Source: an optimization exercise on an open RTL-to-GDS flow (aim: small area). Production flows keep margins and buffers that such runs may drop.
At most, simulation tests tie the RTL to the original design; equivalence was not proved.
The series may have gaps, and a smaller design here may also do less where the tests do not look.
Only the layout flow was run in run 7; the RTL was not checked for function there.

## design/flow/config.mk

```make
export PLATFORM = sky130hd
export DESIGN_NAME = router
export DESIGN_NICKNAME = router
export VERILOG_FILES = /design/flow/design.v
export SDC_FILE = /design/flow/constraint.sdc
export NUM_CORES = 4
export LEC_CHECK = 0
export CAP_MARGIN = 20
export CORE_MARGIN = 2
export CORE_UTILIZATION = 40
export SLEW_MARGIN = 20
```

## design/flow/constraint.sdc

```tcl
create_clock -name core_clock -period 5.0 [get_ports {clock}]
set_input_delay 1.0000 -clock core_clock [delete_from_list [all_inputs] [get_ports {clock}]]
set_output_delay 1.0000 -clock core_clock [all_outputs]
set_load 0.01 [all_outputs]
```

## design/flow/design.v

```verilog
module fifo_1 (input clock ,resetn,soft_reset,write_enb,read_enb,lfd_state,
        input [7:0]data_in , output reg[7:0]data_out, output full,empty);
integer count,i;
reg [4:0]wr_ptr,rd_ptr;
reg [8:0] mem [15:0];
reg lfd_reg;
always@(posedge clock)
	begin
		lfd_reg<=lfd_state;
	end
always@(posedge clock)  
begin
	if(~resetn)
	begin
	for(i=0;i<16;i=i+1)
		mem[i]<=8'd0;
        end
	else if(soft_reset)  
	       begin
		for(i=0;i<16;i=i+1)
			mem[i]<=8'd0;
	      end
	     else 
                if(write_enb&&~full)
		{mem[wr_ptr[3:0]][8],mem[wr_ptr[3:0]][7:0]}<={lfd_reg,data_in};
	end
always@(posedge clock)
begin  
if(~resetn) data_out<=0;
else if(soft_reset) data_out<=8'd0;
else       
if(read_enb&&~empty)
		data_out<=mem[rd_ptr[3:0]][7:0];
end        
always@(posedge clock)
 begin 
 if(read_enb&&mem[rd_ptr[3:0]][8]&&~empty)
                count<=mem[rd_ptr[3:0]][7:2]+1'b1;  
	    else if(read_enb&&~mem[rd_ptr[3:0]][8] &&~empty)
		count<=count-1'b1;
end	
always@(posedge clock)  
begin
	if(~resetn)
		wr_ptr<=0;
	else if(soft_reset)
		wr_ptr<=0;
	else if(write_enb&&~full)
		wr_ptr<=wr_ptr+1'b1;
end
always @(posedge clock)
begin
	if(~resetn)
		rd_ptr<=0;
	else if(soft_reset)
		rd_ptr<=0;
	else if(read_enb&&~empty)
		rd_ptr<=rd_ptr+1'b1;
end
assign empty=(rd_ptr==wr_ptr)?1'b1:1'b0;
assign full=((rd_ptr[4]!=wr_ptr[4])&&rd_ptr[3:0]==wr_ptr[3:0]);
endmodule
module fsm_1(input clock,resetn,pkt_valid,fifo_full,fifo_empty_0,fifo_empty_1,fifo_empty_2,
	   soft_reset_0,soft_reset_1,soft_reset_2,parity_done,low_packet_valid,input[1:0]data_in, 
	   output write_enb_reg,detect_add,ld_state,laf_state,lfd_state,full_state,rst_int_reg,busy);
parameter decode_address=8'b00000001,
	load_first_data=8'b00000010,
	load_data=8'b00000100,
	wait_till_empty=8'b00001000,
	fifo_full_state=8'b00010000,
	load_after_full=8'b00100000,
	load_parity=8'b01000000,
	check_parity_error=8'b10000000;
reg[7:0]ps,ns;
reg[1:0] temp;
always@(posedge clock)
begin
if(~resetn)
temp<=0;
else
begin
if(detect_add)
temp<=data_in;
end
end
   always@(posedge clock)  
	begin
	if(~resetn)
		ps<=decode_address;
	else if((soft_reset_0&&temp==2'd0)|(soft_reset_1&&temp==2'd1)|(soft_reset_2&&temp==2'd2))
	ps<=decode_address;
	else
	ps<=ns;
end
always@(*)  
begin
if(soft_reset_0|soft_reset_1|soft_reset_2) ns<=decode_address;
else
	case(ps)	
	decode_address:           
	begin
		ns<=decode_address;
	if((pkt_valid&&(data_in==2'b00)&&fifo_empty_0)|(pkt_valid&&(data_in==2'b01)&&fifo_empty_1)|(pkt_valid&&(data_in==2'b10)&&fifo_empty_2))
		ns<=load_first_data;
	if(((pkt_valid)&&(data_in==2'b00)&&(~fifo_empty_0))|((pkt_valid)&&(data_in==2'b01)&&(~fifo_empty_1))|((pkt_valid)&&(data_in==2'b10)&&(~fifo_empty_2)))
		ns<=wait_till_empty;
	end
	load_first_data:ns<=load_data;              
	load_data: 		    
	begin
		ns<=load_data;
	if(fifo_full==1) ns<=fifo_full_state;
	else if(pkt_valid==0) ns<=load_parity;
	end
	wait_till_empty:		            
	begin
		ns<=wait_till_empty;
	if((~fifo_empty_0)|(~fifo_empty_1)|(~fifo_empty_2)) ns<=wait_till_empty;
	if((fifo_empty_0&&temp==2'd0)|(fifo_empty_1&&temp==2'd1)|(fifo_empty_2&&temp==2'd2)) ns<=load_first_data;
        end
	load_parity: ns<=check_parity_error;        
	fifo_full_state:if(fifo_full) ns<=fifo_full_state; 
	else ns<=load_after_full;
	load_after_full:
	begin
		ns<=load_after_full;
	if(parity_done==0&&low_packet_valid==0) ns<=load_data;
	if(parity_done) ns<=decode_address;
	end
	check_parity_error:
		if(fifo_full) ns<=fifo_full_state;
		else ns<=decode_address;
	default:ns<=decode_address;
endcase
end
assign write_enb_reg=(((ps==load_data)|(ps==load_parity)|(ps==load_after_full))&&((ps!=fifo_full_state)&&(ps!=wait_till_empty)))? 1'b1:1'b0;  
assign detect_add=(ps==decode_address)? 1'b1:1'b0; 
assign lfd_state=(ps==load_first_data)? 1'b1:1'b0;
assign busy=((ps==load_first_data)|(ps==fifo_full_state)|(ps==load_after_full)|(ps==wait_till_empty)|(ps==check_parity_error)|(ps==load_parity)) ? 1'b1:1'b0;
assign ld_state=(ps==load_data)? 1'b1:1'b0;  
assign full_state=(ps==fifo_full_state)? 1'b1:1'b0;
assign laf_state=(ps==load_after_full)? 1'b1:1'b0;
assign rst_int_reg=(ps==check_parity_error)? 1'b1:1'b0;
endmodule
module register_1(input clock,resetn,pkt_valid,fifo_full,detect_add,ld_state,laf_state,full_state,lfd_state,rst_int_reg,
		input [7:0]data_in,output reg err,parity_done,low_packet_valid,output reg [7:0]dout);
	reg [7:0]int_header;
	reg[7:0] int_parity;
	reg[7:0] packet_parity;
	reg[7:0] fifo_full_state;
always@(posedge clock)				 
begin
	if(~resetn)
		parity_done<=0;
	else if(detect_add)
		parity_done<=0;
	else 
	begin
		if(~pkt_valid && ld_state && ~fifo_full)
			parity_done<=1;
		else if(parity_done && laf_state && low_packet_valid)
			parity_done<=1;
else 
parity_done<=0;
	end
end
always@(posedge clock) 				 
begin						 
	if(~resetn)
		low_packet_valid<=0;
	else if(rst_int_reg)
		low_packet_valid<=0;
	else 
	begin
		if(~pkt_valid&&ld_state)
			low_packet_valid<=1;
		else
			low_packet_valid<=0;
	end
end
always@(posedge clock) 				 
begin
	if(~resetn)
		int_header<=0;
	else
	begin
		if(detect_add && pkt_valid && data_in!=2'd3)
			int_header<=data_in;
		else
			int_header<=0;
	end
end
always@(posedge clock)				 
begin
	if(~resetn)
	begin
		dout<=0;
		fifo_full_state<=0;
	end
	else
	begin
		if(lfd_state)
			dout<=int_header;
		else if(ld_state && ~fifo_full)
			dout<=data_in;
		else if(ld_state && fifo_full)
			fifo_full_state<=data_in;
		else if(laf_state)
			dout<=fifo_full_state;
	end
end
always@(posedge clock)				 
	begin
	if(~resetn)
		int_parity<=0;
	else
	begin
		if(lfd_state && ~full_state && pkt_valid)
			int_parity<=int_parity^int_header;
		else if(ld_state && ~full_state && pkt_valid)
			int_parity<=int_parity ^ data_in;
		else if(detect_add)
			int_parity<=0;
	end
end
always@(posedge clock) 				 
	begin
	if(~resetn)
		err<=0;
	else if(parity_done)
	begin
		if(int_parity==packet_parity)
			err<=0;
		else
			err<=1;
	end
end
always@(posedge clock)
begin
	if(~resetn)
		packet_parity<=0;
	else if(ld_state && ~pkt_valid)
		packet_parity<=data_in;
end
endmodule
module synchronizer_1 (input clock,resetn,detect_add,write_enb_reg, 
                     input[1:0]data_in,
                     input full_0,full_1,full_2,empty_0,empty_1,empty_2,read_enb_0,read_enb_1,read_enb_2,
                     output  reg[2:0] write_enb,
                     output reg vld_out_0,soft_reset_0, vld_out_1,soft_reset_1, vld_out_2,soft_reset_2, 
                     output reg fifo_full);
reg [1:0]temp;
integer count0,count1,count2;
always@(posedge clock)   
begin
	if(~resetn)
		temp<=2'b11;
	else if(detect_add)
		temp<=data_in;
end
always@(posedge clock)  
begin
	if(~resetn)  
	begin
		soft_reset_0<=0;count0<=5'd0;
	end
	else if(vld_out_0)
	begin 
        	if(read_enb_0)
		begin
		soft_reset_0<=0;count0<=5'd0;
		end
	        else if(count0>=5'd29)
		begin
		soft_reset_0<=1;count0<=5'd0;
		end
	        else	
		begin
		soft_reset_0<=0;count0<=count0+1'b1;
		end
	end
	else
	begin
		soft_reset_0<=0;count0<=5'd0;
	end
	if(~resetn)  
	begin
		soft_reset_1<=0;count1<=5'd0;
	end
	else if(vld_out_1)
	begin 
        	if(read_enb_1)
		begin
		soft_reset_1<=0;count1<=5'd0;
		end
	        else if(count1>=5'd29)
		begin
		soft_reset_1<=1;count1<=5'd0;
		end
	        else	
		begin
		soft_reset_1<=0;count1<=count1+1'b1;
		end
	end
	else
	begin
		soft_reset_1<=0;count1<=5'd0;
	end
	if(~resetn)  
	begin
		soft_reset_2<=0;count2<=5'd0;
	end
	else if(vld_out_2)
	begin 
        	if(read_enb_2)
		begin
		soft_reset_2<=0;count2<=5'd0;
		end
	        else if(count2>=5'd29)
		begin
		soft_reset_2<=1;count2<=5'd0;
		end
	        else	
		begin
		soft_reset_2<=0;count2<=count2+1'b1;
		end
	end
	else
	begin
		soft_reset_2<=0;count2<=5'd0;
	end
end
always@(*)  
begin
 	 if(write_enb_reg)
	case(temp)
		2'b00:write_enb=3'b001;
		2'b01:write_enb=3'b010;
		2'b10:write_enb=3'b100;
		default:write_enb=3'b000;
	endcase
	else
	write_enb=3'b000;
end
always@(*)  
begin
	if(~empty_0)
		vld_out_0=1'b1;
	else 
		vld_out_0=1'b0;
	if(~empty_1)
		vld_out_1=1'b1;
	else
		vld_out_1=1'b0;
        if(~empty_2)
		vld_out_2=1'b1;
	else
		vld_out_2=1'b0;
end
always@(*)  
begin
		case(temp)
			2'b00:fifo_full=full_0;
			2'b01:fifo_full=full_1;
			2'b10:fifo_full=full_2;
			default:fifo_full=0;
		endcase
end
endmodule
module router(input [7:0]data_in,input pkt_valid,clock,resetn,read_enb_0,read_enb_1,read_enb_2, output [7:0]data_out_0,data_out_1,data_out_2,
 	      output vld_out_0,vld_out_1,vld_out_2,err,busy);
wire [2:0]write_enb;
wire[7:0]dout;
fifo_1 FIFO1(clock ,resetn,soft_reset_0,write_enb[0],read_enb_0,lfd_state,dout,data_out_0,full_0,fifo_empty_0);
fifo_1 FIFO2(clock ,resetn,soft_reset_1,write_enb[1],read_enb_1,lfd_state,dout,data_out_1,full_1,fifo_empty_1);
fifo_1 FIFO3(clock ,resetn,soft_reset_2,write_enb[2],read_enb_2,lfd_state,dout,data_out_2,full_2,fifo_empty_2);
synchronizer_1 SYNCHRONISER(clock,resetn,detect_add,write_enb_reg,data_in[1:0],full_0,full_1,full_2,fifo_empty_0,fifo_empty_1,fifo_empty_2,read_enb_0,read_enb_1,read_enb_2,write_enb,vld_out_0,soft_reset_0, vld_out_1,soft_reset_1, vld_out_2,soft_reset_2,fifo_full);
fsm_1 FSM(clock,resetn,pkt_valid,fifo_full,fifo_empty_0,fifo_empty_1,fifo_empty_2,
	   soft_reset_0,soft_reset_1,soft_reset_2,parity_done,low_pkt_valid,data_in[1:0], 
	   write_enb_reg,detect_add,ld_state,laf_state,lfd_state,full_state,rst_int_reg,busy);
register_1 REGISTER(clock,resetn,pkt_valid,fifo_full,detect_add,ld_state,laf_state,full_state,lfd_state,rst_int_reg,
		data_in,err,parity_done,low_pkt_valid,dout);
endmodule
```

## design/flow/run.sh

```bash
#!/bin/bash
# synth_recipe.tcl (not shown) runs the flow's synth.tcl, then flattens the netlist and writes it again
# the make line also repeats each setting of config.mk as NAME=value (left out here)
make -C /OpenROAD-flow-scripts/flow DESIGN_CONFIG=/design/flow/config.mk WORK_HOME=/design/flow/orfs CLKGATE_MAP_FILE= SYNTH_SCRIPT=/design/flow/synth_recipe.tcl finish
```

==> results.sh, run 1 <==
export IMPL_postLayoutCellArea_um2=29000
export IMPL_yosysTopAreaCell="edfxtp_1"
export IMPL_die_h_um=256
export IMPL_syn_to_final_growth_pct=14.3
export IMPL_startpoint_type="flip-flop"
export IMPL_synthAdderAreaFrac_pct=1.18
export IMPL_ctsResizeCount=0
export IMPL_coreArea_um2=63000
export IMPL_dp_hpwl_um=37300
export IMPL_fin_tns_setup_ns=0
export IMPL_cts_buffer_depth=3
export IMPL_slowest_delay_ns=0.67
export IMPL_finalSetupViolations=0
export IMPL_clock_fmax_mhz=237
export IMPL_holdBufCountCts=0
export IMPL_synth_area_um2=25400
export IMPL_yosysUniqueCellTypes=63
export IMPL_routed_wl_um=57900
export IMPL_grt_overflow=0
export IMPL_nNetsFinal=2053
export IMPL_ys_ff_latch=592
export IMPL_die_area_um2=65500
export IMPL_worst_slack_ns=0.777
export IMPL_place_congestion=0.808
export IMPL_grt_pass1_vias=15345
export IMPL_synth_xor_area_share_pct=2.48
export IMPL_drive_above_1_share_pct=13.0
export IMPL_grt_pass1_wl_um=89800
export IMPL_cp_slowest_cell="dfxtp_1"
export IMPL_rrSetupSlack_ns=1.54
export IMPL_synth_top_family_by_area="simple AND/OR/NAND/NOR gates"
export IMPL_synthFlopType="edfxtp_1"
export IMPL_crit_fanout=11
export IMPL_slew_headroom_pct=26.1
export IMPL_hold_viol=0
export IMPL_avgSynthCellArea_um2=13.1
export IMPL_antenna_found_initial=1
export IMPL_synth_edff_count=384
export IMPL_synth_mux_area_share_pct=8.99
export IMPL_clock_root_buffer="clkbuf_16"
export IMPL_criticalPathCategory="reg2out"
export IMPL_clkTransAtPathRegs_ns=0.06
export IMPL_drc=0
export IMPL_drtIter0Drc=1063
export IMPL_htree_levels=3
export IMPL_maxSlewViolCount=0
export IMPL_synth_simple_gate_area_share_pct=17.6
export IMPL_end_kind="primary output"
export IMPL_start_util_pct=40.3
export IMPL_path_cells="xor2_1, nor4_2, nand2_1, clkdlybuf4s50_1"
export IMPL_netlist_top_cells_count="edfxtp_1 (384), and2_1 (268), dfxtp_1 (208), and3_1 (133), nand2_1 (114)"
export IMPL_min_path_type="reg2reg"
export IMPL_grt_usage_pct=17.7
export IMPL_dr_pass1_iters=5
export IMPL_maxCapViolations=0
export IMPL_tritoncts="built"
export IMPL_worst_slew_pin_slew_ns=1.11
export IMPL_rows=92
export IMPL_route_detailed_wl_per_inst_um=19.9
export IMPL_finalCritPeriodShare_pct=84.5
export IMPL_via_count=15326
export IMPL_rsz0062_at_grt="false"
export IMPL_place_area_um2=26800
export IMPL_period_needed_ns=4.22
export IMPL_antenna_cells=0
export IMPL_fillCellCount=5539
export IMPL_grt_max_degree=50
export IMPL_synth_compound_area_share_pct=5.45
export IMPL_synth_async_reset_ratio_pct=0
export IMPL_place_ws_ns=0.920
export IMPL_synth_warnings=23
export IMPL_synth_most_common_cell="edfxtp_1"
export IMPL_io_buffers=42
export IMPL_syn_inst=1935
export IMPL_yosysTopAreaCellShare_pct=45.4
export IMPL_fp_dieW_um=256
export IMPL_ys_top_cells_by_area="edfxtp_1 (45%), dfxtp_1 (16%), mux4_2 (8.5%)"
export IMPL_io_pins=43
export IMPL_status="no timing/DRC/antenna violations"
export IMPL_cts_sinks=592
export IMPL_worstPathRequired_ns=4.00
export IMPL_cts_setup_buffers=0
export IMPL_crit_arrival_ns=3.22
export IMPL_ant_nets=0
export IMPL_viasPerCell=5.26
export IMPL_seq_area_frac_synth_pct=61.8
run 1: area by class of cell:
| cell class | instances | area, um2 | share of cell area (%) |
|---|---|---|---|
| Inverter | 24 | 90.1 | 0.310 |
| Tap cell | 846 | 1060 | 3.65 |
| Timing Repair Buffer | 70 | 631 | 2.17 |
| Clock buffer | 88 | 1940 | 6.70 |
| Clock inverter | 31 | 229 | 0.789 |
| Multi-Input combinational cell | 1261 | 9370 | 32.3 |
| Sequential cell | 592 | 15700 | 54.1 |
run 1: placed cells by master (no fill, tap or decap), drive strengths merged, types with 6 or more instances in the layout:
master         instances
and2                 268
mux2i                 11
o21ai                 24
buf                   28
clkinv                20
nand4                 12
conb                  78
inv                   27
a21o                  24
a21oi                 47
dfxtp                208
nor3                  21
xor2                  49
nand3                 29
o22a                   7
a32o                   9
ha                    24
nor4                  26
clkbuf                88
mux4                  96
or3                   13
clkdlybuf4s50         42
nor2b                 16
a21boi                12
nand2b                20
nor2                 107
a22oi                 48
xnor2                 23
nand2                114
edfxtp               384
and3                 133
clkinvlp               6
run 1: registers in the layout, summed over array words and instances, names as in the netlist, 32 cells and up:
name                 cells
SYNCHRONISER.count2     32
SYNCHRONISER.count0     32
FIFO2.mem              128
FIFO1.mem              128
SYNCHRONISER.count1     32
FIFO3.mem              128
run 1: per-stage QoR:
step	hold slack [ns]	util, %	cells
finish	0.455	46.1	2912
global route	0.481	46.1	2912
CTS	0.457	46.1	2912
detailed placement	0.449	42.6	2793
global placement	0.443	42.6	2793
floorplan	0.441	-	2012
run 1: worst max-delay path, delay by kind of cell (launching register included):
| family | cells | cell delay, ns |
|---|---|---|
| flops | 1 | 0.67 |
| buf+inv | 1 | 0.63 |
| simple gates | 2 | 1.18 |
| xor+xnor | 1 | 0.15 |
run 1: metal layers:
metal,wire [um],global-route usage [%]
met3,3500,2.68
met5,0,0
met1,26100,24.8
met2,26400,27.6
met4,1920,7.29
run 1: worst paths after layout:
check	from	end	cells past startpoint
worst min-delay path	FIFO3.data_out[6]	FIFO3.data_out[6]	2
worst max register to register	FIFO1.wr_ptr[3]	FIFO1.mem[1][7]	6
worst max-delay path	FIFO3.wr_ptr[3]	vld_out_2	4
worst min register to register	FIFO3.data_out[6]	FIFO3.data_out[6]	2
run 1: kinds of logic (layout without fill, tap and decap cells):
logic type | count (synthesis) | after routing
muxes | 108 | 108
and+or+nand+nor | 784 | 784
adders and majority gates | 24 | 24
buffers and inverters | 159 | 213
other | 1 | 78
AOI/OAI and AO/OA | 195 | 195
DFF | 592 | 592
xor gates and xnor gates | 72 | 72
### Clock wiring as the flow saved it, run 1

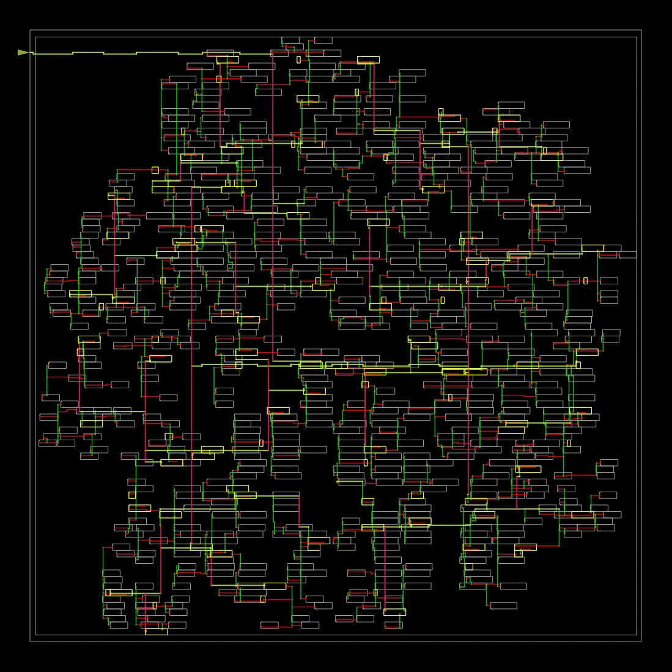
CLK BUF: 88
seq_cells: 592
CTS buffer count: 66
clock latency on the worst-skew pair: 0.60 ns
skew final: 0.0271 ns

### Wires at chosen ports, followed through buffers, run 1

(2 px per um)
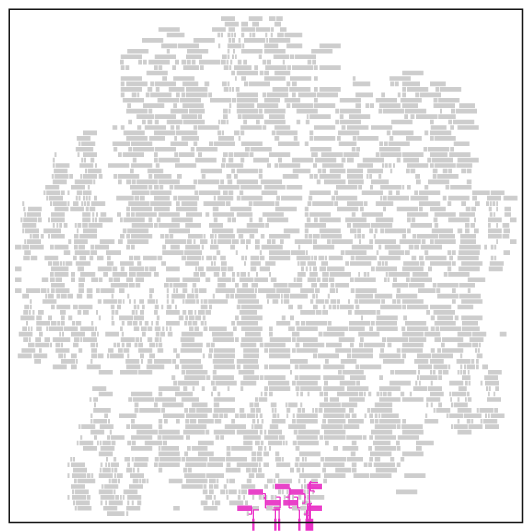
data_out_0 -> magenta  # bits 8, direction output, edge bottom, end cells 8, buffers 8, wire 161 um

### Drive-strength map, run 1

(2 px per um)
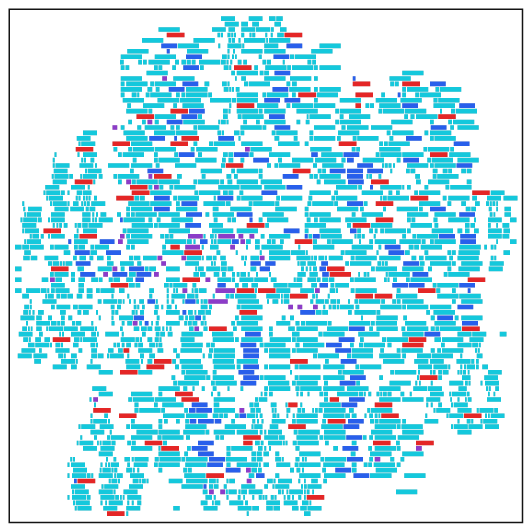
drive 1 or less -> cyan  # cells 1797
drive 2 -> blue  # cells 145
drive 6 and up -> red  # cells 82
drive 3 to 4 -> purple  # cells 42

### Register map, names as in the netlist, run 1

(2 px per um) Other sequential cells in the stronger gray, the rest of the logic in the fainter gray.
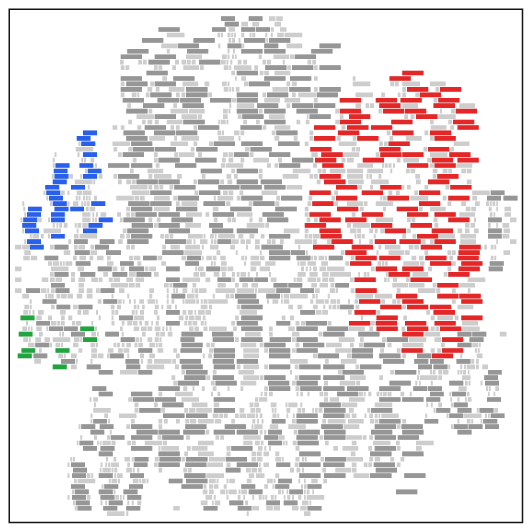
FIFO3.mem -> red  # sequential cells 128
REGISTER.packet_parity -> green  # sequential cells 8
SYNCHRONISER.count1 -> blue  # sequential cells 32

--- run 2 (changed files replaced; the others as in run 1) ---
==> design/flow/design.v <==
module fifo_1 (input clock, resetn, soft_reset, write_enb, read_enb,
               input [7:0] data_in, output reg [7:0] data_out, output full, empty);
reg [4:0] wr_ptr, rd_ptr;
reg [7:0] mem [15:0];
wire wr = write_enb && !full;
wire rd = read_enb && !empty;
always @(posedge clock)
	if (wr) mem[wr_ptr[3:0]] <= data_in;
always @(posedge clock)
	if (!resetn || soft_reset) data_out <= 8'd0;
	else if (rd) data_out <= mem[rd_ptr[3:0]];
always @(posedge clock)
	if (!resetn || soft_reset) wr_ptr <= 5'd0;
	else if (wr) wr_ptr <= wr_ptr + 5'd1;
always @(posedge clock)
	if (!resetn || soft_reset) rd_ptr <= 5'd0;
	else if (rd) rd_ptr <= rd_ptr + 5'd1;
assign empty = (rd_ptr == wr_ptr);
assign full  = (rd_ptr[4] != wr_ptr[4]) && (rd_ptr[3:0] == wr_ptr[3:0]);
endmodule
module fsm_1 (input clock, resetn, pkt_valid, fifo_full, soft_reset,
              input [2:0] fifo_empty, input [1:0] data_in, input [1:0] temp,
              output detect_add, lfd_state, ld_state, wte_state, laf_state,
              output write_enb_reg, busy);
localparam DA = 0, LFD = 1, LD = 2, WTE = 3, FFS = 4, LAF = 5, LP = 6, CPE = 7;
reg [7:0] ps;
reg [7:0] ns;
wire empty_in  = fifo_empty[data_in];
wire empty_tmp = fifo_empty[temp];
always @(*) begin
	ns = 8'd0;
	if (ps[DA]) begin
		if (pkt_valid && data_in != 2'd3) begin
			if (empty_in) ns[LFD] = 1'b1; else ns[WTE] = 1'b1;
		end else ns[DA] = 1'b1;
	end
	if (ps[LFD]) ns[LD] = 1'b1;
	if (ps[LD]) begin
		if (fifo_full) ns[FFS] = 1'b1;
		else if (!pkt_valid) ns[LP] = 1'b1;
		else ns[LD] = 1'b1;
	end
	if (ps[WTE]) begin
		if (empty_tmp) ns[LFD] = 1'b1; else ns[WTE] = 1'b1;
	end
	if (ps[FFS]) begin
		if (fifo_full) ns[FFS] = 1'b1; else ns[LAF] = 1'b1;
	end
	if (ps[LAF]) ns[LD] = 1'b1;
	if (ps[LP]) ns[CPE] = 1'b1;
	if (ps[CPE]) begin
		if (fifo_full) ns[FFS] = 1'b1; else ns[DA] = 1'b1;
	end
end
always @(posedge clock)
	if (!resetn || soft_reset) ps <= 8'd1;
	else ps <= ns;
assign detect_add = ps[DA];
assign lfd_state = ps[LFD];
assign ld_state = ps[LD];
assign wte_state = ps[WTE];
assign laf_state = ps[LAF];
assign write_enb_reg = ps[LD] | ps[LP] | ps[LAF];
assign busy = !(ps[DA] | ps[LD]);
endmodule
module register_1 (input clock, resetn, pkt_valid, fifo_full, detect_add, lfd_state,
                   ld_state, wte_state, laf_state, input [7:0] data_in,
                   output reg err, output reg [7:0] dout);
reg [7:0] int_parity;
reg [7:0] full_byte;
reg parity_done, mismatch;
always @(posedge clock)
	if (!resetn) parity_done <= 1'b0;
	else parity_done <= ld_state && !pkt_valid && !fifo_full;
always @(posedge clock)
	mismatch <= (int_parity != data_in);
always @(posedge clock)
	if (!resetn) err <= 1'b0;
	else if (parity_done) err <= mismatch;
always @(posedge clock)
	if (detect_add || (ld_state && !fifo_full)) dout <= data_in;
	else if (wte_state) dout <= 8'd0;
	else if (laf_state) dout <= full_byte;
always @(posedge clock)
	if (!resetn) full_byte <= 8'd0;
	else if (ld_state && fifo_full) full_byte <= data_in;
always @(posedge clock)
	if (lfd_state) int_parity <= pkt_valid ? dout : 8'd0;
	else if (ld_state && pkt_valid) int_parity <= int_parity ^ data_in;
endmodule
module synchronizer_1 (input clock, resetn, vld_out, read_enb, output reg soft_reset);
reg [4:0] count;
always @(posedge clock)
	if (!resetn || !vld_out || read_enb) begin
		soft_reset <= 1'b0; count <= 5'd0;
	end else if (count == 5'd29) begin
		soft_reset <= 1'b1; count <= 5'd0;
	end else begin
		soft_reset <= 1'b0; count <= count + 5'd1;
	end
endmodule
module router(input [7:0]data_in,input pkt_valid,clock,resetn,read_enb_0,read_enb_1,read_enb_2, output [7:0]data_out_0,data_out_1,data_out_2,
 	      output vld_out_0,vld_out_1,vld_out_2,err,busy);
wire [7:0] dout;
wire [2:0] full, empty;
reg [1:0] temp;
wire detect_add, lfd_state, ld_state, wte_state, laf_state, write_enb_reg;
wire soft_reset_0, soft_reset_1, soft_reset_2;
always @(posedge clock)
	if (detect_add) temp <= data_in[1:0];
wire [2:0] write_enb = write_enb_reg ? {temp == 2'd2, temp == 2'd1, temp == 2'd0} : 3'b000;
wire fifo_full = full[temp];
fifo_1 FIFO1(clock, resetn, soft_reset_0, write_enb[0], read_enb_0, dout, data_out_0, full[0], empty[0]);
fifo_1 FIFO2(clock, resetn, soft_reset_1, write_enb[1], read_enb_1, dout, data_out_1, full[1], empty[1]);
fifo_1 FIFO3(clock, resetn, soft_reset_2, write_enb[2], read_enb_2, dout, data_out_2, full[2], empty[2]);
assign vld_out_0 = !empty[0];
assign vld_out_1 = !empty[1];
assign vld_out_2 = !empty[2];
synchronizer_1 SYNC0(clock, resetn, vld_out_0, read_enb_0, soft_reset_0);
synchronizer_1 SYNC1(clock, resetn, vld_out_1, read_enb_1, soft_reset_1);
synchronizer_1 SYNC2(clock, resetn, vld_out_2, read_enb_2, soft_reset_2);
fsm_1 FSM(clock, resetn, pkt_valid, fifo_full, soft_reset_0 | soft_reset_1 | soft_reset_2,
	  empty, data_in[1:0], temp, detect_add, lfd_state, ld_state, wte_state, laf_state,
	  write_enb_reg, busy);
register_1 REGISTER(clock, resetn, pkt_valid, fifo_full, detect_add, lfd_state, ld_state,
	  wte_state, laf_state, data_in, err, dout);
endmodule
==> design/flow/config.mk <==
export PLATFORM = sky130hd
export DESIGN_NAME = router
export DESIGN_NICKNAME = router
export VERILOG_FILES = /design/flow/design.v
export SDC_FILE = /design/flow/constraint.sdc
export NUM_CORES = 4
export LEC_CHECK = 0
export CAP_MARGIN = 20
export CORE_MARGIN = 2
export CORE_UTILIZATION = 60
export CTS_BUF_LIST = sky130_fd_sc_hd__clkbuf_8
export CTS_CLUSTER_DIAMETER = 60
export CTS_CLUSTER_SIZE = 20
export SLEW_MARGIN = 20
==> run 2 against run 1 <==
  * Routed wire length is 32% lower
  * Still clean on timing, DRC and antenna
  * Via count decreased by 34%
  * Synthesized cell count down 40%
  * Sequential share of layout area up 11 points
  * Sequential cell count decreased by 99
==> results.sh, run 2 <==
export IMPL_netlist_top_cells_count="edfxtp_1 (402), mux4_2 (94), dfxtp_1 (91), nand2_1 (77), nor2_1 (60)"
export IMPL_io_pins=43
export IMPL_fp_dieW_um=185
export IMPL_synth_warnings=5
export IMPL_antenna_found_initial=0
export IMPL_min_path_type="reg2reg"
export IMPL_synth_area_um2=19700
export IMPL_routed_wl_um=39100
export IMPL_maxCapViolations=0
export IMPL_criticalPathCategory="reg2out"
export IMPL_seq_area_frac_synth_pct=70.4
export IMPL_hold_start="FSM.ps[4]"
export IMPL_synth_xor_area_share_pct=2.56
export IMPL_die_area_um2=34400
export IMPL_yosysUniqueCellTypes=57
export IMPL_holdBufCountCts=0
export IMPL_grt_overflow=0
export IMPL_route_detailed_wl_per_inst_um=23.5
export IMPL_avgSynthCellArea_um2=17.0
export IMPL_synth_edff_count=402
export IMPL_dr_pass1_iters=5
export IMPL_rsz0062_at_grt="false"
export IMPL_final_cells=1663
export IMPL_clock_fmax_mhz=281
export IMPL_drtIter0Drc=889
export IMPL_worstPathRequired_ns=4.00
export IMPL_grt_max_degree=49
export IMPL_coreArea_um2=32500
export IMPL_nNetsFinal=1231
export IMPL_place_congestion=0.801
export IMPL_synth_async_reset_ratio_pct=0
export IMPL_r2r_cells=5
export IMPL_cts_buffers=36
export IMPL_multi_input_area_um2=5500
export IMPL_via_count=10116
export IMPL_rrSetupSlack_ns=2.17
export IMPL_io_buffers=42
export IMPL_crit_arrival_ns=2.56
export IMPL_tritoncts="built"
export IMPL_ys_ff_latch=493
export IMPL_synthAdderAreaFrac_pct=1.33
export IMPL_synth_simple_gate_area_share_pct=6.77
export IMPL_viasPerCell=6.08
export IMPL_fillCellCount=2269
export IMPL_ant_nets=0
export IMPL_hold_viol=0
export IMPL_ctsResizeCount=0
export IMPL_min_path_cells=2
export IMPL_crit_fanout=10
export IMPL_yosysTopAreaCell="edfxtp_1"
export IMPL_clkTransAtPathRegs_ns=0.11
export IMPL_dpl_cell_count=1600
export IMPL_grt_pass1_wl_um=60100
export IMPL_timing_rr_start="FIFO3.wr_ptr[2]"
export IMPL_layout_commonest_cell="edfxtp_1"
export IMPL_status="no timing/DRC/antenna violations"
export IMPL_yosysTopAreaCellShare_pct=61.2
export IMPL_cts_buffer_depth=3
export IMPL_syn_inst=1162
export IMPL_grt_usage_pct=23.5
export IMPL_finalSetupViolations=0
export IMPL_syn_to_final_growth_pct=8.24
export IMPL_reg2reg_to="REGISTER.dout[6]"
export IMPL_worst_slew_pin_slew_ns=1.00
export IMPL_dp_hpwl_um=24700
export IMPL_end_kind="primary output"
export IMPL_fin_tns_setup_ns=0
export IMPL_drive_above_1_share_pct=14.8
export IMPL_whs_endpoint="FSM.ps[5]"
export IMPL_synth_mux_area_share_pct=11.9
export IMPL_htree_levels=2
export IMPL_synth_top_family_by_area="multiplexers"
export IMPL_rows=66
export IMPL_slew_headroom_pct=32.6
export IMPL_drc=0
export IMPL_synth_most_common_cell="edfxtp_1"
export IMPL_cts_sinks=493
export IMPL_cts_setup_buffers=0
export IMPL_layout_common_cells="edfxtp_1 (402), mux4_2 (94), dfxtp_1 (88)"
export IMPL_die_h_um=185
export IMPL_finalCritPeriodShare_pct=71.3
export IMPL_synth_compound_area_share_pct=5.21
export IMPL_start_util_pct=60.8
export IMPL_antenna_cells=0
export IMPL_startpoint_type="flip-flop"
export IMPL_grt_pass1_vias=10111
export IMPL_period_needed_ns=3.56
export IMPL_clock_root_buffer="clkbuf_8"
export IMPL_maxSlewViolCount=0
export IMPL_synthFlopType="edfxtp_1"
export IMPL_ys_top_cells_by_area="edfxtp_1 (61%), mux4_2 (11%), dfxtp_1 (9.2%)"
## run 2: cell types whose count changed in the layout (fill, tap and decap cells not counted), moves of 39 or more
cell	change
and3_1	-94
a22oi_1	-48
dfxtp_1	-109
nor2_1	-47
a21oi_1	-39
clkbuf_16	-74
conb_1	-78
and2_1	-255
## run 2: how the worst max path moves through the flow
stage,startpoint,end,slack (ns),cells past startpoint
global route,FIFO3.wr_ptr[2],vld_out_2,1.25,5
finish,FIFO3.wr_ptr[2],vld_out_2,1.44,5
CTS,FIFO3.wr_ptr[2],vld_out_2,1.37,5
floorplan,FIFO2.wr_ptr[2],FIFO2.mem[3][0],2.64,5
global placement,resetn,FIFO3.data_out[6],1.87,4
detailed placement,resetn,FIFO3.data_out[4],1.79,4
## run 2: metal layers
layer	part of all wire [%]	track usage, %
met1	45	33.9
met2	49	39.0
met3	4.4	3.13
met4	1.5	4.48
met5	0	0
## run 2: layout make-up
type                       count  area share, %
sequential                   493           65.1
inverter                      16          0.281
clock buffer                  37           2.38
multi-input combinational    587           25.8
tap                          442           2.59
timing repair buffer          62           2.67
clock inverter                26           1.25
## run 2: stage by stage
stage | hold slack [ns] | instance area, um2 | worst slack [ns]
2_1_floorplan | 0.410 | 19700 | 2.64
3_3_place_gp | 0.421 | 20600 | 1.87
3_5_place_dp | 0.432 | 20600 | 1.79
4_1_cts | 0.447 | 21400 | 1.37
5_1_grt | 0.475 | 21400 | 1.25
6_report | 0.446 | 21400 | 1.44
## run 2: cell families (layout without fill, tap and decap cells)
| family | count (synthesis) | after routing |
|---|---|---|
| and+or+nand+nor | 264 | 264 |
| muxes | 113 | 113 |
| adders and majority gates | 21 | 21 |
| xor gates and xnor gates | 55 | 55 |
| AOI/OAI and AO/OA | 134 | 134 |
| buffers and inverters | 82 | 141 |
| DFF | 493 | 493 |
## run 2: critical path, cell delays in order, from the launching register on
cell             delay (ns)
dfxtp_1                0.56
xnor2_2                0.16
nand4_2                0.29
nor2_1                 0.39
inv_1                  0.11
clkdlybuf4s50_1        0.49
### Clock wiring as the flow saved it, run 2

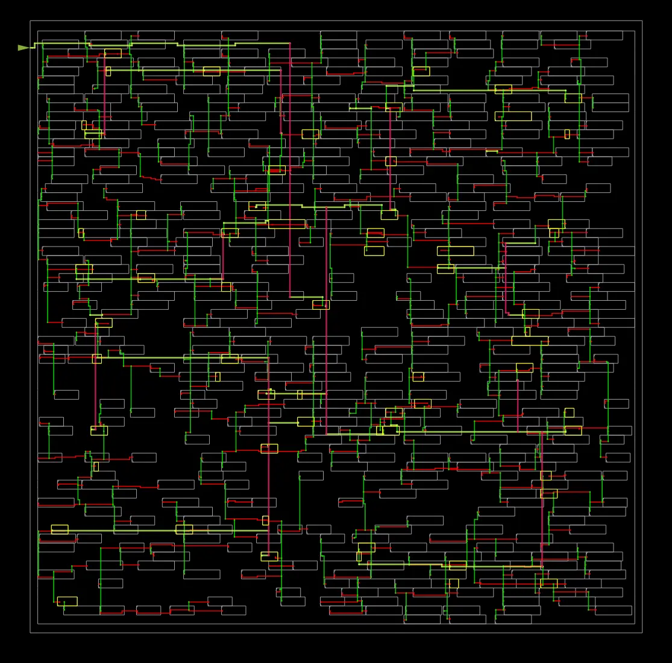
CLK BUF: 37
seq_cells: 493
skew final: 0.0205 ns
clock latency on the worst-skew pair: 0.56 ns

### Drive-strength map, run 2

(4 px per um)
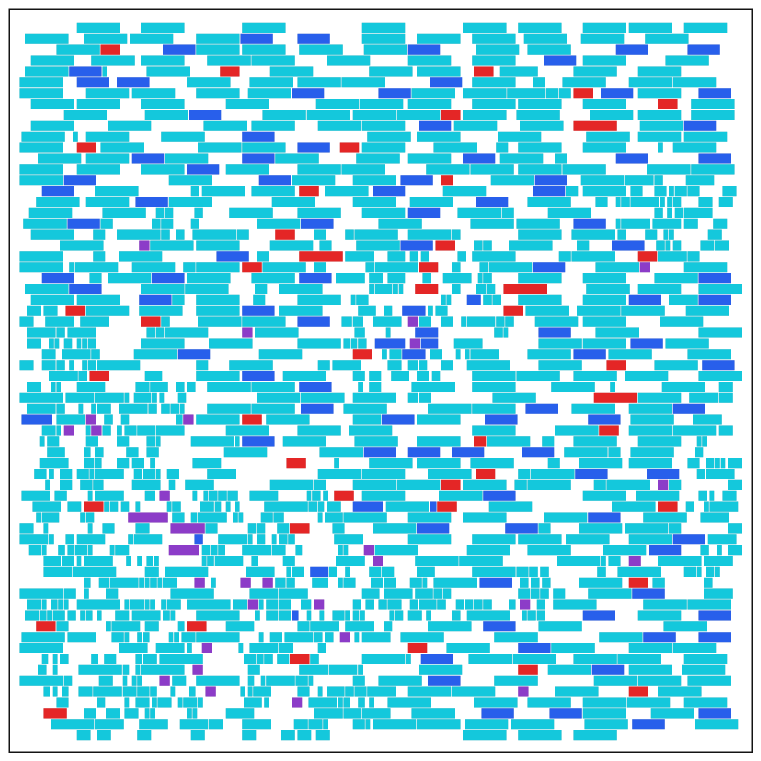
drive 6 and up -> red  # cells 45
drive 3 to 4 -> purple  # cells 30
drive 2 -> blue  # cells 106
drive 1 or less -> cyan  # cells 1040
number of signal-net buffers in the layout: 62
setup ws final: 1.44 ns

### Register map, names as in the netlist, run 2

(3 px per um) Other sequential cells in the stronger gray, the rest of the logic in the fainter gray.
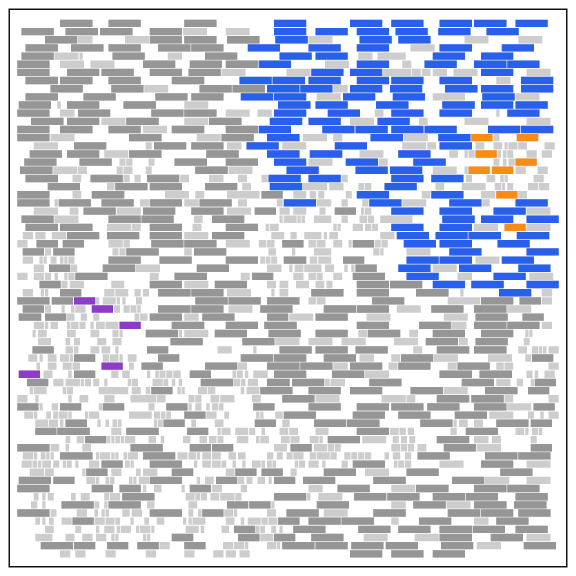
FIFO1.wr_ptr -> purple  # sequential cells 5, where left middle
FIFO3.data_out -> orange  # sequential cells 8, where top right
FIFO3.mem -> blue  # sequential cells 128
not colored = 352
fin util: 65.8%
fraction of area in registers: 65.1%
FF+latch area: 13900 um2

==> run 2 -> run 3 <==
==> design/flow/config.mk (replaced) <==
export PLATFORM = sky130hd
export DESIGN_NAME = router
export DESIGN_NICKNAME = router
export VERILOG_FILES = /design/flow/design.v
export SDC_FILE = /design/flow/constraint.sdc
export NUM_CORES = 4
export LEC_CHECK = 0
export CAP_MARGIN = 20
export CORE_MARGIN = 2
export CORE_UTILIZATION = 40
export SLEW_MARGIN = 20
==> run 3 against run 2 <==
  * Still clean on timing, DRC and antenna
  * Sequential share of layout area is 3.3 points lower
  * Clock-buffer cell count increased by 27
  * Utilization fell by 20 points
  * Critical path depth unchanged
  * Synthesized cell count unchanged
  * Via count grew 2.3%
  * Global-route usage fell by 6.7 points
  * Non-clock buffer count unchanged
  * Critical path type unchanged
  * Critical endpoint unchanged
==> results.sh, run 3 <==
export IMPL_status="no timing/DRC/antenna violations"
export IMPL_final_cells=1917
export IMPL_synth_area_um2=19700
export IMPL_netlist_top_cells_count="edfxtp_1 (402), mux4_2 (94), dfxtp_1 (91), nand2_1 (77), nor2_1 (60)"
export IMPL_cts_setup_buffers=0
export IMPL_synth_edff_count=402
export IMPL_crit_buf_inv=2
export IMPL_viasPerCell=5.40
export IMPL_holdBufCountCts=0
export IMPL_rows=81
export IMPL_clock_fmax_mhz=276
export IMPL_antenna_found_initial=0
export IMPL_crit_fanout=10
export IMPL_yosysUniqueCellTypes=57
export IMPL_clkTransAtPathRegs_ns=0.06
export IMPL_via_count=10347
export IMPL_die_h_um=226
export IMPL_drc=0
export IMPL_nNetsFinal=1246
export IMPL_fp_dieW_um=226
export IMPL_fillCellCount=4256
export IMPL_grt_max_degree=49
export IMPL_synth_async_reset_ratio_pct=0
export IMPL_worstPathRequired_ns=4.00
export IMPL_fin_tns_setup_ns=0
export IMPL_cts_buffer_depth=3
export IMPL_cp_slowest_cell="dfxtp_1"
export IMPL_synth_most_common_cell="edfxtp_1"
export IMPL_start_util_pct=40.4
export IMPL_ctsResizeCount=0
export IMPL_route_detailed_wl_per_inst_um=21.8
export IMPL_slowest_delay_ns=0.53
export IMPL_crit_arrival_ns=2.62
export IMPL_rsz0062_at_grt="false"
export IMPL_min_path_cells=2
export IMPL_yosysTopAreaCellShare_pct=61.2
export IMPL_critPathTopFamily="simple AND/OR/NAND/NOR gates"
export IMPL_rrSetupSlack_ns=2.05
export IMPL_ant_nets=0
export IMPL_r2r_cells=5
export IMPL_cts_sinks=493
export IMPL_startpoint_type="flip-flop"
export IMPL_ys_top_cells_by_area="edfxtp_1 (61%), mux4_2 (11%), dfxtp_1 (9.2%)"
export IMPL_clock_root_buffer="clkbuf_16"
export IMPL_syn_inst=1162
export IMPL_dpl_cell_count=1822
export IMPL_antenna_cells=0
export IMPL_htree_levels=2
export IMPL_dr_pass1_iters=5
export IMPL_drtIter0Drc=907
export IMPL_worst_slew_pin_slew_ns=1.09
export IMPL_grt_usage_pct=16.7
export IMPL_place_congestion=0.743
export IMPL_synth_warnings=5
export IMPL_hold_viol=0
export IMPL_path_cells="xnor2_2, nand4_2, nor2_1, inv_1, clkdlybuf4s50_1"
export IMPL_routed_wl_um=41800
export IMPL_maxCapViolations=0
export IMPL_yosysTopAreaCell="edfxtp_1"
export IMPL_grt_pass1_vias=10218
export IMPL_drive_above_1_share_pct=16.2
export IMPL_coreArea_um2=48800
export IMPL_finalCritPeriodShare_pct=72.4
export IMPL_period_needed_ns=3.62
export IMPL_layout_common_cells="edfxtp_1 (402), mux4_2 (94), dfxtp_1 (88)"
export IMPL_criticalPathCategory="reg2out"
export IMPL_grt_overflow=0
export IMPL_clkLatencyLatePin_ns=0.58
export IMPL_min_path_type="reg2reg"
export IMPL_maxSlewViolCount=0
export IMPL_grt_pass1_wl_um=63800
export IMPL_seq_area_frac_synth_pct=70.4
export IMPL_clock_skew_ns=0.0149
export IMPL_tritoncts="built"
## run 3: per-stage QoR
stage	setup slack, ns	hold slack, ns	utilization [%]	cell area, um2
floorplan	2.64	0.410	-	19700
global placement	1.77	0.427	42.7	20900
detailed placement	1.70	0.421	42.7	20900
CTS	1.29	0.431	46.1	22500
global route	1.11	0.467	46.1	22500
finish	1.38	0.431	46.1	22500
## run 3: tightest hold or removal path, cell delays in order (launching register included)
cell	delay, ns
dfxtp_1	0.31
nand2_1	0.05
nor2_1	0.03
## run 3: cells by family (layout without fill, tap and decap cells)
family | after synthesis | count (layout) | synth area share, %
compound gates | 134 | 134 | 5.21
xor+xnor | 55 | 55 | 2.56
fa+ha+maj | 21 | 21 | 1.33
buf+inv | 82 | 173 | 1.88
flops | 493 | 493 | 70.4
mux | 113 | 113 | 11.9
simple gates | 264 | 264 | 6.77
## run 3: cell type report
cell class	instances	area, um2	area share (%)
tap	664	831	3.69
sequential	493	13900	61.7
clock inverter	31	273	1.21
timing repair buffer	62	571	2.53
inverter	16	60.1	0.267
multi-input combinational	587	5500	24.4
clock buffer	64	1390	6.16
## run 3: worst paths after layout
check                   from               end
max          FIFO3.wr_ptr[2]         vld_out_2
min                FSM.ps[4]         FSM.ps[5]
max reg2reg  FIFO2.rd_ptr[1]  FIFO2.mem[13][5]
min reg2reg        FSM.ps[4]         FSM.ps[5]
## run 3: layer usage
layer	global-route usage (%)	vias to the layer above	wire length, um
li1	-	4704	-
met1	24.2	5326	19100
met2	26.6	268	19800
met3	2.89	49	2200
met4	3.97	0	664
met5	0	-	0
### Drive-strength map, run 3

(3 px per um)
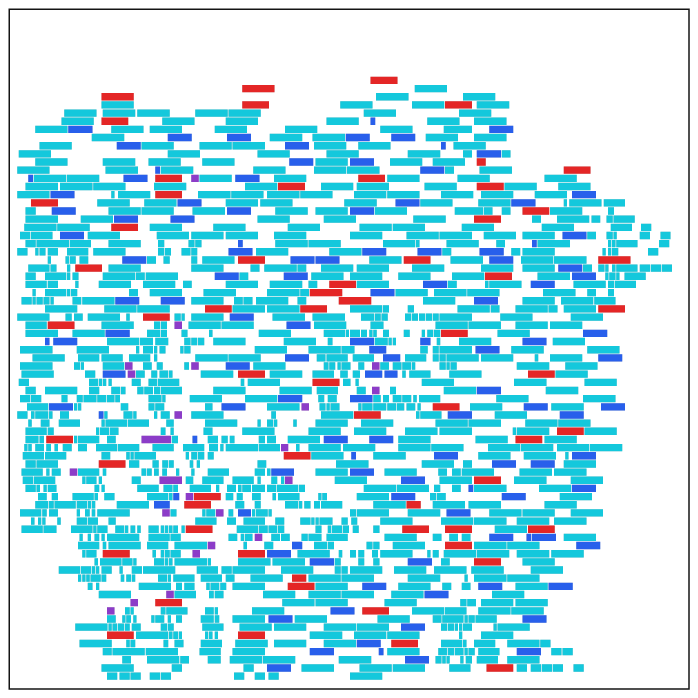
drive 6 and up -> red  # cells 61
drive 1 or less -> cyan  # cells 1050
drive 2 -> blue  # cells 119
drive 3 to 4 -> purple  # cells 23
area grow syn2layout: 14.1%
final instance area: 22500 um2

### Wires at chosen ports, followed through buffers, run 3

(2 px per um)
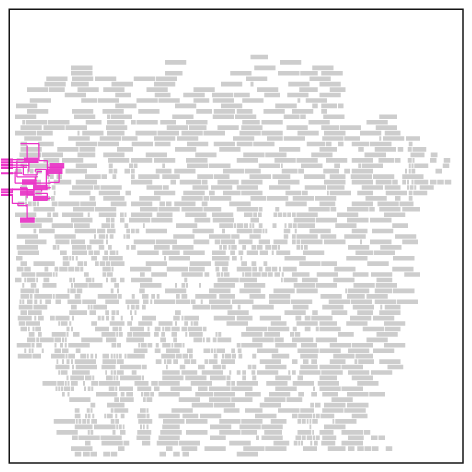
data_out_0 -> magenta  # bits 8, direction output, edge left, end cells 8, buffers 8, wire 260 um
# IOs: 43
# port buffers: 42

### M4 wires, run 3

(2 px per um) Cells faint in the background.
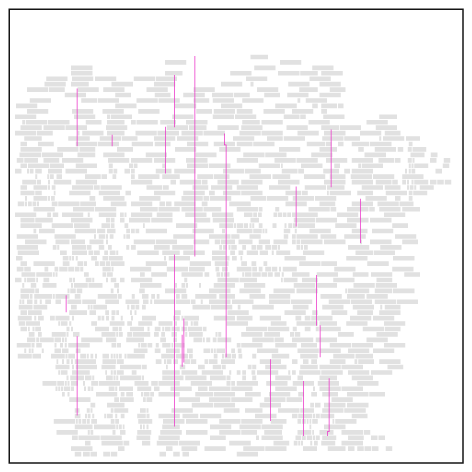
share of all routed wire = 1.6%
wire length on this layer = 664 um

==> run 4: a larger rewrite; changed files in full <==
==> design/flow/design.v <==
module fifo_1 (input clock, resetn, soft_reset, write_enb, read_enb,
               input [7:0] data_in, output reg [7:0] data_out, output full, empty);
reg [4:0] last;
reg [7:0] mem [15:0];
wire wr = write_enb && !full;
wire rd = read_enb && !empty;
integer i;
always @(posedge clock)
	if (wr) begin
		mem[0] <= data_in;
		for (i = 1; i < 16; i = i + 1) mem[i] <= mem[i-1];
	end
always @(posedge clock)
	if (!resetn || soft_reset) data_out <= 8'd0;
	else if (rd) data_out <= mem[last[3:0]];
always @(posedge clock)
	if (!resetn || soft_reset) last <= 5'h1f;
	else if (wr && !rd) last <= last + 5'd1;
	else if (rd && !wr) last <= last - 5'd1;
assign empty = last[4];
assign full  = (last == 5'd15);
endmodule
module fsm_1 (input clock, resetn, pkt_valid, fifo_full, soft_reset,
              input [2:0] fifo_empty, input [1:0] data_in, input [1:0] temp,
              output detect_add, lfd_state, ld_state, wte_state, laf_state,
              output write_enb_reg, busy);
localparam [2:0] DA = 3'd0, LD = 3'd1, LP = 3'd5, LAF = 3'd7,
                 LFD = 3'd3, WTE = 3'd2, FFS = 3'd6, CPE = 3'd4;
reg [2:0] ps, ns;
wire empty_in  = (data_in == 2'd0) ? fifo_empty[0] : (data_in == 2'd1) ? fifo_empty[1] : fifo_empty[2];
wire empty_tmp = (temp == 2'd0) ? fifo_empty[0] : (temp == 2'd1) ? fifo_empty[1] : fifo_empty[2];
always @(*)
	case (ps)
	DA:  ns = (pkt_valid && data_in != 2'd3) ? (empty_in ? LFD : WTE) : DA;
	LFD: ns = LD;
	LD:  ns = fifo_full ? FFS : !pkt_valid ? LP : LD;
	WTE: ns = empty_tmp ? LFD : WTE;
	FFS: ns = fifo_full ? FFS : LAF;
	LAF: ns = LD;
	LP:  ns = CPE;
	default: ns = fifo_full ? FFS : DA;
	endcase
always @(posedge clock)
	if (!resetn || soft_reset) ps <= DA;
	else ps <= ns;
assign detect_add = (ps == DA);
assign lfd_state = (ps == LFD);
assign ld_state = (ps == LD);
assign wte_state = (ps == WTE);
assign laf_state = (ps == LAF);
assign write_enb_reg = (ps == LD) | (ps == LP) | (ps == LAF);
assign busy = !((ps == DA) | (ps == LD));
endmodule
module register_1 (input clock, resetn, pkt_valid, fifo_full, detect_add, lfd_state,
                   ld_state, wte_state, laf_state, input [7:0] data_in,
                   output reg err, output reg [7:0] dout);
reg [7:0] int_parity;
reg [7:0] full_byte;
reg parity_done, mismatch;
always @(posedge clock)
	if (!resetn) parity_done <= 1'b0;
	else parity_done <= ld_state && !pkt_valid && !fifo_full;
always @(posedge clock)
	mismatch <= (int_parity != data_in);
always @(posedge clock)
	if (!resetn) err <= 1'b0;
	else if (parity_done) err <= mismatch;
always @(posedge clock)
	if (detect_add || (ld_state && !fifo_full)) dout <= data_in;
	else if (wte_state) dout <= 8'd0;
	else if (laf_state) dout <= full_byte;
always @(posedge clock)
	if (!resetn) full_byte <= 8'd0;
	else if (ld_state && fifo_full) full_byte <= data_in;
always @(posedge clock)
	if (lfd_state) int_parity <= pkt_valid ? dout : 8'd0;
	else if (ld_state && pkt_valid) int_parity <= int_parity ^ data_in;
endmodule
module synchronizer_1 (input clock, resetn, vld_out, read_enb, output reg soft_reset);
reg [4:0] count;
always @(posedge clock)
	if (!resetn || !vld_out || read_enb) begin
		soft_reset <= 1'b0; count <= 5'd0;
	end else if (count == 5'd29) begin
		soft_reset <= 1'b1; count <= 5'd0;
	end else begin
		soft_reset <= 1'b0; count <= count + 5'd1;
	end
endmodule
module router(input [7:0]data_in,input pkt_valid,clock,resetn,read_enb_0,read_enb_1,read_enb_2, output [7:0]data_out_0,data_out_1,data_out_2,
 	      output vld_out_0,vld_out_1,vld_out_2,err,busy);
wire [7:0] dout;
wire [2:0] full, empty;
reg [1:0] temp;
wire detect_add, lfd_state, ld_state, wte_state, laf_state, write_enb_reg;
wire soft_reset_0, soft_reset_1, soft_reset_2;
always @(posedge clock)
	if (detect_add) temp <= data_in[1:0];
wire [2:0] write_enb = write_enb_reg ? {temp == 2'd2, temp == 2'd1, temp == 2'd0} : 3'b000;
wire fifo_full = full[temp];
fifo_1 FIFO1(clock, resetn, soft_reset_0, write_enb[0], read_enb_0, dout, data_out_0, full[0], empty[0]);
fifo_1 FIFO2(clock, resetn, soft_reset_1, write_enb[1], read_enb_1, dout, data_out_1, full[1], empty[1]);
fifo_1 FIFO3(clock, resetn, soft_reset_2, write_enb[2], read_enb_2, dout, data_out_2, full[2], empty[2]);
assign vld_out_0 = !empty[0];
assign vld_out_1 = !empty[1];
assign vld_out_2 = !empty[2];
synchronizer_1 SYNC0(clock, resetn, vld_out_0, read_enb_0, soft_reset_0);
synchronizer_1 SYNC1(clock, resetn, vld_out_1, read_enb_1, soft_reset_1);
synchronizer_1 SYNC2(clock, resetn, vld_out_2, read_enb_2, soft_reset_2);
fsm_1 FSM(clock, resetn, pkt_valid, fifo_full, soft_reset_0 | soft_reset_1 | soft_reset_2,
	  empty, data_in[1:0], temp, detect_add, lfd_state, ld_state, wte_state, laf_state,
	  write_enb_reg, busy);
register_1 REGISTER(clock, resetn, pkt_valid, fifo_full, detect_add, lfd_state, ld_state,
	  wte_state, laf_state, data_in, err, dout);
endmodule
==> design/flow/config.mk <==
export PLATFORM = sky130hd
export DESIGN_NAME = router
export DESIGN_NICKNAME = router
export VERILOG_FILES = /design/flow/design.v
export SDC_FILE = /design/flow/constraint.sdc
export NUM_CORES = 4
export LEC_CHECK = 0
export CAP_MARGIN = 20
export CORE_MARGIN = 2
export CORE_UTILIZATION = 60
export CTS_BUF_LIST = sky130_fd_sc_hd__clkbuf_8
export CTS_CLUSTER_DIAMETER = 60
export CTS_CLUSTER_SIZE = 20
export SLEW_MARGIN = 20
==> run 4 against run 3 <==
  * Still clean on timing, DRC and antenna
  * Worst setup slack gained 0.35 ns
  * First-iteration DRC count rose by 29%
  * Register-to-register slack worse by 0.32 ns
  * Die area shrank 35%
  * Global-route usage up 7.5 points
  * Cell area is 7.3% lower
  * Cell count decreased by 7.9%
  * Non-clock buffer count did not move
  * Via count rose by 7.3%
  * Highest routed layer unchanged
==> results.sh, run 4 <==
export IMPL_status="no timing/DRC/antenna violations"
export IMPL_route_detailed_wl_per_inst_um=22.6
export IMPL_die_h_um=182
export IMPL_finalCritPeriodShare_pct=65.3
export IMPL_dp_hpwl_um=24400
export IMPL_grt_overflow=0
export IMPL_rows=65
export IMPL_yosysUniqueCellTypes=67
export IMPL_die_area_um2=33200
export IMPL_slew_headroom_pct=25.4
export IMPL_finalSetupViolations=0
export IMPL_drive_above_1_share_pct=10.6
export IMPL_tritoncts="built"
export IMPL_syn_inst=1309
export IMPL_antenna_found_initial=1
export IMPL_cts_buffers=36
export IMPL_antenna_cells=0
export IMPL_worstPathRequired_ns=5.51
export IMPL_synthAdderAreaFrac_pct=1.63
export IMPL_synth_simple_gate_area_share_pct=8.01
export IMPL_synth_xor_area_share_pct=1.19
export IMPL_clock_skew_ns=0.0254
export IMPL_crit_fanout=36
export IMPL_grt_pass1_wl_um=62300
export IMPL_synth_mux_area_share_pct=5.31
export IMPL_fin_tns_setup_ns=0
export IMPL_synth_compound_area_share_pct=11.0
export IMPL_clock_root_buffer="clkbuf_8"
export IMPL_start_util_pct=60.8
export IMPL_io_pins=43
export IMPL_synth_top_family_by_area="compound AO/OA/AOI/OAI gates"
export IMPL_dpl_cell_count=1702
export IMPL_worst_slew_pin_slew_ns=1.12
export IMPL_synthFlopType="edfxtp_1"
export IMPL_synth_most_common_cell="edfxtp_1"
export IMPL_ant_nets=0
export IMPL_avgSynthCellArea_um2=14.6
export IMPL_yosysTopAreaCell="edfxtp_1"
export IMPL_grt_max_degree=95
export IMPL_io_buffers=42
export IMPL_hold_viol=0
export IMPL_viasPerCell=6.29
export IMPL_synth_edff_count=402
export IMPL_netlist_top_cells_count="edfxtp_1 (402), nand2_1 (73), dfxtp_1 (71), o21ai_0 (71), mux2i_1 (67)"
export IMPL_layout_common_cells="edfxtp_1 (402), nand2_1 (72), o21ai_0 (69)"
export IMPL_fillCellCount=2265
export IMPL_final_cells=1765
export IMPL_clkLatencyLatePin_ns=0.57
export IMPL_dr_pass1_iters=5
export IMPL_nNetsFinal=1375
export IMPL_coreArea_um2=31400
export IMPL_cts_sinks=473
export IMPL_ctsResizeCount=0
export IMPL_startpoint_type="flip-flop"
export IMPL_cts_setup_buffers=0
export IMPL_place_congestion=0.807
export IMPL_ys_top_cells_by_area="edfxtp_1 (63%), dfxtp_1 (7.5%), mux2i_1 (3.5%)"
export IMPL_fp_dieW_um=182
export IMPL_drc=0
export IMPL_syn_to_final_growth_pct=9.37
export IMPL_clkTransAtPathRegs_ns=0.11
export IMPL_criticalPathCategory="reg2reg"
export IMPL_layout_commonest_cell="edfxtp_1"
export IMPL_yosysTopAreaCellShare_pct=63.3
export IMPL_synth_async_reset_ratio_pct=0
export IMPL_holdBufCountCts=0
export IMPL_seq_area_frac_synth_pct=70.7
export IMPL_period_needed_ns=3.27
export IMPL_cts_buffer_depth=3
export IMPL_clock_fmax_mhz=306
export IMPL_maxCapViolations=0
export IMPL_grt_usage_pct=24.2
export IMPL_synth_area_um2=19100
export IMPL_synth_warnings=6
export IMPL_crit_arrival_ns=3.77
export IMPL_min_path_type="reg2reg"
export IMPL_drtIter0Drc=1166
export IMPL_ys_ff_latch=473
export IMPL_htree_levels=2
export IMPL_utilization_pct=66.5
export IMPL_maxSlewViolCount=0
export IMPL_end_kind="flip-flop"
export IMPL_grt_pass1_vias=10754
export IMPL_rsz0062_at_grt="false"
run 4: logic make-up (layout without fill, tap and decap cells):
group / after synthesis / in the layout
AND/OR/NAND/NOR: 291 / 291
adder cells (fa/ha/maj): 23 / 23
buffers and inverters: 94 / 148
AO/OA/AOI/OAI: 308 / 308
multiplexers: 94 / 94
XOR/XNOR: 26 / 26
flip-flops: 473 / 473
run 4: per-stage QoR:
step / setup slack [ns] / instance area, um2 / hold slack, ns
finish: 1.73 / 20900 / 0.447
global route: 1.51 / 20900 / 0.457
CTS: 1.74 / 20900 / 0.451
detailed placement: 1.22 / 20000 / 0.426
global placement: 1.28 / 20000 / 0.425
floorplan: -1.65 / 19300 / 0.417
run 4: worst paths after layout:
path / to / start / depth (start not counted) / slack, ns
max: FIFO3.last[4] / FIFO3.last[0] / 12 / 1.73
max reg2reg: FIFO3.last[4] / FIFO3.last[0] / 12 / 1.73
min reg2reg: FIFO3.mem[6][5] / FIFO3.mem[5][5] / 0 / 0.45
min: FIFO3.mem[6][5] / FIFO3.mem[5][5] / 0 / 0.45
run 4: critical path: stages (launching register included):
cell     delay (ns)
dfxtp_1        0.77
nand2_1        0.23
nor3_4         0.24
nor4b_4        0.07
buf_4          0.28
ha_1           0.32
inv_2          0.13
ha_4           0.21
nor2b_1        0.12
o21a_1         0.17
or3_1          0.32
a21oi_2        0.14
mux2i_1        0.18
run 4: routing by layer:
metal / global-route usage (%) / vias up / part of all wire, %
met5: 0 / - / 0
met4: 7.55 / 0 / 3.0
met3: 3.07 / 70 / 5.6
met2: 35.7 / 352 / 45
met1: 38.0 / 5550 / 47
li1: - / 5131 / -
run 4: final cells by class:
| cell class | instances | area (um2) | share of cell area (%) |
|---|---|---|---|
| well taps | 402 | 503 | 2.41 |
| inverters | 23 | 88.8 | 0.426 |
| multi-input cells | 742 | 5360 | 25.7 |
| repair buffers | 62 | 574 | 2.75 |
| clock inverters | 22 | 267 | 1.28 |
| clock buffers | 41 | 564 | 2.70 |
| flip-flops and latches | 473 | 13500 | 64.7 |
### Wires at chosen ports, followed through buffers, run 4

(2 px per um)
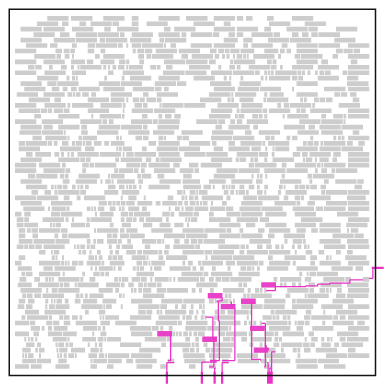
data_out_0 -> magenta  # bits 8, direction output, edge 7 bottom, 1 right, end cells 8, buffers 8, wire 306 um

### M4 wires, run 4

(2 px per um) Cells faint in the background.
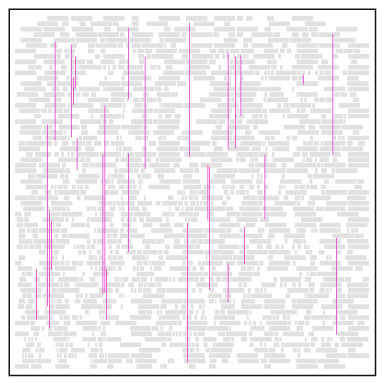
wire length on this layer = 1200 um
nets with wire on the layer = 21
main direction = vertical
longest straight run = 93.2 um
share of all routed wire = 3.0%
Post-Route WL: 39800 um
Vias: 11103

### Register map, names as in the netlist, run 4

(3 px per um) Other sequential cells in the stronger gray, the rest of the logic in the fainter gray.
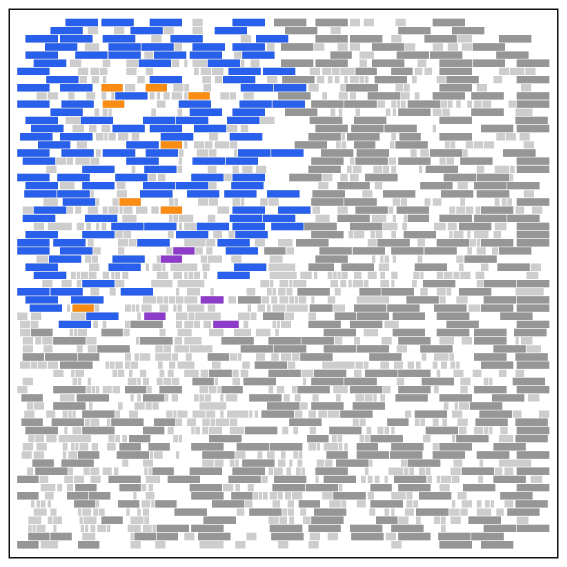
FIFO3.last -> purple  # sequential cells 5
FIFO3.mem -> blue  # sequential cells 128
FIFO3.data_out -> orange  # sequential cells 8, where top left
not colored = 332

==> run 4 -> run 5 <==
--- a/design/flow/design.v
+++ b/design/flow/design.v
@@ -1,18 +1,21 @@
 module fifo_1 (input clock, resetn, soft_reset, write_enb, read_enb,
                input [7:0] data_in, output reg [7:0] data_out, output full, empty);
 reg [4:0] last;
-reg [7:0] mem [15:0];
+reg [127:0] mem;
 wire wr = write_enb && !full;
 wire rd = read_enb && !empty;
-integer i;
+wire [7:0] m4 [0:3];
+genvar g;
+generate for (g = 0; g < 4; g = g + 1) begin: q
+	assign m4[g] = last[1] ? (last[0] ? mem[(4*g+3)*8 +: 8] : mem[(4*g+2)*8 +: 8])
+	                       : (last[0] ? mem[(4*g+1)*8 +: 8] : mem[(4*g)*8 +: 8]);
+end endgenerate
+wire [7:0] rdata = last[3] ? (last[2] ? m4[3] : m4[2]) : (last[2] ? m4[1] : m4[0]);
 always @(posedge clock)
-	if (wr) begin
-		mem[0] <= data_in;
-		for (i = 1; i < 16; i = i + 1) mem[i] <= mem[i-1];
-	end
+	if (wr) mem <= {mem[119:0], data_in};
 always @(posedge clock)
 	if (!resetn || soft_reset) data_out <= 8'd0;
-	else if (rd) data_out <= mem[last[3:0]];
+	else if (rd) data_out <= rdata;
 always @(posedge clock)
 	if (!resetn || soft_reset) last <= 5'h1f;
 	else if (wr && !rd) last <= last + 5'd1;
==> design/flow/flow/run.sh (new file) <==
#!/bin/bash
# The standard layout, with two changes: the port buffers are buf_1
# instead of the flow's default choice, and CTS adds no dummy loads.
set -uo pipefail
export BUFFER_PORTS_ARGS="-buffer_cell sky130_fd_sc_hd__buf_1"
export CTS_ARGS="-sink_clustering_enable -repair_clock_nets -sink_clustering_size 10 -sink_clustering_max_diameter 30 -buf_list sky130_fd_sc_hd__clkbuf_4 -dont_use_dummy_load"
bash standard.sh > standard.log 2>&1
==> design/flow/standard.sh (new file) <==
#!/bin/bash
# synth_recipe.tcl (not shown) runs the flow's synth.tcl, then flattens the netlist and writes it again
# the make line also repeats each setting of config.mk as NAME=value (left out here)
make -C /OpenROAD-flow-scripts/flow DESIGN_CONFIG=/design/flow/config.mk WORK_HOME=/design/flow/orfs CLKGATE_MAP_FILE= SYNTH_SCRIPT=/design/flow/synth_recipe.tcl "${@:-finish}"
removed: design/flow/run.sh
==> run 5 against run 4 <==
  * Still clean
  * Global-route usage is 2.1 points lower
  * Clock skew up 0.052 ns
  * Routed wire length fell by 14%
  * Highest routed layer unchanged
==> results.sh, run 5 <==
export IMPL_status="no timing/DRC/antenna violations"
export IMPL_antenna_found_initial=1
export IMPL_utilization_pct=64.7
export IMPL_route_detailed_wl_per_inst_um=23.0
export IMPL_place_area_um2=19000
export IMPL_rows=64
export IMPL_clock_root_buffer="clkbuf_4"
export IMPL_end_kind="flip-flop"
export IMPL_rrSetupSlack_ns=2.01
export IMPL_hold_start="FIFO2.mem[119]"
export IMPL_timing_rr_start="FIFO2.last[2]"
export IMPL_cp_slowest_cell="buf_4"
export IMPL_grt_pass1_wl_um=53600
export IMPL_path_cells="buf_4, nand4_1, nor2_2, nor4b_4, buf_4, buf_4"
export IMPL_clkTransAtPathRegs_ns=0.10
export IMPL_ctsResizeCount=0
export IMPL_dp_hpwl_um=20500
export IMPL_drtIter0Drc=694
export IMPL_cts_sinks=473
export IMPL_cts_buffers=86
export IMPL_worst_slew_pin_slew_ns=1.09
export IMPL_maxCapViolations=0
export IMPL_rsz0062_at_grt="false"
export IMPL_htree_levels=3
export IMPL_slowest_delay_ns=0.78
export IMPL_criticalPathCategory="reg2reg"
export IMPL_clock_skew_ns=0.0769
export IMPL_syn_inst=988
export IMPL_hold_viol=0
export IMPL_crit_fanout=66
export IMPL_postLayoutCellArea_um2=19600
export IMPL_cpMostUsedCell="buf_4"
export IMPL_io_buffers=42
export IMPL_synth_most_common_cell="edfxtp_1"
export IMPL_fp_dieW_um=179
export IMPL_io_pins=43
export IMPL_synth_async_reset_ratio_pct=0
export IMPL_viasPerCell=6.27
export IMPL_r2r_cells=6
export IMPL_place_ws_ns=1.90
export IMPL_cts_buffer_depth=3
export IMPL_grt_overflow=0
export IMPL_coreArea_um2=30300
export IMPL_final_cells=1484
export IMPL_fillCellCount=2109
export IMPL_seq_area_frac_synth_pct=73.4
export IMPL_die_h_um=179
export IMPL_yosysUniqueCellTypes=49
export IMPL_maxSlewViolCount=0
export IMPL_whs_endpoint="FIFO2.mem[127]"
export IMPL_grt_pass1_vias=9779
export IMPL_ys_ff_latch=473
export IMPL_slew_headroom_pct=27.1
export IMPL_synthFlopType="edfxtp_1"
export IMPL_nNetsFinal=1124
export IMPL_via_count=9300
export IMPL_dr_pass1_iters=5
export IMPL_start_util_pct=60.5
export IMPL_holdBufCountCts=0
export IMPL_min_path_type="reg2reg"
export IMPL_dpl_cell_count=1397
export IMPL_synth_edff_count=402
export IMPL_drc=0
export IMPL_clock_fmax_mhz=334
export IMPL_avgSynthCellArea_um2=18.6
export IMPL_ant_nets=0
export IMPL_crit_buf_inv=3
export IMPL_finalSetupViolations=0
export IMPL_ys_top_cells_by_area="edfxtp_1 (66%), mux4_2 (12%), dfxtp_1 (7.7%)"
export IMPL_period_needed_ns=2.99
export IMPL_crit_start="FIFO2.last[2]"
export IMPL_die_area_um2=32000
export IMPL_layout_commonest_cell="edfxtp_1"
export IMPL_worstPathRequired_ns=5.33
export IMPL_place_congestion=0.820
export IMPL_routed_wl_um=34100
export IMPL_tritoncts="built"
export IMPL_cts_setup_buffers=0
export IMPL_grt_usage_pct=22.1
export IMPL_yosysTopAreaCellShare_pct=65.7
export IMPL_netlist_top_cells_count="edfxtp_1 (402), mux4_2 (96), dfxtp_1 (71), nand2_1 (61), a22oi_1 (48)"
export IMPL_drive_above_1_share_pct=20.4
export IMPL_yosysTopAreaCell="edfxtp_1"
export IMPL_startpoint_type="flip-flop"
export IMPL_reg2reg_to="FIFO2.mem[3]"
export IMPL_grt_max_degree=81
export IMPL_worst_hold_slack_ns=0.400
export IMPL_layout_common_cells="edfxtp_1 (402), mux4_2 (96), clkbuf_4 (86)"
## run 5: cell count changes in the layout (fill, tap and decap cells not counted), sizes merged, moves of 32 or more
cell,previous run,this run
clkdlybuf4s50,42,0
clkbuf,41,86
mux2i,67,14
buf,20,56
o21ai,74,13
a21oi,50,18
mux4,3,96
## run 5: cell families after synthesis
logic type | synth area share (%)
AO/OA/AOI/OAI | 5.13
XOR/XNOR | 1.29
adder cells (fa/ha/maj) | 1.55
buffers and inverters | 1.46
flip-flops | 73.4
multiplexers | 12.7
AND/OR/NAND/NOR | 4.47
## run 5: worst max-delay path by stage
stage,to,slack [ns],cells after the start
after floorplan,FIFO1.last[4],-1.56,9
after global placement,FIFO3.last[4],2.02,10
after detailed placement,FIFO2.mem[100],1.90,6
after CTS,FIFO2.mem[107],1.97,6
after global routing,FIFO2.mem[107],1.75,6
final,FIFO2.mem[3],2.01,6
## run 5: cell type report
type	count	area, um2	area share (%)
timing repair buffer	56	263	1.34
clock buffer	86	646	3.29
multi-input combinational	456	4680	23.8
tap	396	495	2.52
inverter	16	60.1	0.306
antenna	1	2.50	0.0127
sequential	473	13500	68.7
## run 5: worst register-to-register path: cells and delay by family (launching register included)
kind / cells / cell delay (ns)
buffers and inverters: 3 / 1.74
flip-flops: 1 / 0.30
AND/OR/NAND/NOR: 3 / 0.56
## run 5: metal layers
| metal | GRT usage, % | up-vias | part of all wire [%] |
|---|---|---|---|
| met3 | 4.58 | 83 | 5.1 |
| met5 | 0 | - | 0 |
| met4 | 9.01 | 0 | 2.7 |
| met2 | 34.5 | 299 | 49 |
| met1 | 31.0 | 4766 | 43 |
| li1 | - | 4152 | - |
### Drive-strength map, run 5

(4 px per um)
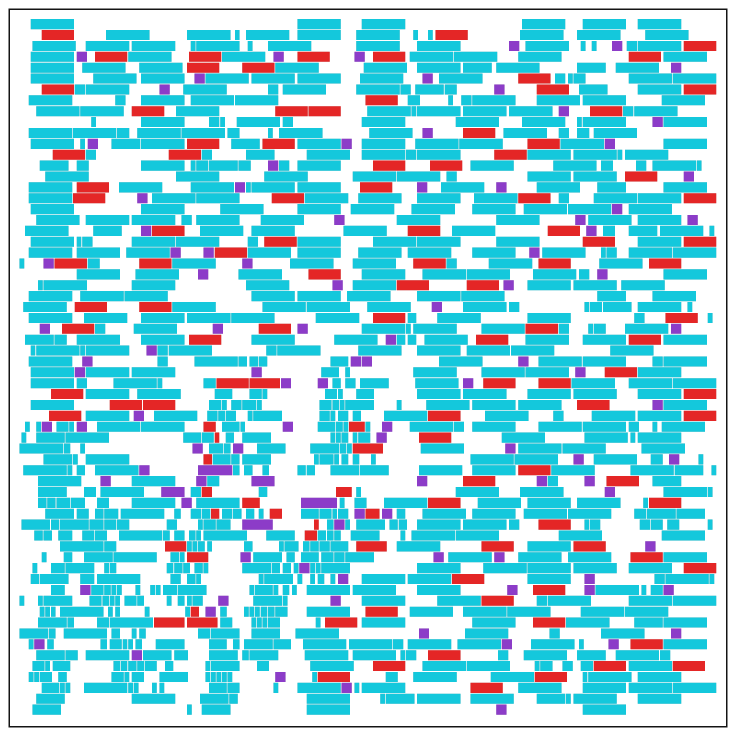
drive 3 to 4 -> purple  # cells 105
drive 2 -> red  # cells 117
drive 1 or less -> cyan  # cells 865
area grow syn2layout: 6.93%
number of signal-net buffers in the layout: 56
setup ws final: 2.01 ns

### Register map, names as in the netlist, run 5

(3 px per um) Other sequential cells in the stronger gray, the rest of the logic in the fainter gray.
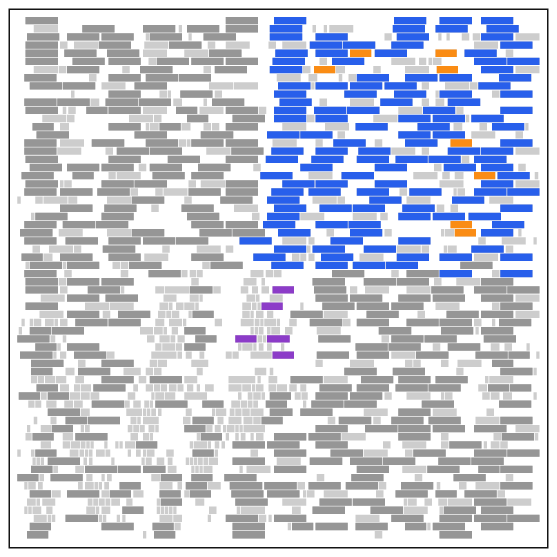
FIFO3.last -> purple  # sequential cells 5, where middle
FIFO3.mem -> blue  # sequential cells 128
FIFO3.data_out -> orange  # sequential cells 8, where top right

### Wires at chosen ports, followed through buffers, run 5

(3 px per um)
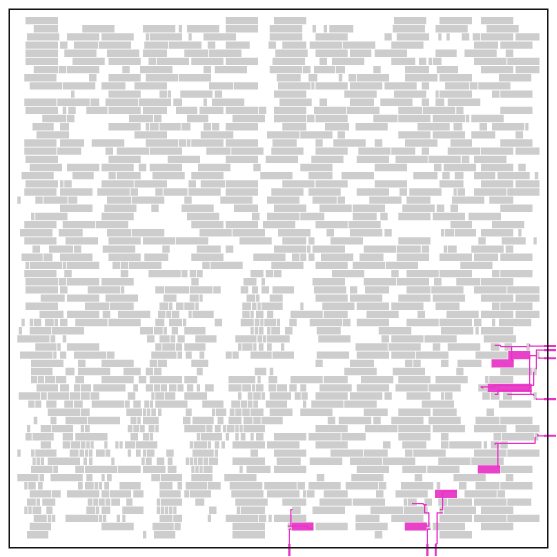
data_out_0 -> magenta  # bits 8, direction output, edge 5 right, 3 bottom, end cells 8, buffers 8, wire 193 um

==> run 5 -> run 6 <==
==> design/flow/flow/run.sh (replaced) <==
#!/bin/bash
# The standard layout, with two changes: the port buffers are buf_1
# instead of the flow's default choice, and CTS adds no dummy loads.
set -uo pipefail
export BUFFER_PORTS_ARGS="-buffer_cell sky130_fd_sc_hd__buf_1"
export CTS_ARGS="-sink_clustering_enable -repair_clock_nets -sink_clustering_size 20 -sink_clustering_max_diameter 60 -buf_list sky130_fd_sc_hd__clkbuf_8 -dont_use_dummy_load"
bash standard.sh > standard.log 2>&1
==> run 6 against run 5 <==
  * Still clean
  * Register-to-register slack is essentially flat
  * Maximum frequency is essentially flat
  * Cell area shrank 0.85%
  * Clock-buffer cell count shrank 51
  * Highest routed layer unchanged
==> results.sh, run 6 <==
export IMPL_clock_fmax_mhz=334
export IMPL_die_h_um=179
export IMPL_dr_pass1_iters=5
export IMPL_fin_tns_setup_ns=0
export IMPL_clkLatencyLatePin_ns=0.57
export IMPL_io_pins=43
export IMPL_slew_headroom_pct=29.1
export IMPL_clock_root_buffer="clkbuf_8"
export IMPL_layout_commonest_cell="edfxtp_1"
export IMPL_drc=0
export IMPL_rrSetupSlack_ns=2.01
export IMPL_place_congestion=0.820
export IMPL_yosysUniqueCellTypes=49
export IMPL_synth_mux_area_share_pct=12.7
export IMPL_holdBufCountCts=0
export IMPL_synthFlopType="edfxtp_1"
export IMPL_synth_top_family_by_area="multiplexers"
export IMPL_synthAdderAreaFrac_pct=1.55
export IMPL_yosysTopAreaCellShare_pct=65.7
export IMPL_start_util_pct=60.5
export IMPL_coreArea_um2=30300
export IMPL_rows=64
export IMPL_layout_common_cells="edfxtp_1 (402), mux4_2 (96), dfxtp_1 (66)"
export IMPL_grt_pass1_wl_um=52000
export IMPL_synth_simple_gate_area_share_pct=4.47
export IMPL_cts_setup_buffers=0
export IMPL_drtIter0Drc=671
export IMPL_yosysTopAreaCell="edfxtp_1"
export IMPL_fp_dieW_um=179
export IMPL_grt_max_degree=81
export IMPL_fillCellCount=2081
export IMPL_cts_sinks=473
export IMPL_finalSetupViolations=0
export IMPL_cp_slowest_cell="buf_4"
export IMPL_hold_viol=0
export IMPL_synth_compound_area_share_pct=5.13
export IMPL_ys_ff_latch=473
export IMPL_crit_fanout=66
export IMPL_status="no timing/DRC/antenna violations"
export IMPL_grt_pass1_vias=9332
export IMPL_antenna_cells=0
export IMPL_end_kind="flip-flop"
export IMPL_dp_hpwl_um=20500
export IMPL_crit_buf_inv=3
export IMPL_cpMostUsedCell="buf_4"
export IMPL_synth_edff_count=402
export IMPL_avgSynthCellArea_um2=18.6
export IMPL_syn_inst=988
export IMPL_routed_wl_um=33200
export IMPL_antenna_found_initial=0
export IMPL_seq_area_frac_synth_pct=73.4
export IMPL_ys_top_cells_by_area="edfxtp_1 (66%), mux4_2 (12%), dfxtp_1 (7.7%)"
export IMPL_cts_buffer_depth=3
export IMPL_viasPerCell=6.31
export IMPL_via_count=9031
export IMPL_synth_area_um2=18400
export IMPL_tritoncts="built"
export IMPL_ctsResizeCount=0
export IMPL_finalCritPeriodShare_pct=59.8
export IMPL_ant_nets=0
export IMPL_route_detailed_wl_per_inst_um=23.2
export IMPL_grt_usage_pct=21.4
export IMPL_synth_async_reset_ratio_pct=0
export IMPL_synth_warnings=5
export IMPL_clkTransAtPathRegs_ns=0.11
export IMPL_slowest_delay_ns=0.77
export IMPL_htree_levels=2
export IMPL_die_area_um2=32000
export IMPL_min_path_cells=0
export IMPL_io_buffers=42
export IMPL_drive_above_1_share_pct=16.5
export IMPL_r2r_cells=6
export IMPL_synth_most_common_cell="edfxtp_1"
export IMPL_synth_xor_area_share_pct=1.29
export IMPL_worstPathRequired_ns=5.18
export IMPL_criticalPathCategory="reg2reg"
export IMPL_clock_skew_ns=0.0564
export IMPL_worst_slew_pin_slew_ns=1.06
export IMPL_period_needed_ns=2.99
export IMPL_startpoint_type="flip-flop"
export IMPL_critPathTopFamily="buffers and inverters"
export IMPL_worst_path_stages=6
export IMPL_nNetsFinal=1073
export IMPL_rsz0062_at_grt="false"
export IMPL_min_path_type="reg2reg"
export IMPL_path_cells="buf_4, nand4_1, nor2_2, nor4b_4, buf_4, buf_4"
export IMPL_grt_overflow=0
export IMPL_netlist_top_cells_count="edfxtp_1 (402), mux4_2 (96), dfxtp_1 (71), nand2_1 (61), a22oi_1 (48)"
export IMPL_maxCapViolations=0
export IMPL_maxSlewViolCount=0
export IMPL_place_ws_ns=1.90
export IMPL_crit_arrival_ns=3.17
## run 6: through the flow
step,utilization (%),instances,cell area (um2),hold slack (ns)
2_1_floorplan,-,988,18500,0.421
3_3_place_gp,62.6,1397,19000,0.425
3_5_place_dp,62.6,1397,19000,0.428
4_1_cts,64.2,1432,19500,0.430
5_1_grt,64.2,1432,19500,0.432
6_report,64.2,1432,19500,0.430
## run 6: cell families (layout without fill, tap and decap cells)
| family | Yosys count | after routing |
|---|---|---|
| multiplexers | 112 | 112 |
| AND/OR/NAND/NOR | 168 | 168 |
| XOR/XNOR | 27 | 27 |
| buffers and inverters | 59 | 107 |
| adder cells (fa/ha/maj) | 21 | 21 |
| flip-flops | 473 | 473 |
| AO/OA/AOI/OAI | 128 | 128 |
## run 6: worst paths after layout
check	end	start
setup / recovery	FIFO2.mem[1]	FIFO2.last[0]
hold / removal	FIFO2.mem[29]	FIFO2.mem[21]
setup reg to reg	FIFO2.mem[1]	FIFO2.last[0]
hold reg to reg	FIFO2.mem[29]	FIFO2.mem[21]
## run 6: area by class of cell
type	count	area [um2]	share of cell area [%]
Inverter	16	60.1	0.308
Tap cell	396	495	2.54
Multi-Input combinational cell	456	4680	24.0
Clock buffer	35	482	2.47
Timing Repair Buffer	56	263	1.35
Sequential cell	473	13500	69.3
## run 6: layer usage
metal	vias to the layer above	part of all wire (%)	GRT usage, %
met2	254	49	34.1
met5	-	0	0
met3	61	4.6	3.22
met1	4698	43	30.8
met4	0	2.7	7.08
li1	4018	-	-
## run 6: worst reg2reg max path, delay by kind of cell, from the launching register on
| kind | cells | cell delay [ns] |
|---|---|---|
| buffers and inverters | 3 | 1.74 |
| and+or+nand+nor | 3 | 0.56 |
| DFF | 1 | 0.31 |
### Drive-strength map, run 6

(4 px per um)
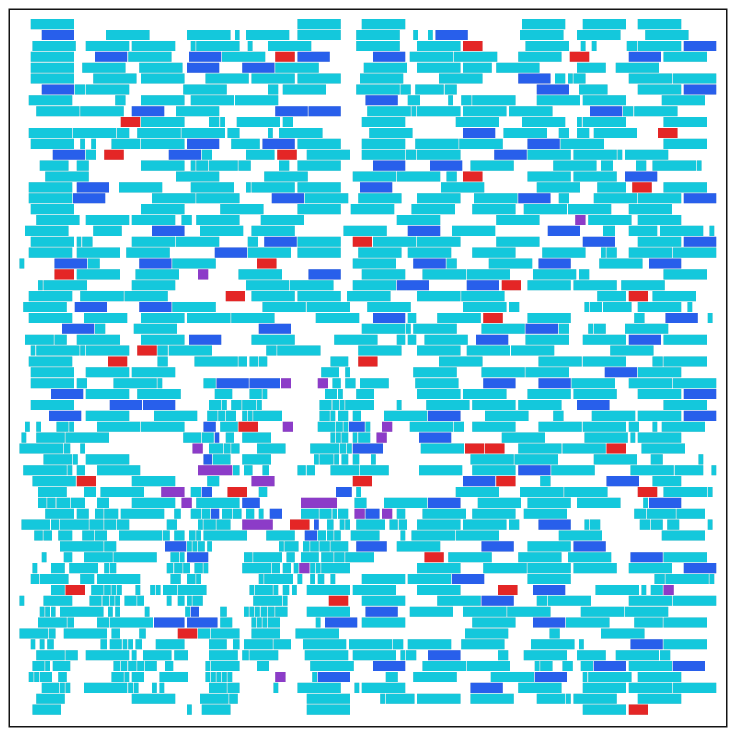
drive 6 and up -> red  # cells 35
drive 1 or less -> cyan  # cells 865
drive 3 to 4 -> purple  # cells 19
drive 2 -> blue  # cells 117
setup ws final: 2.01 ns
final instance area: 19500 um2
area grow syn2layout: 6.02%

### Clock wiring as the flow saved it, run 6

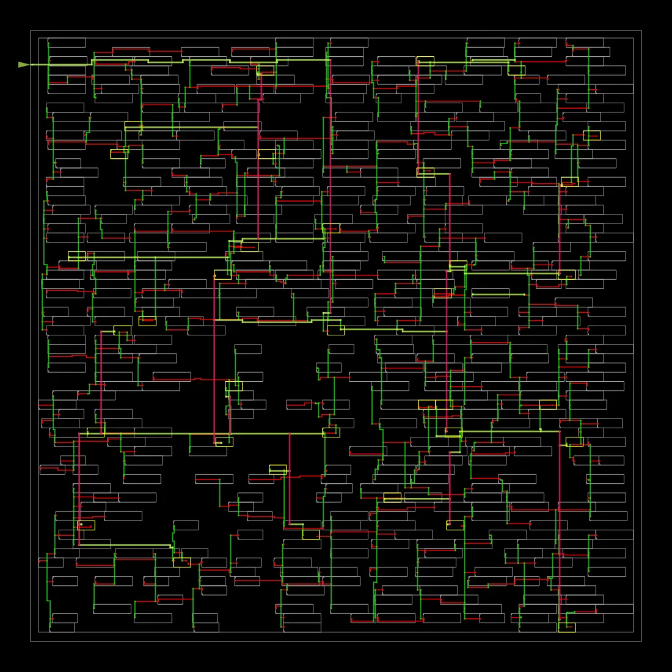
seq_cells: 473
CTS buffer count: 35

### Wires at chosen ports, followed through buffers, run 6

(3 px per um)
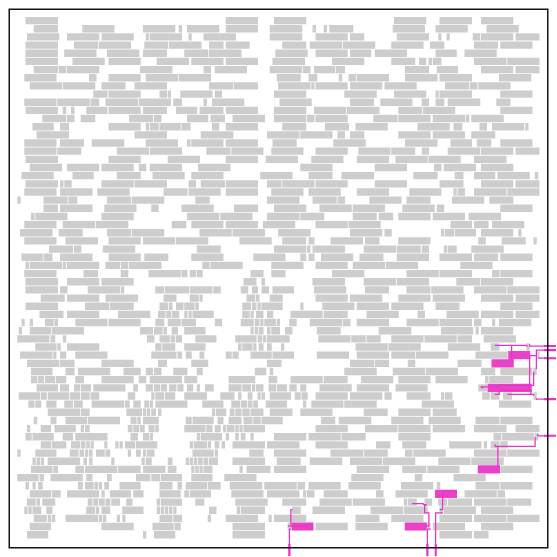
data_out_0 -> magenta  # bits 8, direction output, edge 5 right, 3 bottom, end cells 8, buffers 8, wire 193 um

==> run 6 -> run 7 <==
--- a/design/flow/design.v
+++ b/design/flow/design.v
@@ -1,8 +1,9 @@
-module fifo_1 (input clock, resetn, soft_reset, write_enb, read_enb,
+module fifo_1 (input clock, resetn, soft_reset, write_enb_next, read_enb,
                input [7:0] data_in, output reg [7:0] data_out, output full, empty);
 reg [4:0] last;
+reg [4:0] last_next;
 reg [127:0] mem;
-wire wr = write_enb && !full;
+reg shift, hold;
 wire rd = read_enb && !empty;
 wire [7:0] m4 [0:3];
 genvar g;
@@ -12,21 +13,28 @@
 end endgenerate
 wire [7:0] rdata = last[3] ? (last[2] ? m4[3] : m4[2]) : (last[2] ? m4[1] : m4[0]);
 always @(posedge clock)
-	if (wr) mem <= {mem[119:0], data_in};
+	mem <= ({mem[119:0], data_in} & {128{shift}}) | (mem & {128{hold}});
 always @(posedge clock)
 	if (!resetn || soft_reset) data_out <= 8'd0;
 	else if (rd) data_out <= rdata;
-always @(posedge clock)
-	if (!resetn || soft_reset) last <= 5'h1f;
-	else if (wr && !rd) last <= last + 5'd1;
-	else if (rd && !wr) last <= last - 5'd1;
+always @(*)
+	if (!resetn || soft_reset) last_next = 5'h1f;
+	else if (shift && !rd) last_next = last + 5'd1;
+	else if (rd && !shift) last_next = last - 5'd1;
+	else last_next = last;
+wire shift_next = write_enb_next && (last_next != 5'd15);
+always @(posedge clock) begin
+	last <= last_next;
+	shift <= shift_next;
+	hold <= !shift_next;
+end
 assign empty = last[4];
 assign full  = (last == 5'd15);
 endmodule
 module fsm_1 (input clock, resetn, pkt_valid, fifo_full, soft_reset,
               input [2:0] fifo_empty, input [1:0] data_in, input [1:0] temp,
               output detect_add, lfd_state, ld_state, wte_state, laf_state,
-              output write_enb_reg, busy);
+              output write_enb_reg, write_next, busy);
 localparam [2:0] DA = 3'd0, LD = 3'd1, LP = 3'd5, LAF = 3'd7,
                  LFD = 3'd3, WTE = 3'd2, FFS = 3'd6, CPE = 3'd4;
 reg [2:0] ps, ns;
@@ -52,6 +60,7 @@
 assign wte_state = (ps == WTE);
 assign laf_state = (ps == LAF);
 assign write_enb_reg = (ps == LD) | (ps == LP) | (ps == LAF);
+assign write_next = resetn && !soft_reset && ((ns == LD) | (ns == LP) | (ns == LAF));
 assign busy = !((ps == DA) | (ps == LD));
 endmodule
 module register_1 (input clock, resetn, pkt_valid, fifo_full, detect_add, lfd_state,
@@ -99,11 +108,12 @@
 wire soft_reset_0, soft_reset_1, soft_reset_2;
 always @(posedge clock)
 	if (detect_add) temp <= data_in[1:0];
-wire [2:0] write_enb = write_enb_reg ? {temp == 2'd2, temp == 2'd1, temp == 2'd0} : 3'b000;
-wire fifo_full = full[temp];
-fifo_1 FIFO1(clock, resetn, soft_reset_0, write_enb[0], read_enb_0, dout, data_out_0, full[0], empty[0]);
-fifo_1 FIFO2(clock, resetn, soft_reset_1, write_enb[1], read_enb_1, dout, data_out_1, full[1], empty[1]);
-fifo_1 FIFO3(clock, resetn, soft_reset_2, write_enb[2], read_enb_2, dout, data_out_2, full[2], empty[2]);
+wire write_next;
+wire [2:0] write_enb_next = write_next ? {temp == 2'd2, temp == 2'd1, temp == 2'd0} : 3'b000;
+wire fifo_full = (temp == 2'd0) ? full[0] : (temp == 2'd1) ? full[1] : full[2];
+fifo_1 FIFO1(clock, resetn, soft_reset_0, write_enb_next[0], read_enb_0, dout, data_out_0, full[0], empty[0]);
+fifo_1 FIFO2(clock, resetn, soft_reset_1, write_enb_next[1], read_enb_1, dout, data_out_1, full[1], empty[1]);
+fifo_1 FIFO3(clock, resetn, soft_reset_2, write_enb_next[2], read_enb_2, dout, data_out_2, full[2], empty[2]);
 assign vld_out_0 = !empty[0];
 assign vld_out_1 = !empty[1];
 assign vld_out_2 = !empty[2];
@@ -112,7 +122,7 @@
 synchronizer_1 SYNC2(clock, resetn, vld_out_2, read_enb_2, soft_reset_2);
 fsm_1 FSM(clock, resetn, pkt_valid, fifo_full, soft_reset_0 | soft_reset_1 | soft_reset_2,
 	  empty, data_in[1:0], temp, detect_add, lfd_state, ld_state, wte_state, laf_state,
-	  write_enb_reg, busy);
+	  write_enb_reg, write_next, busy);
 register_1 REGISTER(clock, resetn, pkt_valid, fifo_full, detect_add, lfd_state, ld_state,
 	  wte_state, laf_state, data_in, err, dout);
 endmodule
==> run 7 against run 6 <==
  * Critical endpoint is now REGISTER.full_byte[2]
  * Global-route usage rose by 1.2 points
  * Largest cell class unchanged
  * Clock-buffer cell count rose by 2
  * Worst setup slack improved by 0.28 ns
  * Non-clock buffer count fell by 4
  * Worst hold slack improved by 0.039 ns
  * Cell area fell by 1.2%
==> results.sh, run 7 <==
export IMPL_reg2reg_to="REGISTER.full_byte[2]"
export IMPL_worst_slew_pin_slew_ns=1.04
export IMPL_grt_usage_pct=22.6
export IMPL_synth_warnings=5
export IMPL_maxCapViolations=0
export IMPL_grt_pass1_vias=11291
export IMPL_finalSetupViolations=0
export IMPL_coreArea_um2=30600
export IMPL_grt_max_degree=114
export IMPL_rrSetupSlack_ns=2.28
export IMPL_maxSlewViolCount=0
export IMPL_min_path_cells=1
export IMPL_grt_overflow=0
export IMPL_period_needed_ns=2.72
export IMPL_synth_mux_area_share_pct=12.7
export IMPL_layout_common_cells="dfxtp_1 (450), a22o_1 (408), mux4_2 (96)"
export IMPL_dp_hpwl_um=22600
export IMPL_synth_edff_count=18
export IMPL_ctsResizeCount=0
export IMPL_die_area_um2=32400
export IMPL_startpoint_type="flip-flop"
export IMPL_clkTransAtPathRegs_ns=0.09
export IMPL_crit_arrival_ns=3.14
export IMPL_place_ws_ns=1.89
export IMPL_via_count=12019
export IMPL_io_pins=43
export IMPL_fin_tns_setup_ns=0
export IMPL_min_path_type="reg2reg"
export IMPL_synth_xor_area_share_pct=1.22
export IMPL_die_h_um=180
export IMPL_clock_skew_ns=0.0546
export IMPL_drc=0
export IMPL_htree_levels=2
export IMPL_tritoncts="built"
export IMPL_timing_rr_start="FIFO2.last[0]"
export IMPL_synth_most_common_cell="dfxtp_1"
export IMPL_rows=64
export IMPL_grt_pass1_wl_um=61100
export IMPL_cts_buffers=37
export IMPL_cts_sinks=479
export IMPL_ys_ff_latch=479
export IMPL_fp_dieW_um=180
export IMPL_synth_area_um2=18600
export IMPL_holdBufCountCts=0
export IMPL_cp_slowest_cell="dfxtp_2"
export IMPL_finalCritPeriodShare_pct=54.3
export IMPL_clkLatencyLatePin_ns=0.56
export IMPL_hold_start="FIFO2.mem[120]"
export IMPL_crit_start="FIFO2.last[0]"
export IMPL_start_util_pct=60.8
export IMPL_slowest_delay_ns=0.75
export IMPL_route_detailed_wl_per_inst_um=20.4
export IMPL_layout_commonest_cell="dfxtp_1"
export IMPL_drive_above_1_share_pct=11.3
export IMPL_yosysTopAreaCellShare_pct=49.6
export IMPL_synthAdderAreaFrac_pct=0.807
export IMPL_synth_compound_area_share_pct=23.7
export IMPL_slew_headroom_pct=30.6
export IMPL_nNetsFinal=1488
export IMPL_cts_setup_buffers=0
export IMPL_antenna_cells=0
export IMPL_whs_endpoint="FIFO2.mem[120]"
export IMPL_routed_wl_um=37800
export IMPL_status="no timing/DRC/antenna violations"
export IMPL_dr_pass1_iters=5
export IMPL_end_kind="flip-flop"
export IMPL_synth_async_reset_ratio_pct=0
export IMPL_clock_fmax_mhz=368
export IMPL_path_cells="buf_4, nand3b_1, o311ai_2, nand4_1, mux2i_1, nor2b_1"
export IMPL_antenna_found_initial=0
export IMPL_rsz0062_at_grt="false"
export IMPL_synth_simple_gate_area_share_pct=5.20
export IMPL_syn_inst=1508
export IMPL_avgSynthCellArea_um2=12.3
export IMPL_ys_top_cells_by_area="dfxtp_1 (50%), a22o_1 (19%), mux4_2 (12%)"
export IMPL_io_buffers=42
export IMPL_cts_buffer_depth=3
export IMPL_netlist_top_cells_count="dfxtp_1 (461), a22o_1 (408), mux4_2 (96), clkbuf_1 (78), nand2_1 (70)"
export IMPL_utilization_pct=62.9
export IMPL_seq_area_frac_synth_pct=52.5
export IMPL_worstPathRequired_ns=5.42
export IMPL_r2r_cells=6
export IMPL_synthFlopType="dfxtp_1"
export IMPL_place_congestion=0.791
export IMPL_synth_top_family_by_area="compound AO/OA/AOI/OAI gates"
export IMPL_drtIter0Drc=979
export IMPL_criticalPathCategory="reg2reg"
export IMPL_yosysTopAreaCell="dfxtp_1"
export IMPL_viasPerCell=6.48
export IMPL_clock_root_buffer="clkbuf_8"
export IMPL_crit_fanout=20
export IMPL_ant_nets=0
export IMPL_yosysUniqueCellTypes=58
export IMPL_hold_viol=0
-- run 7: cell count changes after synthesis, moves of 10 or more --
cell	change
dfxtp_1	+390
buf_2	+13
a22o_1	+376
edfxtp_1	-384
buf_1	+13
o21ai_0	+10
clkbuf_1	+58
-- run 7: worst max path at each step --
stage | endpoint | slack (ns) | cells after the start
after CTS | REGISTER.dout[2] | 2.07 | 6
after global placement | FIFO3.hold | 1.93 | 6
after detailed placement | FIFO3.hold | 1.89 | 6
after floorplan | REGISTER.int_parity[0] | 2.54 | 3
final | REGISTER.full_byte[2] | 2.28 | 6
after global routing | REGISTER.full_byte[5] | 1.99 | 6
-- run 7: cell families (layout without fill, tap and decap cells) --
family,after synthesis,after routing
compound gates,524,524
flops,479,479
simple gates,193,193
buf+inv,158,110
mux,116,116
xor+xnor,26,26
fa+ha+maj,12,12
-- run 7: layout make-up --
type	count	area, um2
Clock buffer	37	509
Fill cell	2431	11300
Inverter	21	78.8
Multi-Input combinational cell	871	8130
Sequential cell	479	9800
Tap cell	396	495
Timing Repair Buffer	52	240
-- run 7: per-layer routing --
metal	GRT usage (%)	part of all wire, %
met2	33.0	43
met3	3.11	4.1
met4	5.61	2.0
met1	35.4	51
met5	0	0
-- run 7: per-stage QoR --
stage / instances / hold slack (ns) / cell area, um2
floorplan: 1508 / 0.433 / 18600
global placement: 1819 / 0.448 / 18700
detailed placement: 1819 / 0.452 / 18700
CTS: 1856 / 0.470 / 19200
global route: 1856 / 0.490 / 19200
finish: 1856 / 0.469 / 19200
-- run 7: critical path: cells and delay by family (launching register included) --
kind | cells | cell delay [ns]
flops | 1 | 0.75
mux | 1 | 0.33
compound gates | 1 | 0.16
simple gates | 3 | 0.87
buf+inv | 1 | 0.47
### Register map, names as in the netlist, run 7

(3 px per um) Other sequential cells in the stronger gray, the rest of the logic in the fainter gray.
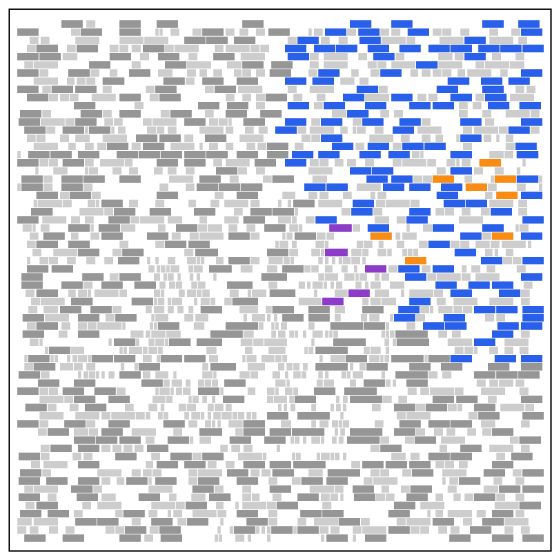
FIFO3.last -> purple  # sequential cells 5, where middle
FIFO3.mem -> blue  # sequential cells 128
FIFO3.data_out -> orange  # sequential cells 8
not colored = 338

### Drive-strength map, run 7

(4 px per um)
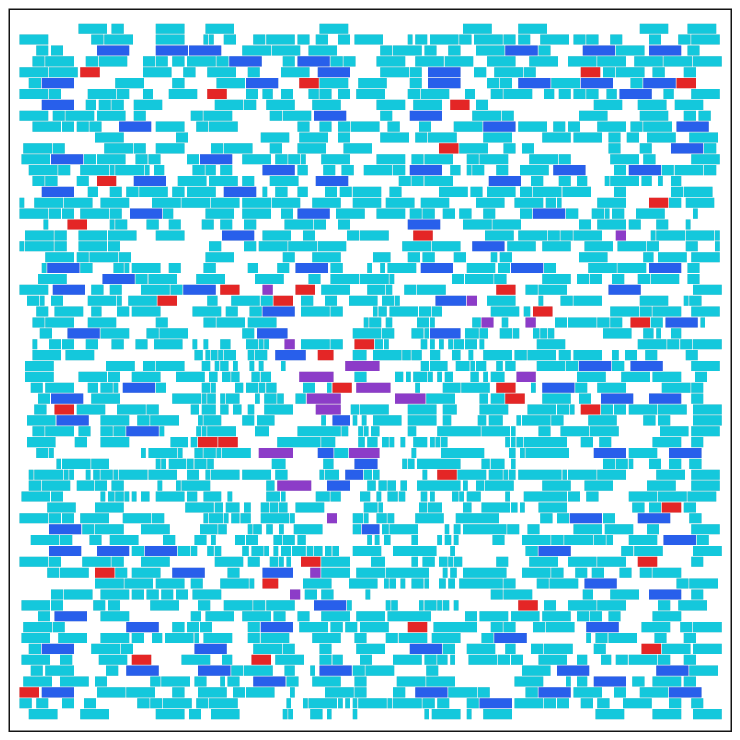
drive 3 to 4 -> purple  # cells 19
drive 6 and up -> red  # cells 39
drive 1 or less -> cyan  # cells 1295
drive 2 -> blue  # cells 107
number of signal-net buffers in the layout: 52
setup ws final: 2.28 ns
final instance area: 19200 um2
area grow syn2layout: 3.42%

### Wires at chosen ports, followed through buffers, run 7

(2 px per um)
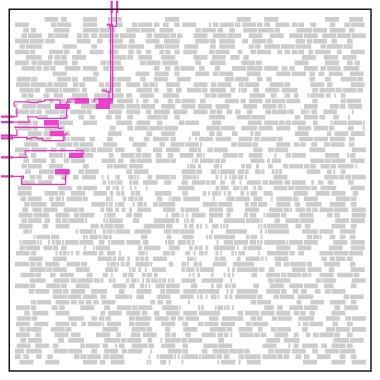
data_out_0 -> magenta  # bits 8, direction output, edge 6 left, 2 top, end cells 8, buffers 8, wire 365 um

==> run 7 -> run 8 <==
--- a/design/flow/design.v
+++ b/design/flow/design.v
@@ -90,13 +90,14 @@
 endmodule
 module synchronizer_1 (input clock, resetn, vld_out, read_enb, output reg soft_reset);
 reg [4:0] count;
+wire last = count[4] & ~count[2] & ~count[1] & ~count[0];
 always @(posedge clock)
 	if (!resetn || !vld_out || read_enb) begin
 		soft_reset <= 1'b0; count <= 5'd0;
-	end else if (count == 5'd29) begin
+	end else if (last) begin
 		soft_reset <= 1'b1; count <= 5'd0;
 	end else begin
-		soft_reset <= 1'b0; count <= count + 5'd1;
+		soft_reset <= 1'b0; count <= {count[3:0], ~(count[4] ^ count[2])};
 	end
 endmodule
 module router(input [7:0]data_in,input pkt_valid,clock,resetn,read_enb_0,read_enb_1,read_enb_2, output [7:0]data_out_0,data_out_1,data_out_2,
--- a/design/flow/config.mk
+++ b/design/flow/config.mk
@@ -7,8 +7,9 @@
 export LEC_CHECK = 0
 export CAP_MARGIN = 20
 export CORE_MARGIN = 2
-export CORE_UTILIZATION = 60
+export CORE_UTILIZATION = 75
 export CTS_BUF_LIST = sky130_fd_sc_hd__clkbuf_8
 export CTS_CLUSTER_DIAMETER = 60
 export CTS_CLUSTER_SIZE = 20
+export PLACE_DENSITY = 0.8
 export SLEW_MARGIN = 20
==> run 8 against run 7 <==
  * Utilization grew 15 points
  * Sequential cell count stayed put
  * Cell count decreased by 6.5%
  * Non-clock buffer count increased by 3
  * Critical endpoint is now busy
  * Largest cell class unchanged
  * Highest routed layer unchanged
==> results.sh, run 8 <==
export IMPL_viasPerCell=6.80
export IMPL_grt_pass1_wl_um=59400
export IMPL_finalSetupViolations=0
export IMPL_fin_tns_setup_ns=0
export IMPL_seq_area_frac_synth_pct=52.9
export IMPL_ys_ff_latch=479
export IMPL_drt_met1_wl_um=17000
export IMPL_fp_dieW_um=161
export IMPL_r2r_cells=5
export IMPL_nNetsFinal=1437
export IMPL_cts_buffer_depth=3
export IMPL_dpl_cell_count=1702
export IMPL_rows=57
export IMPL_cts_buffers=34
export IMPL_clock_root_buffer="clkbuf_8"
export IMPL_synthFlopType="dfxtp_1"
export IMPL_drive_above_1_share_pct=12.3
export IMPL_min_path_cells=1
export IMPL_cp_slowest_cell="dfxtp_1"
export IMPL_antenna_cells=0
export IMPL_clock_fmax_mhz=387
export IMPL_maxSlewViolCount=0
export IMPL_dp_hpwl_um=21700
export IMPL_ant_nets=0
export IMPL_dr_pass1_iters=5
export IMPL_clock_skew_ns=0.0401
export IMPL_io_buffers=42
export IMPL_crit_arrival_ns=1.59
export IMPL_ctsResizeCount=0
export IMPL_htree_levels=2
export IMPL_grt_usage_pct=27.8
export IMPL_dr_wl_met2_um=16500
export IMPL_period_needed_ns=2.59
export IMPL_synth_async_reset_ratio_pct=0
export IMPL_slowest_delay_ns=0.57
export IMPL_netlist_top_cells_count="dfxtp_1 (461), a22o_1 (416), clkbuf_1 (99), mux4_2 (96)"
export IMPL_criticalPathCategory="reg2out"
export IMPL_worst_slew_pin_slew_ns=1.00
export IMPL_synth_area_um2=18500
export IMPL_routed_top_layer="met4"
export IMPL_regArea_um2=9800
export IMPL_ys_top_cells_by_area="dfxtp_1 (50%), a22o_1 (20%), mux4_2 (12%)"
export IMPL_end_kind="primary output"
export IMPL_min_path_type="reg2reg"
export IMPL_yosysTopAreaCell="dfxtp_1"
export IMPL_cts_setup_buffers=0
export IMPL_multi_input_area_um2=7990
export IMPL_grt_max_degree=125
export IMPL_path_cells="nor2_1, inv_1, buf_1"
export IMPL_wl_met3_um=1540
export IMPL_crit_fanout=12
export IMPL_layout_commonest_cell="dfxtp_1"
export IMPL_worstPathRequired_ns=4.00
export IMPL_die_area_um2=25900
export IMPL_yosysTopAreaCellShare_pct=50.0
export IMPL_syn_inst=1465
export IMPL_holdBufCountCts=0
export IMPL_drc=0
export IMPL_fillCellCount=1544
export IMPL_coreArea_um2=24200
export IMPL_hold_viol=0
export IMPL_synth_most_common_cell="dfxtp_1"
export IMPL_grt_pass1_vias=11437
export IMPL_synth_edff_count=18
export IMPL_slew_headroom_pct=33.2
export IMPL_startpoint_type="flip-flop"
export IMPL_tritoncts="built"
export IMPL_drtIter0Drc=1327
export IMPL_io_pins=43
export IMPL_yosysUniqueCellTypes=64
export IMPL_maxCapViolations=0
export IMPL_start_util_pct=76.2
export IMPL_antenna_found_initial=0
export IMPL_finalCritPeriodShare_pct=51.7
export IMPL_place_congestion=0.819
export IMPL_clkTransAtPathRegs_ns=0.10
export IMPL_avgSynthCellArea_um2=12.6
export IMPL_route_detailed_wl_per_inst_um=20.6
export IMPL_status="no timing/DRC/antenna violations"
export IMPL_layout_common_cells="dfxtp_1 (452), a22o_1 (416), mux4_2 (96)"
export IMPL_final_cells=1736
export IMPL_rsz0062_at_grt="false"
export IMPL_grt_overflow=0
export IMPL_synth_warnings=5
export IMPL_die_h_um=161
[run 8: cell count changes in the layout (fill, tap and decap cells not counted), moves of 8 or more]
cell | before | now
xor2_1 | 13 | 1
a22o_1 | 408 | 416
nand3_1 | 14 | 6
nand2_1 | 70 | 50
o21ai_0 | 22 | 1
nor2_1 | 37 | 21
a22oi_1 | 40 | 50
and2_1 | 4 | 17
[run 8: path summary, 6_finish.rpt]
path	end	startpoint	slack, ns
worst max-delay path	busy	FSM.ps[1]	2.41
worst min-delay path	SYNC1.count[4]	SYNC1.count[3]	0.45
worst max register to register	REGISTER.full_byte[0]	FIFO3.last[1]	2.48
worst min register to register	SYNC1.count[4]	SYNC1.count[3]	0.45
[run 8: kinds of logic after synthesis]
logic type / after synthesis / share of synthesized area [%]
AOI/OAI and AO/OA: 515 / 23.8
xor gates and xnor gates: 18 / 1.00
adders and majority gates: 9 / 0.610
buffers and inverters: 160 / 3.87
DFF: 479 / 52.9
muxes: 115 / 12.7
and+or+nand+nor: 169 / 5.06
[run 8: layout make-up]
class                   instances  area share [%]
flip-flops and latches        479            51.6
multi-input cells             826            42.1
clock buffers                  34            2.46
well taps                     324            2.13
repair buffers                 55            1.36
inverters                      18           0.356
[run 8: per-layer routing]
layer	GRT usage, %	up-vias
met3	3.85	51
met1	42.2	5904
met2	42.7	265
met5	0	-
met4	6.74	0
li1	-	5587
[run 8: per-stage QoR]
stage | hold WS (ns) | setup slack (ns) | utilization (%) | cell area, um2
3_3_place_gp | 0.409 | 2.16 | 76.3 | 18500
6_report | 0.447 | 2.41 | 78.3 | 19000
3_5_place_dp | 0.425 | 2.06 | 76.3 | 18500
2_1_floorplan | 0.406 | 2.67 | - | 18500
4_1_cts | 0.454 | 2.42 | 78.3 | 19000
5_1_grt | 0.462 | 2.29 | 78.3 | 19000
[run 8: critical path: cells and delay by family (launching register included)]
family / cells / cell delay [ns]
buf+inv: 2 / 0.33
flops: 1 / 0.57
simple gates: 1 / 0.14
### Clock wiring as the flow saved it, run 8

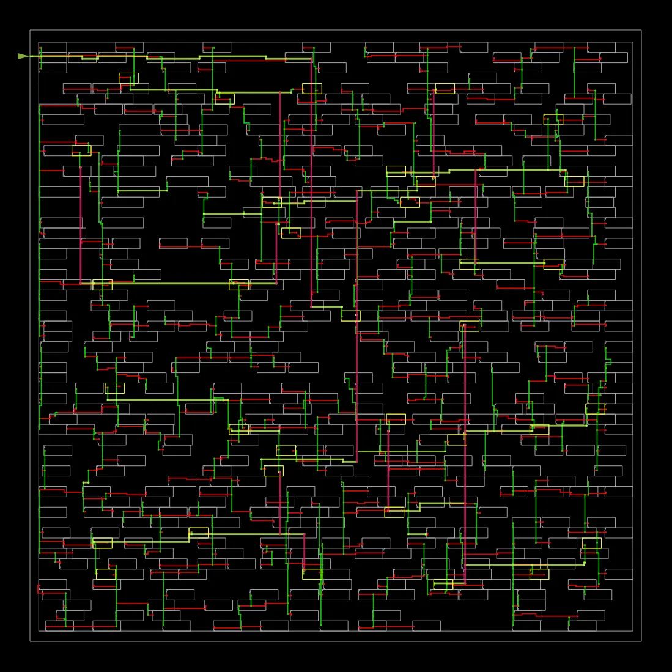
clk sinks: 479
seq_cells: 479
clock latency on the worst-skew pair: 0.55 ns

### Drive-strength map, run 8

(4 px per um)
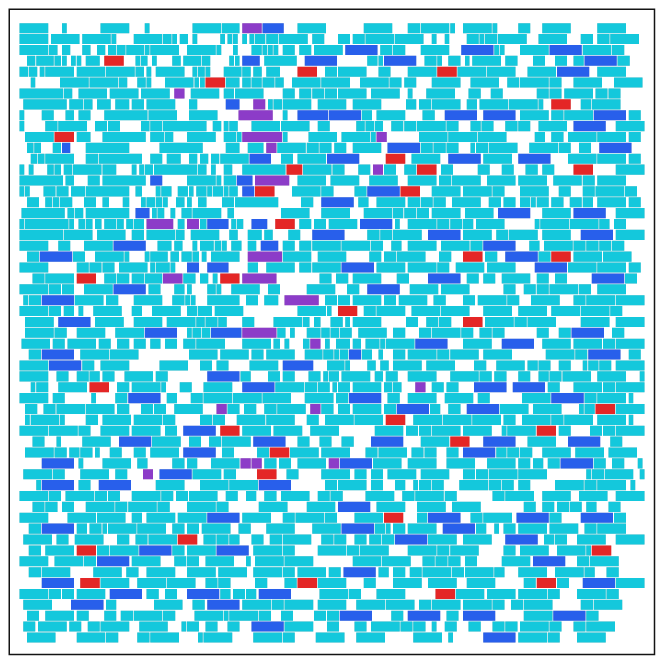
drive 2 -> blue  # cells 114
drive 3 to 4 -> purple  # cells 24
drive 1 or less -> cyan  # cells 1239
drive 6 and up -> red  # cells 35
final instance area: 19000 um2
setup ws final: 2.41 ns
number of signal-net buffers in the layout: 55
area grow syn2layout: 2.79%

### M4 wires, run 8

(3 px per um) Cells faint in the background.
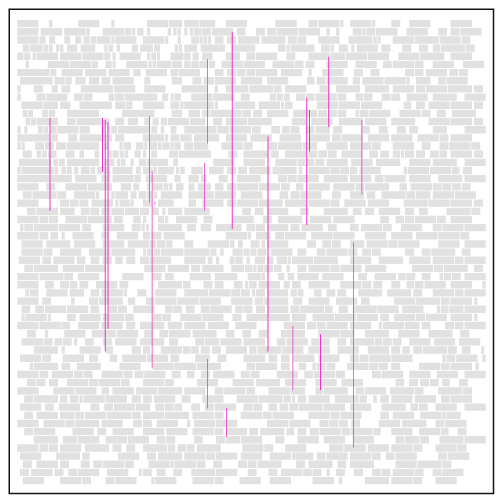
main direction = vertical
nets with wire on the layer = 13
wire length on this layer = 705 um
longest straight run = 76.8 um
Vias: 11807
Post-Route WL: 35800 um

==> run 8 -> run 9 <==
--- a/design/flow/config.mk
+++ b/design/flow/config.mk
@@ -7,9 +7,9 @@
 export LEC_CHECK = 0
 export CAP_MARGIN = 20
 export CORE_MARGIN = 2
-export CORE_UTILIZATION = 75
+export CORE_UTILIZATION = 85
 export CTS_BUF_LIST = sky130_fd_sc_hd__clkbuf_8
 export CTS_CLUSTER_DIAMETER = 60
 export CTS_CLUSTER_SIZE = 20
-export PLACE_DENSITY = 0.8
+export PLACE_DENSITY = 0.9
 export SLEW_MARGIN = 20
==> run 9 against run 8 <==
  * Non-clock buffer count did not move
  * Worst hold slack got worse by 0.0037 ns
  * Critical path depth rose by 3
  * Global-route usage rose by 6.8 points
  * Clock-buffer cell count fell by 6
  * Largest cell class unchanged
==> results.sh, run 9 <==
export IMPL_clock_root_buffer="clkbuf_8"
export IMPL_worst_slew_pin_slew_ns=1.11
export IMPL_worst_slack_ns=2.06
export IMPL_synth_warnings=5
export IMPL_coreArea_um2=21200
export IMPL_crit_fanout=25
export IMPL_syn_inst=1465
export IMPL_tritoncts="built"
export IMPL_fin_tns_setup_ns=0
export IMPL_status="no timing/DRC/antenna violations"
export IMPL_synth_compound_area_share_pct=23.8
export IMPL_place_congestion=0.808
export IMPL_avgSynthCellArea_um2=12.6
export IMPL_fillCellCount=916
export IMPL_synthFlopType="dfxtp_1"
export IMPL_io_pins=43
export IMPL_yosysUniqueCellTypes=64
export IMPL_cts_setup_buffers=0
export IMPL_ys_ff_latch=479
export IMPL_multi_input_area_um2=7990
export IMPL_die_h_um=151
export IMPL_rsz0062_at_grt="false"
export IMPL_rows=53
export IMPL_die_area_um2=22900
export IMPL_yosysTopAreaCellShare_pct=50.0
export IMPL_crit_arrival_ns=3.44
export IMPL_htree_levels=1
export IMPL_crit_buf_inv=1
export IMPL_yosysTopAreaCell="dfxtp_1"
export IMPL_via_count=12482
export IMPL_drtIter0Drc=989
export IMPL_path_cells="buf_4, or4b_1, o211ai_2, nand4_1, mux2i_1, nor2b_1"
export IMPL_slowest_delay_ns=0.61
export IMPL_startpoint_type="flip-flop"
export IMPL_seq_area_frac_synth_pct=52.9
export IMPL_syn_to_final_growth_pct=2.12
export IMPL_start_util_pct=87.3
export IMPL_layout_commonest_cell="dfxtp_1"
export IMPL_criticalPathCategory="reg2reg"
export IMPL_layout_common_cells="dfxtp_1 (451), a22o_1 (416), mux4_2 (96)"
export IMPL_synth_simple_gate_area_share_pct=5.06
export IMPL_synth_mux_area_share_pct=12.7
export IMPL_min_path_type="reg2reg"
export IMPL_io_buffers=42
export IMPL_holdBufCountCts=0
export IMPL_grt_pass1_vias=12290
export IMPL_min_path_cells=1
export IMPL_finalCritPeriodShare_pct=58.8
export IMPL_grt_overflow=0
export IMPL_route_detailed_wl_per_inst_um=23.7
export IMPL_synth_xor_area_share_pct=1.00
export IMPL_slew_headroom_pct=25.9
export IMPL_finalSetupViolations=0
export IMPL_fp_dieW_um=151
export IMPL_synth_area_um2=18500
export IMPL_dp_hpwl_um=24100
export IMPL_drive_above_1_share_pct=11.9
export IMPL_clock_fmax_mhz=340
export IMPL_ctsResizeCount=0
export IMPL_cts_buffer_depth=3
export IMPL_place_ws_ns=2.06
export IMPL_period_needed_ns=2.94
export IMPL_clkTransAtPathRegs_ns=0.12
export IMPL_drc=0
export IMPL_grt_usage_pct=34.5
export IMPL_regArea_um2=9800
export IMPL_ant_nets=0
export IMPL_critPathTopFamily="simple AND/OR/NAND/NOR gates"
export IMPL_final_cells=1682
export IMPL_cts_sinks=479
export IMPL_worst_path_stages=6
export IMPL_viasPerCell=7.42
export IMPL_synth_edff_count=18
export IMPL_synth_top_family_by_area="compound AO/OA/AOI/OAI gates"
export IMPL_ys_top_cells_by_area="dfxtp_1 (50%), a22o_1 (20%), mux4_2 (12%)"
export IMPL_grt_pass1_wl_um=63200
export IMPL_netlist_top_cells_count="dfxtp_1 (461), a22o_1 (416), clkbuf_1 (99), mux4_2 (96)"
export IMPL_r2r_cells=6
export IMPL_grt_max_degree=113
export IMPL_synth_async_reset_ratio_pct=0
export IMPL_routed_wl_um=39800
export IMPL_cp_slowest_cell="nand4_1"
export IMPL_antenna_found_initial=1
export IMPL_end_kind="flip-flop"
export IMPL_worstPathRequired_ns=5.50
export IMPL_maxCapViolations=0
export IMPL_maxSlewViolCount=0
export IMPL_nNetsFinal=1431
export IMPL_synthAdderAreaFrac_pct=0.610
export IMPL_dpl_cell_count=1653
export IMPL_synth_most_common_cell="dfxtp_1"
export IMPL_hold_viol=0
export IMPL_dr_pass1_iters=5
export IMPL_worst_hold_slack_ns=0.443
## run 9: cell counts after synthesis
No cell type changed its count.
## run 9: worst reg2reg max path, cell delays in order, from the launching register on
cell and delay [ns]:
dfxtp_2 0.59, buf_4 0.51, or4b_1 0.52, o211ai_2 0.13, nand4_1 0.61, mux2i_1 0.39, nor2b_1 0.08
## run 9: logic make-up (layout without fill, tap and decap cells)
group	count (synthesis)	in the layout
AO/OA/AOI/OAI	515	515
XOR/XNOR	18	18
adder cells (fa/ha/maj)	9	9
buffers and inverters	160	101
flip-flops	479	479
multiplexers	115	115
other	0	1
AND/OR/NAND/NOR	169	169
## run 9: layout make-up
class	instances	share of cell area, %
Multi-Input combinational cell	826	42.4
Inverter	18	0.358
Clock buffer	28	2.04
Tap cell	275	1.82
Antenna cell	1	0.0133
Timing Repair Buffer	55	1.46
Sequential cell	479	51.9
## run 9: per-layer routing
layer	GRT usage, %	vias up	wire [um]	part of all wire [%]
met2	56.6	505	19500	49
met3	5.00	112	2570	6.4
met4	13.1	0	1390	3.5
met1	47.2	6291	16400	41
li1	-	5574	-	-
met5	0	-	0	0
## run 9: path summary, 6_finish.rpt
| check | start | endpoint | slack [ns] |
|---|---|---|---|
| max | FIFO1.last[0] | REGISTER.full_byte[3] | 2.06 |
| min | SYNC0.count[3] | SYNC0.count[4] | 0.44 |
| max reg2reg | FIFO1.last[0] | REGISTER.full_byte[3] | 2.06 |
| min reg2reg | SYNC0.count[3] | SYNC0.count[4] | 0.44 |
## run 9: metrics by stage
stage / util (%) / cell area, um2
2_1_floorplan: - / 18500
3_3_place_gp: 87.2 / 18400
3_5_place_dp: 87.3 / 18500
4_1_cts: 89.1 / 18900
5_1_grt: 89.2 / 18900
6_report: 89.2 / 18900
### Clock wiring as the flow saved it, run 9

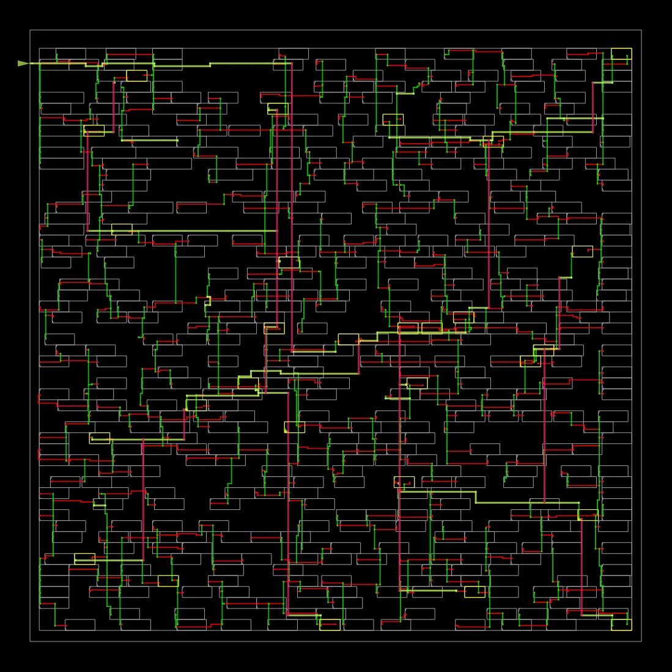
clock latency on the worst-skew pair: 0.64 ns
skew final: 0.0350 ns
CTS buffer count: 28
CLK BUF: 28

### Wires at chosen ports, followed through buffers, run 9

(3 px per um)
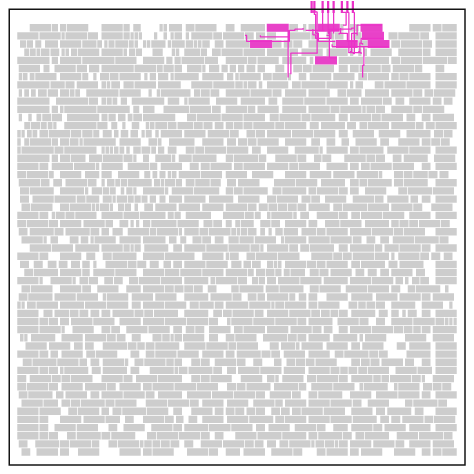
data_out_0 -> magenta  # bits 8, direction output, edge top, end cells 8, buffers 8, wire 280 um

### Register map, names as in the netlist, run 9

(4 px per um) Other sequential cells in the stronger gray, the rest of the logic in the fainter gray.
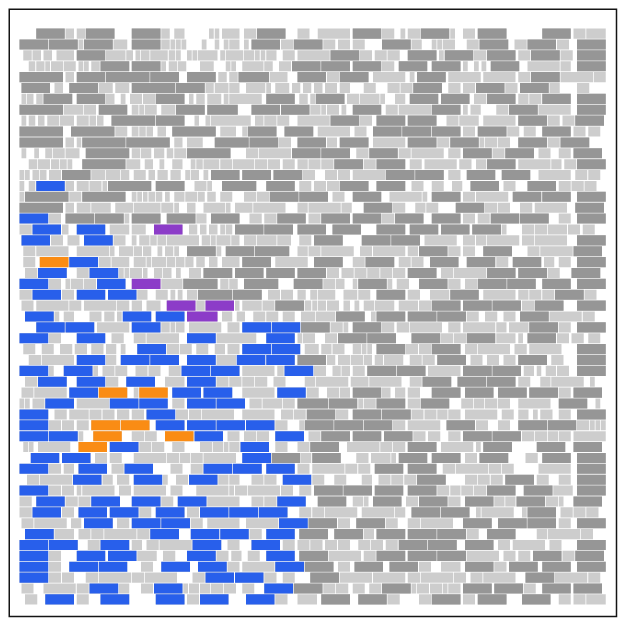
FIFO3.data_out -> orange  # sequential cells 8
FIFO3.last -> purple  # sequential cells 5, where left middle
FIFO3.mem -> blue  # sequential cells 128
fraction of area in registers: 51.9%
fin util: 89.2%


## Gallery

Clock wiring as the flow saved it.
picture 1
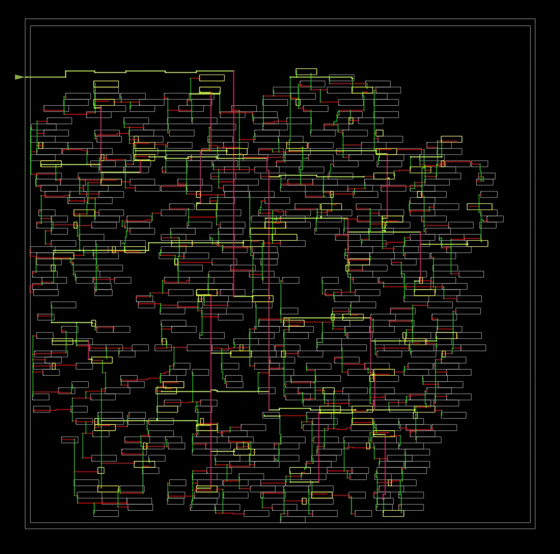
picture 2
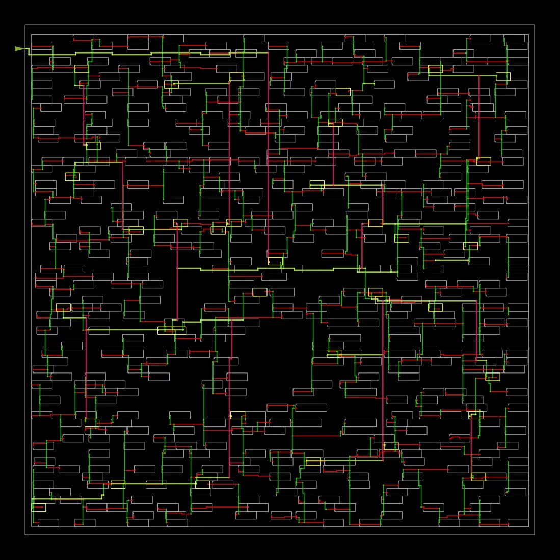
picture 3
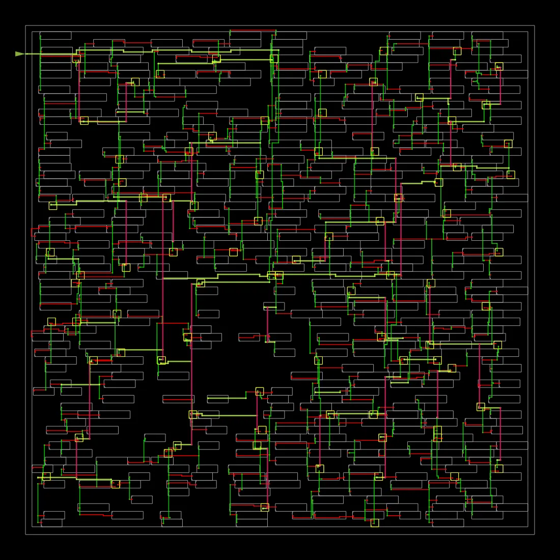
picture 4
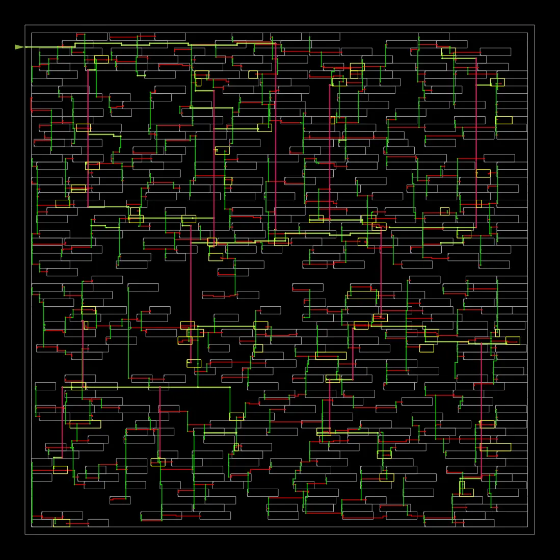
picture 2: run 7
picture 3: run 5
picture 1: run 3
picture 4: run 4
The one with the most clock buffers is picture 3.


==> gallery <==
Register map, names as in the netlist.
panel A
(4 px per um) Other sequential cells in the stronger gray, the rest of the logic in the fainter gray.
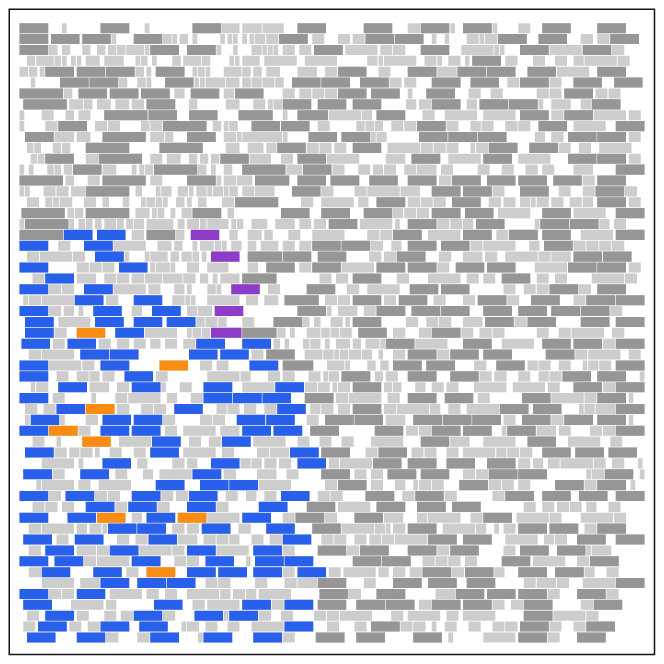
panel B
(2 px per um) Other sequential cells in the stronger gray, the rest of the logic in the fainter gray.
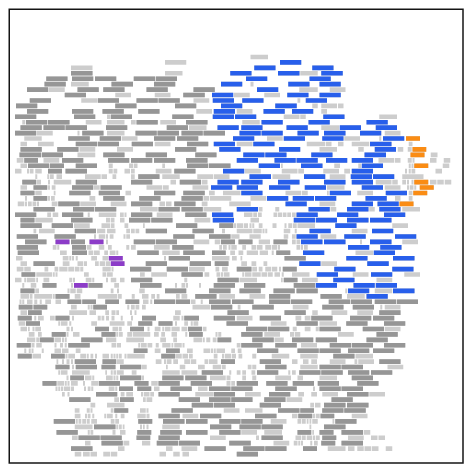
panel C
(3 px per um) Other sequential cells in the stronger gray, the rest of the logic in the fainter gray.
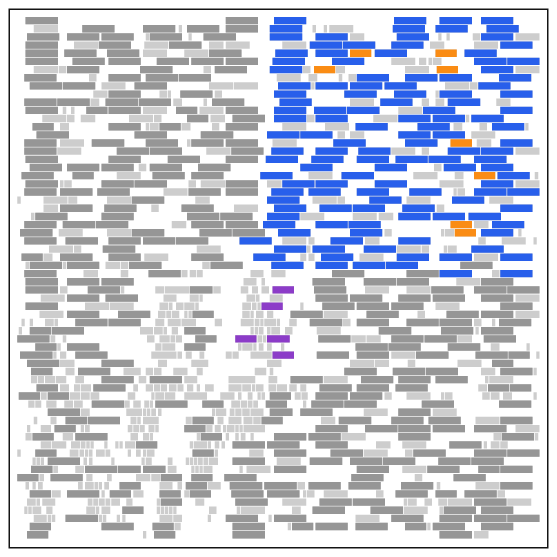
Panel B comes from run 3.
Panel C comes from run 6.
Panel A comes from run 8.
- fewest cells: panel C
- largest die: panel B

Key to panel B:
FIFO3.mem -> blue  # sequential cells 128
FIFO1.wr_ptr -> purple  # sequential cells 5, where left middle
FIFO3.data_out -> orange  # sequential cells 8
not colored = 352

afterwards: timing with drivers on the ports:
How much do the figures lean on ideal ports? The routed layouts below were timed once more, with nothing changed but the port constraints. Step 1 assumes that a clkbuf_16 drives the clock port and a buf_2 every other input. Step 2 also shifts input and output timing later by t, the mid clock arrival at the registers, as if the neighbouring blocks saw the same clock. a / b / c = ideal / step 1 / step 2; a / b = the first two.
run	t, ns	slack for setup (ns)	worst setup path at the end	cell pins on the clock port's net
run 1	0.645	0.777 / 0.714 / 0.888	input to register	1
run 2	0.599	1.436 / 1.388 / 1.815	input to register	1
run 3	0.625	1.379 / 1.328 / 1.650	input to register	1
run 4	0.600	1.733 / 1.733 / 1.162	input to register	1
run 5	0.738	2.009 / 2.009 / 1.868	input to register	1
run 6	0.590	2.008 / 2.008 / 1.839	input to register	1
run 7	0.585	2.284 / 2.284 / 1.862	input to register	1
run 8	0.581	2.413 / 2.367 / 2.006	input to register	1
run 9	0.665	2.060 / 2.060 / 2.021	input to register	1
After both steps setup and hold are still met in every run listed. For run 4, which loses most, drivers alone change the setup slack by 0.000 ns; drivers and shift together by -0.571 ns.
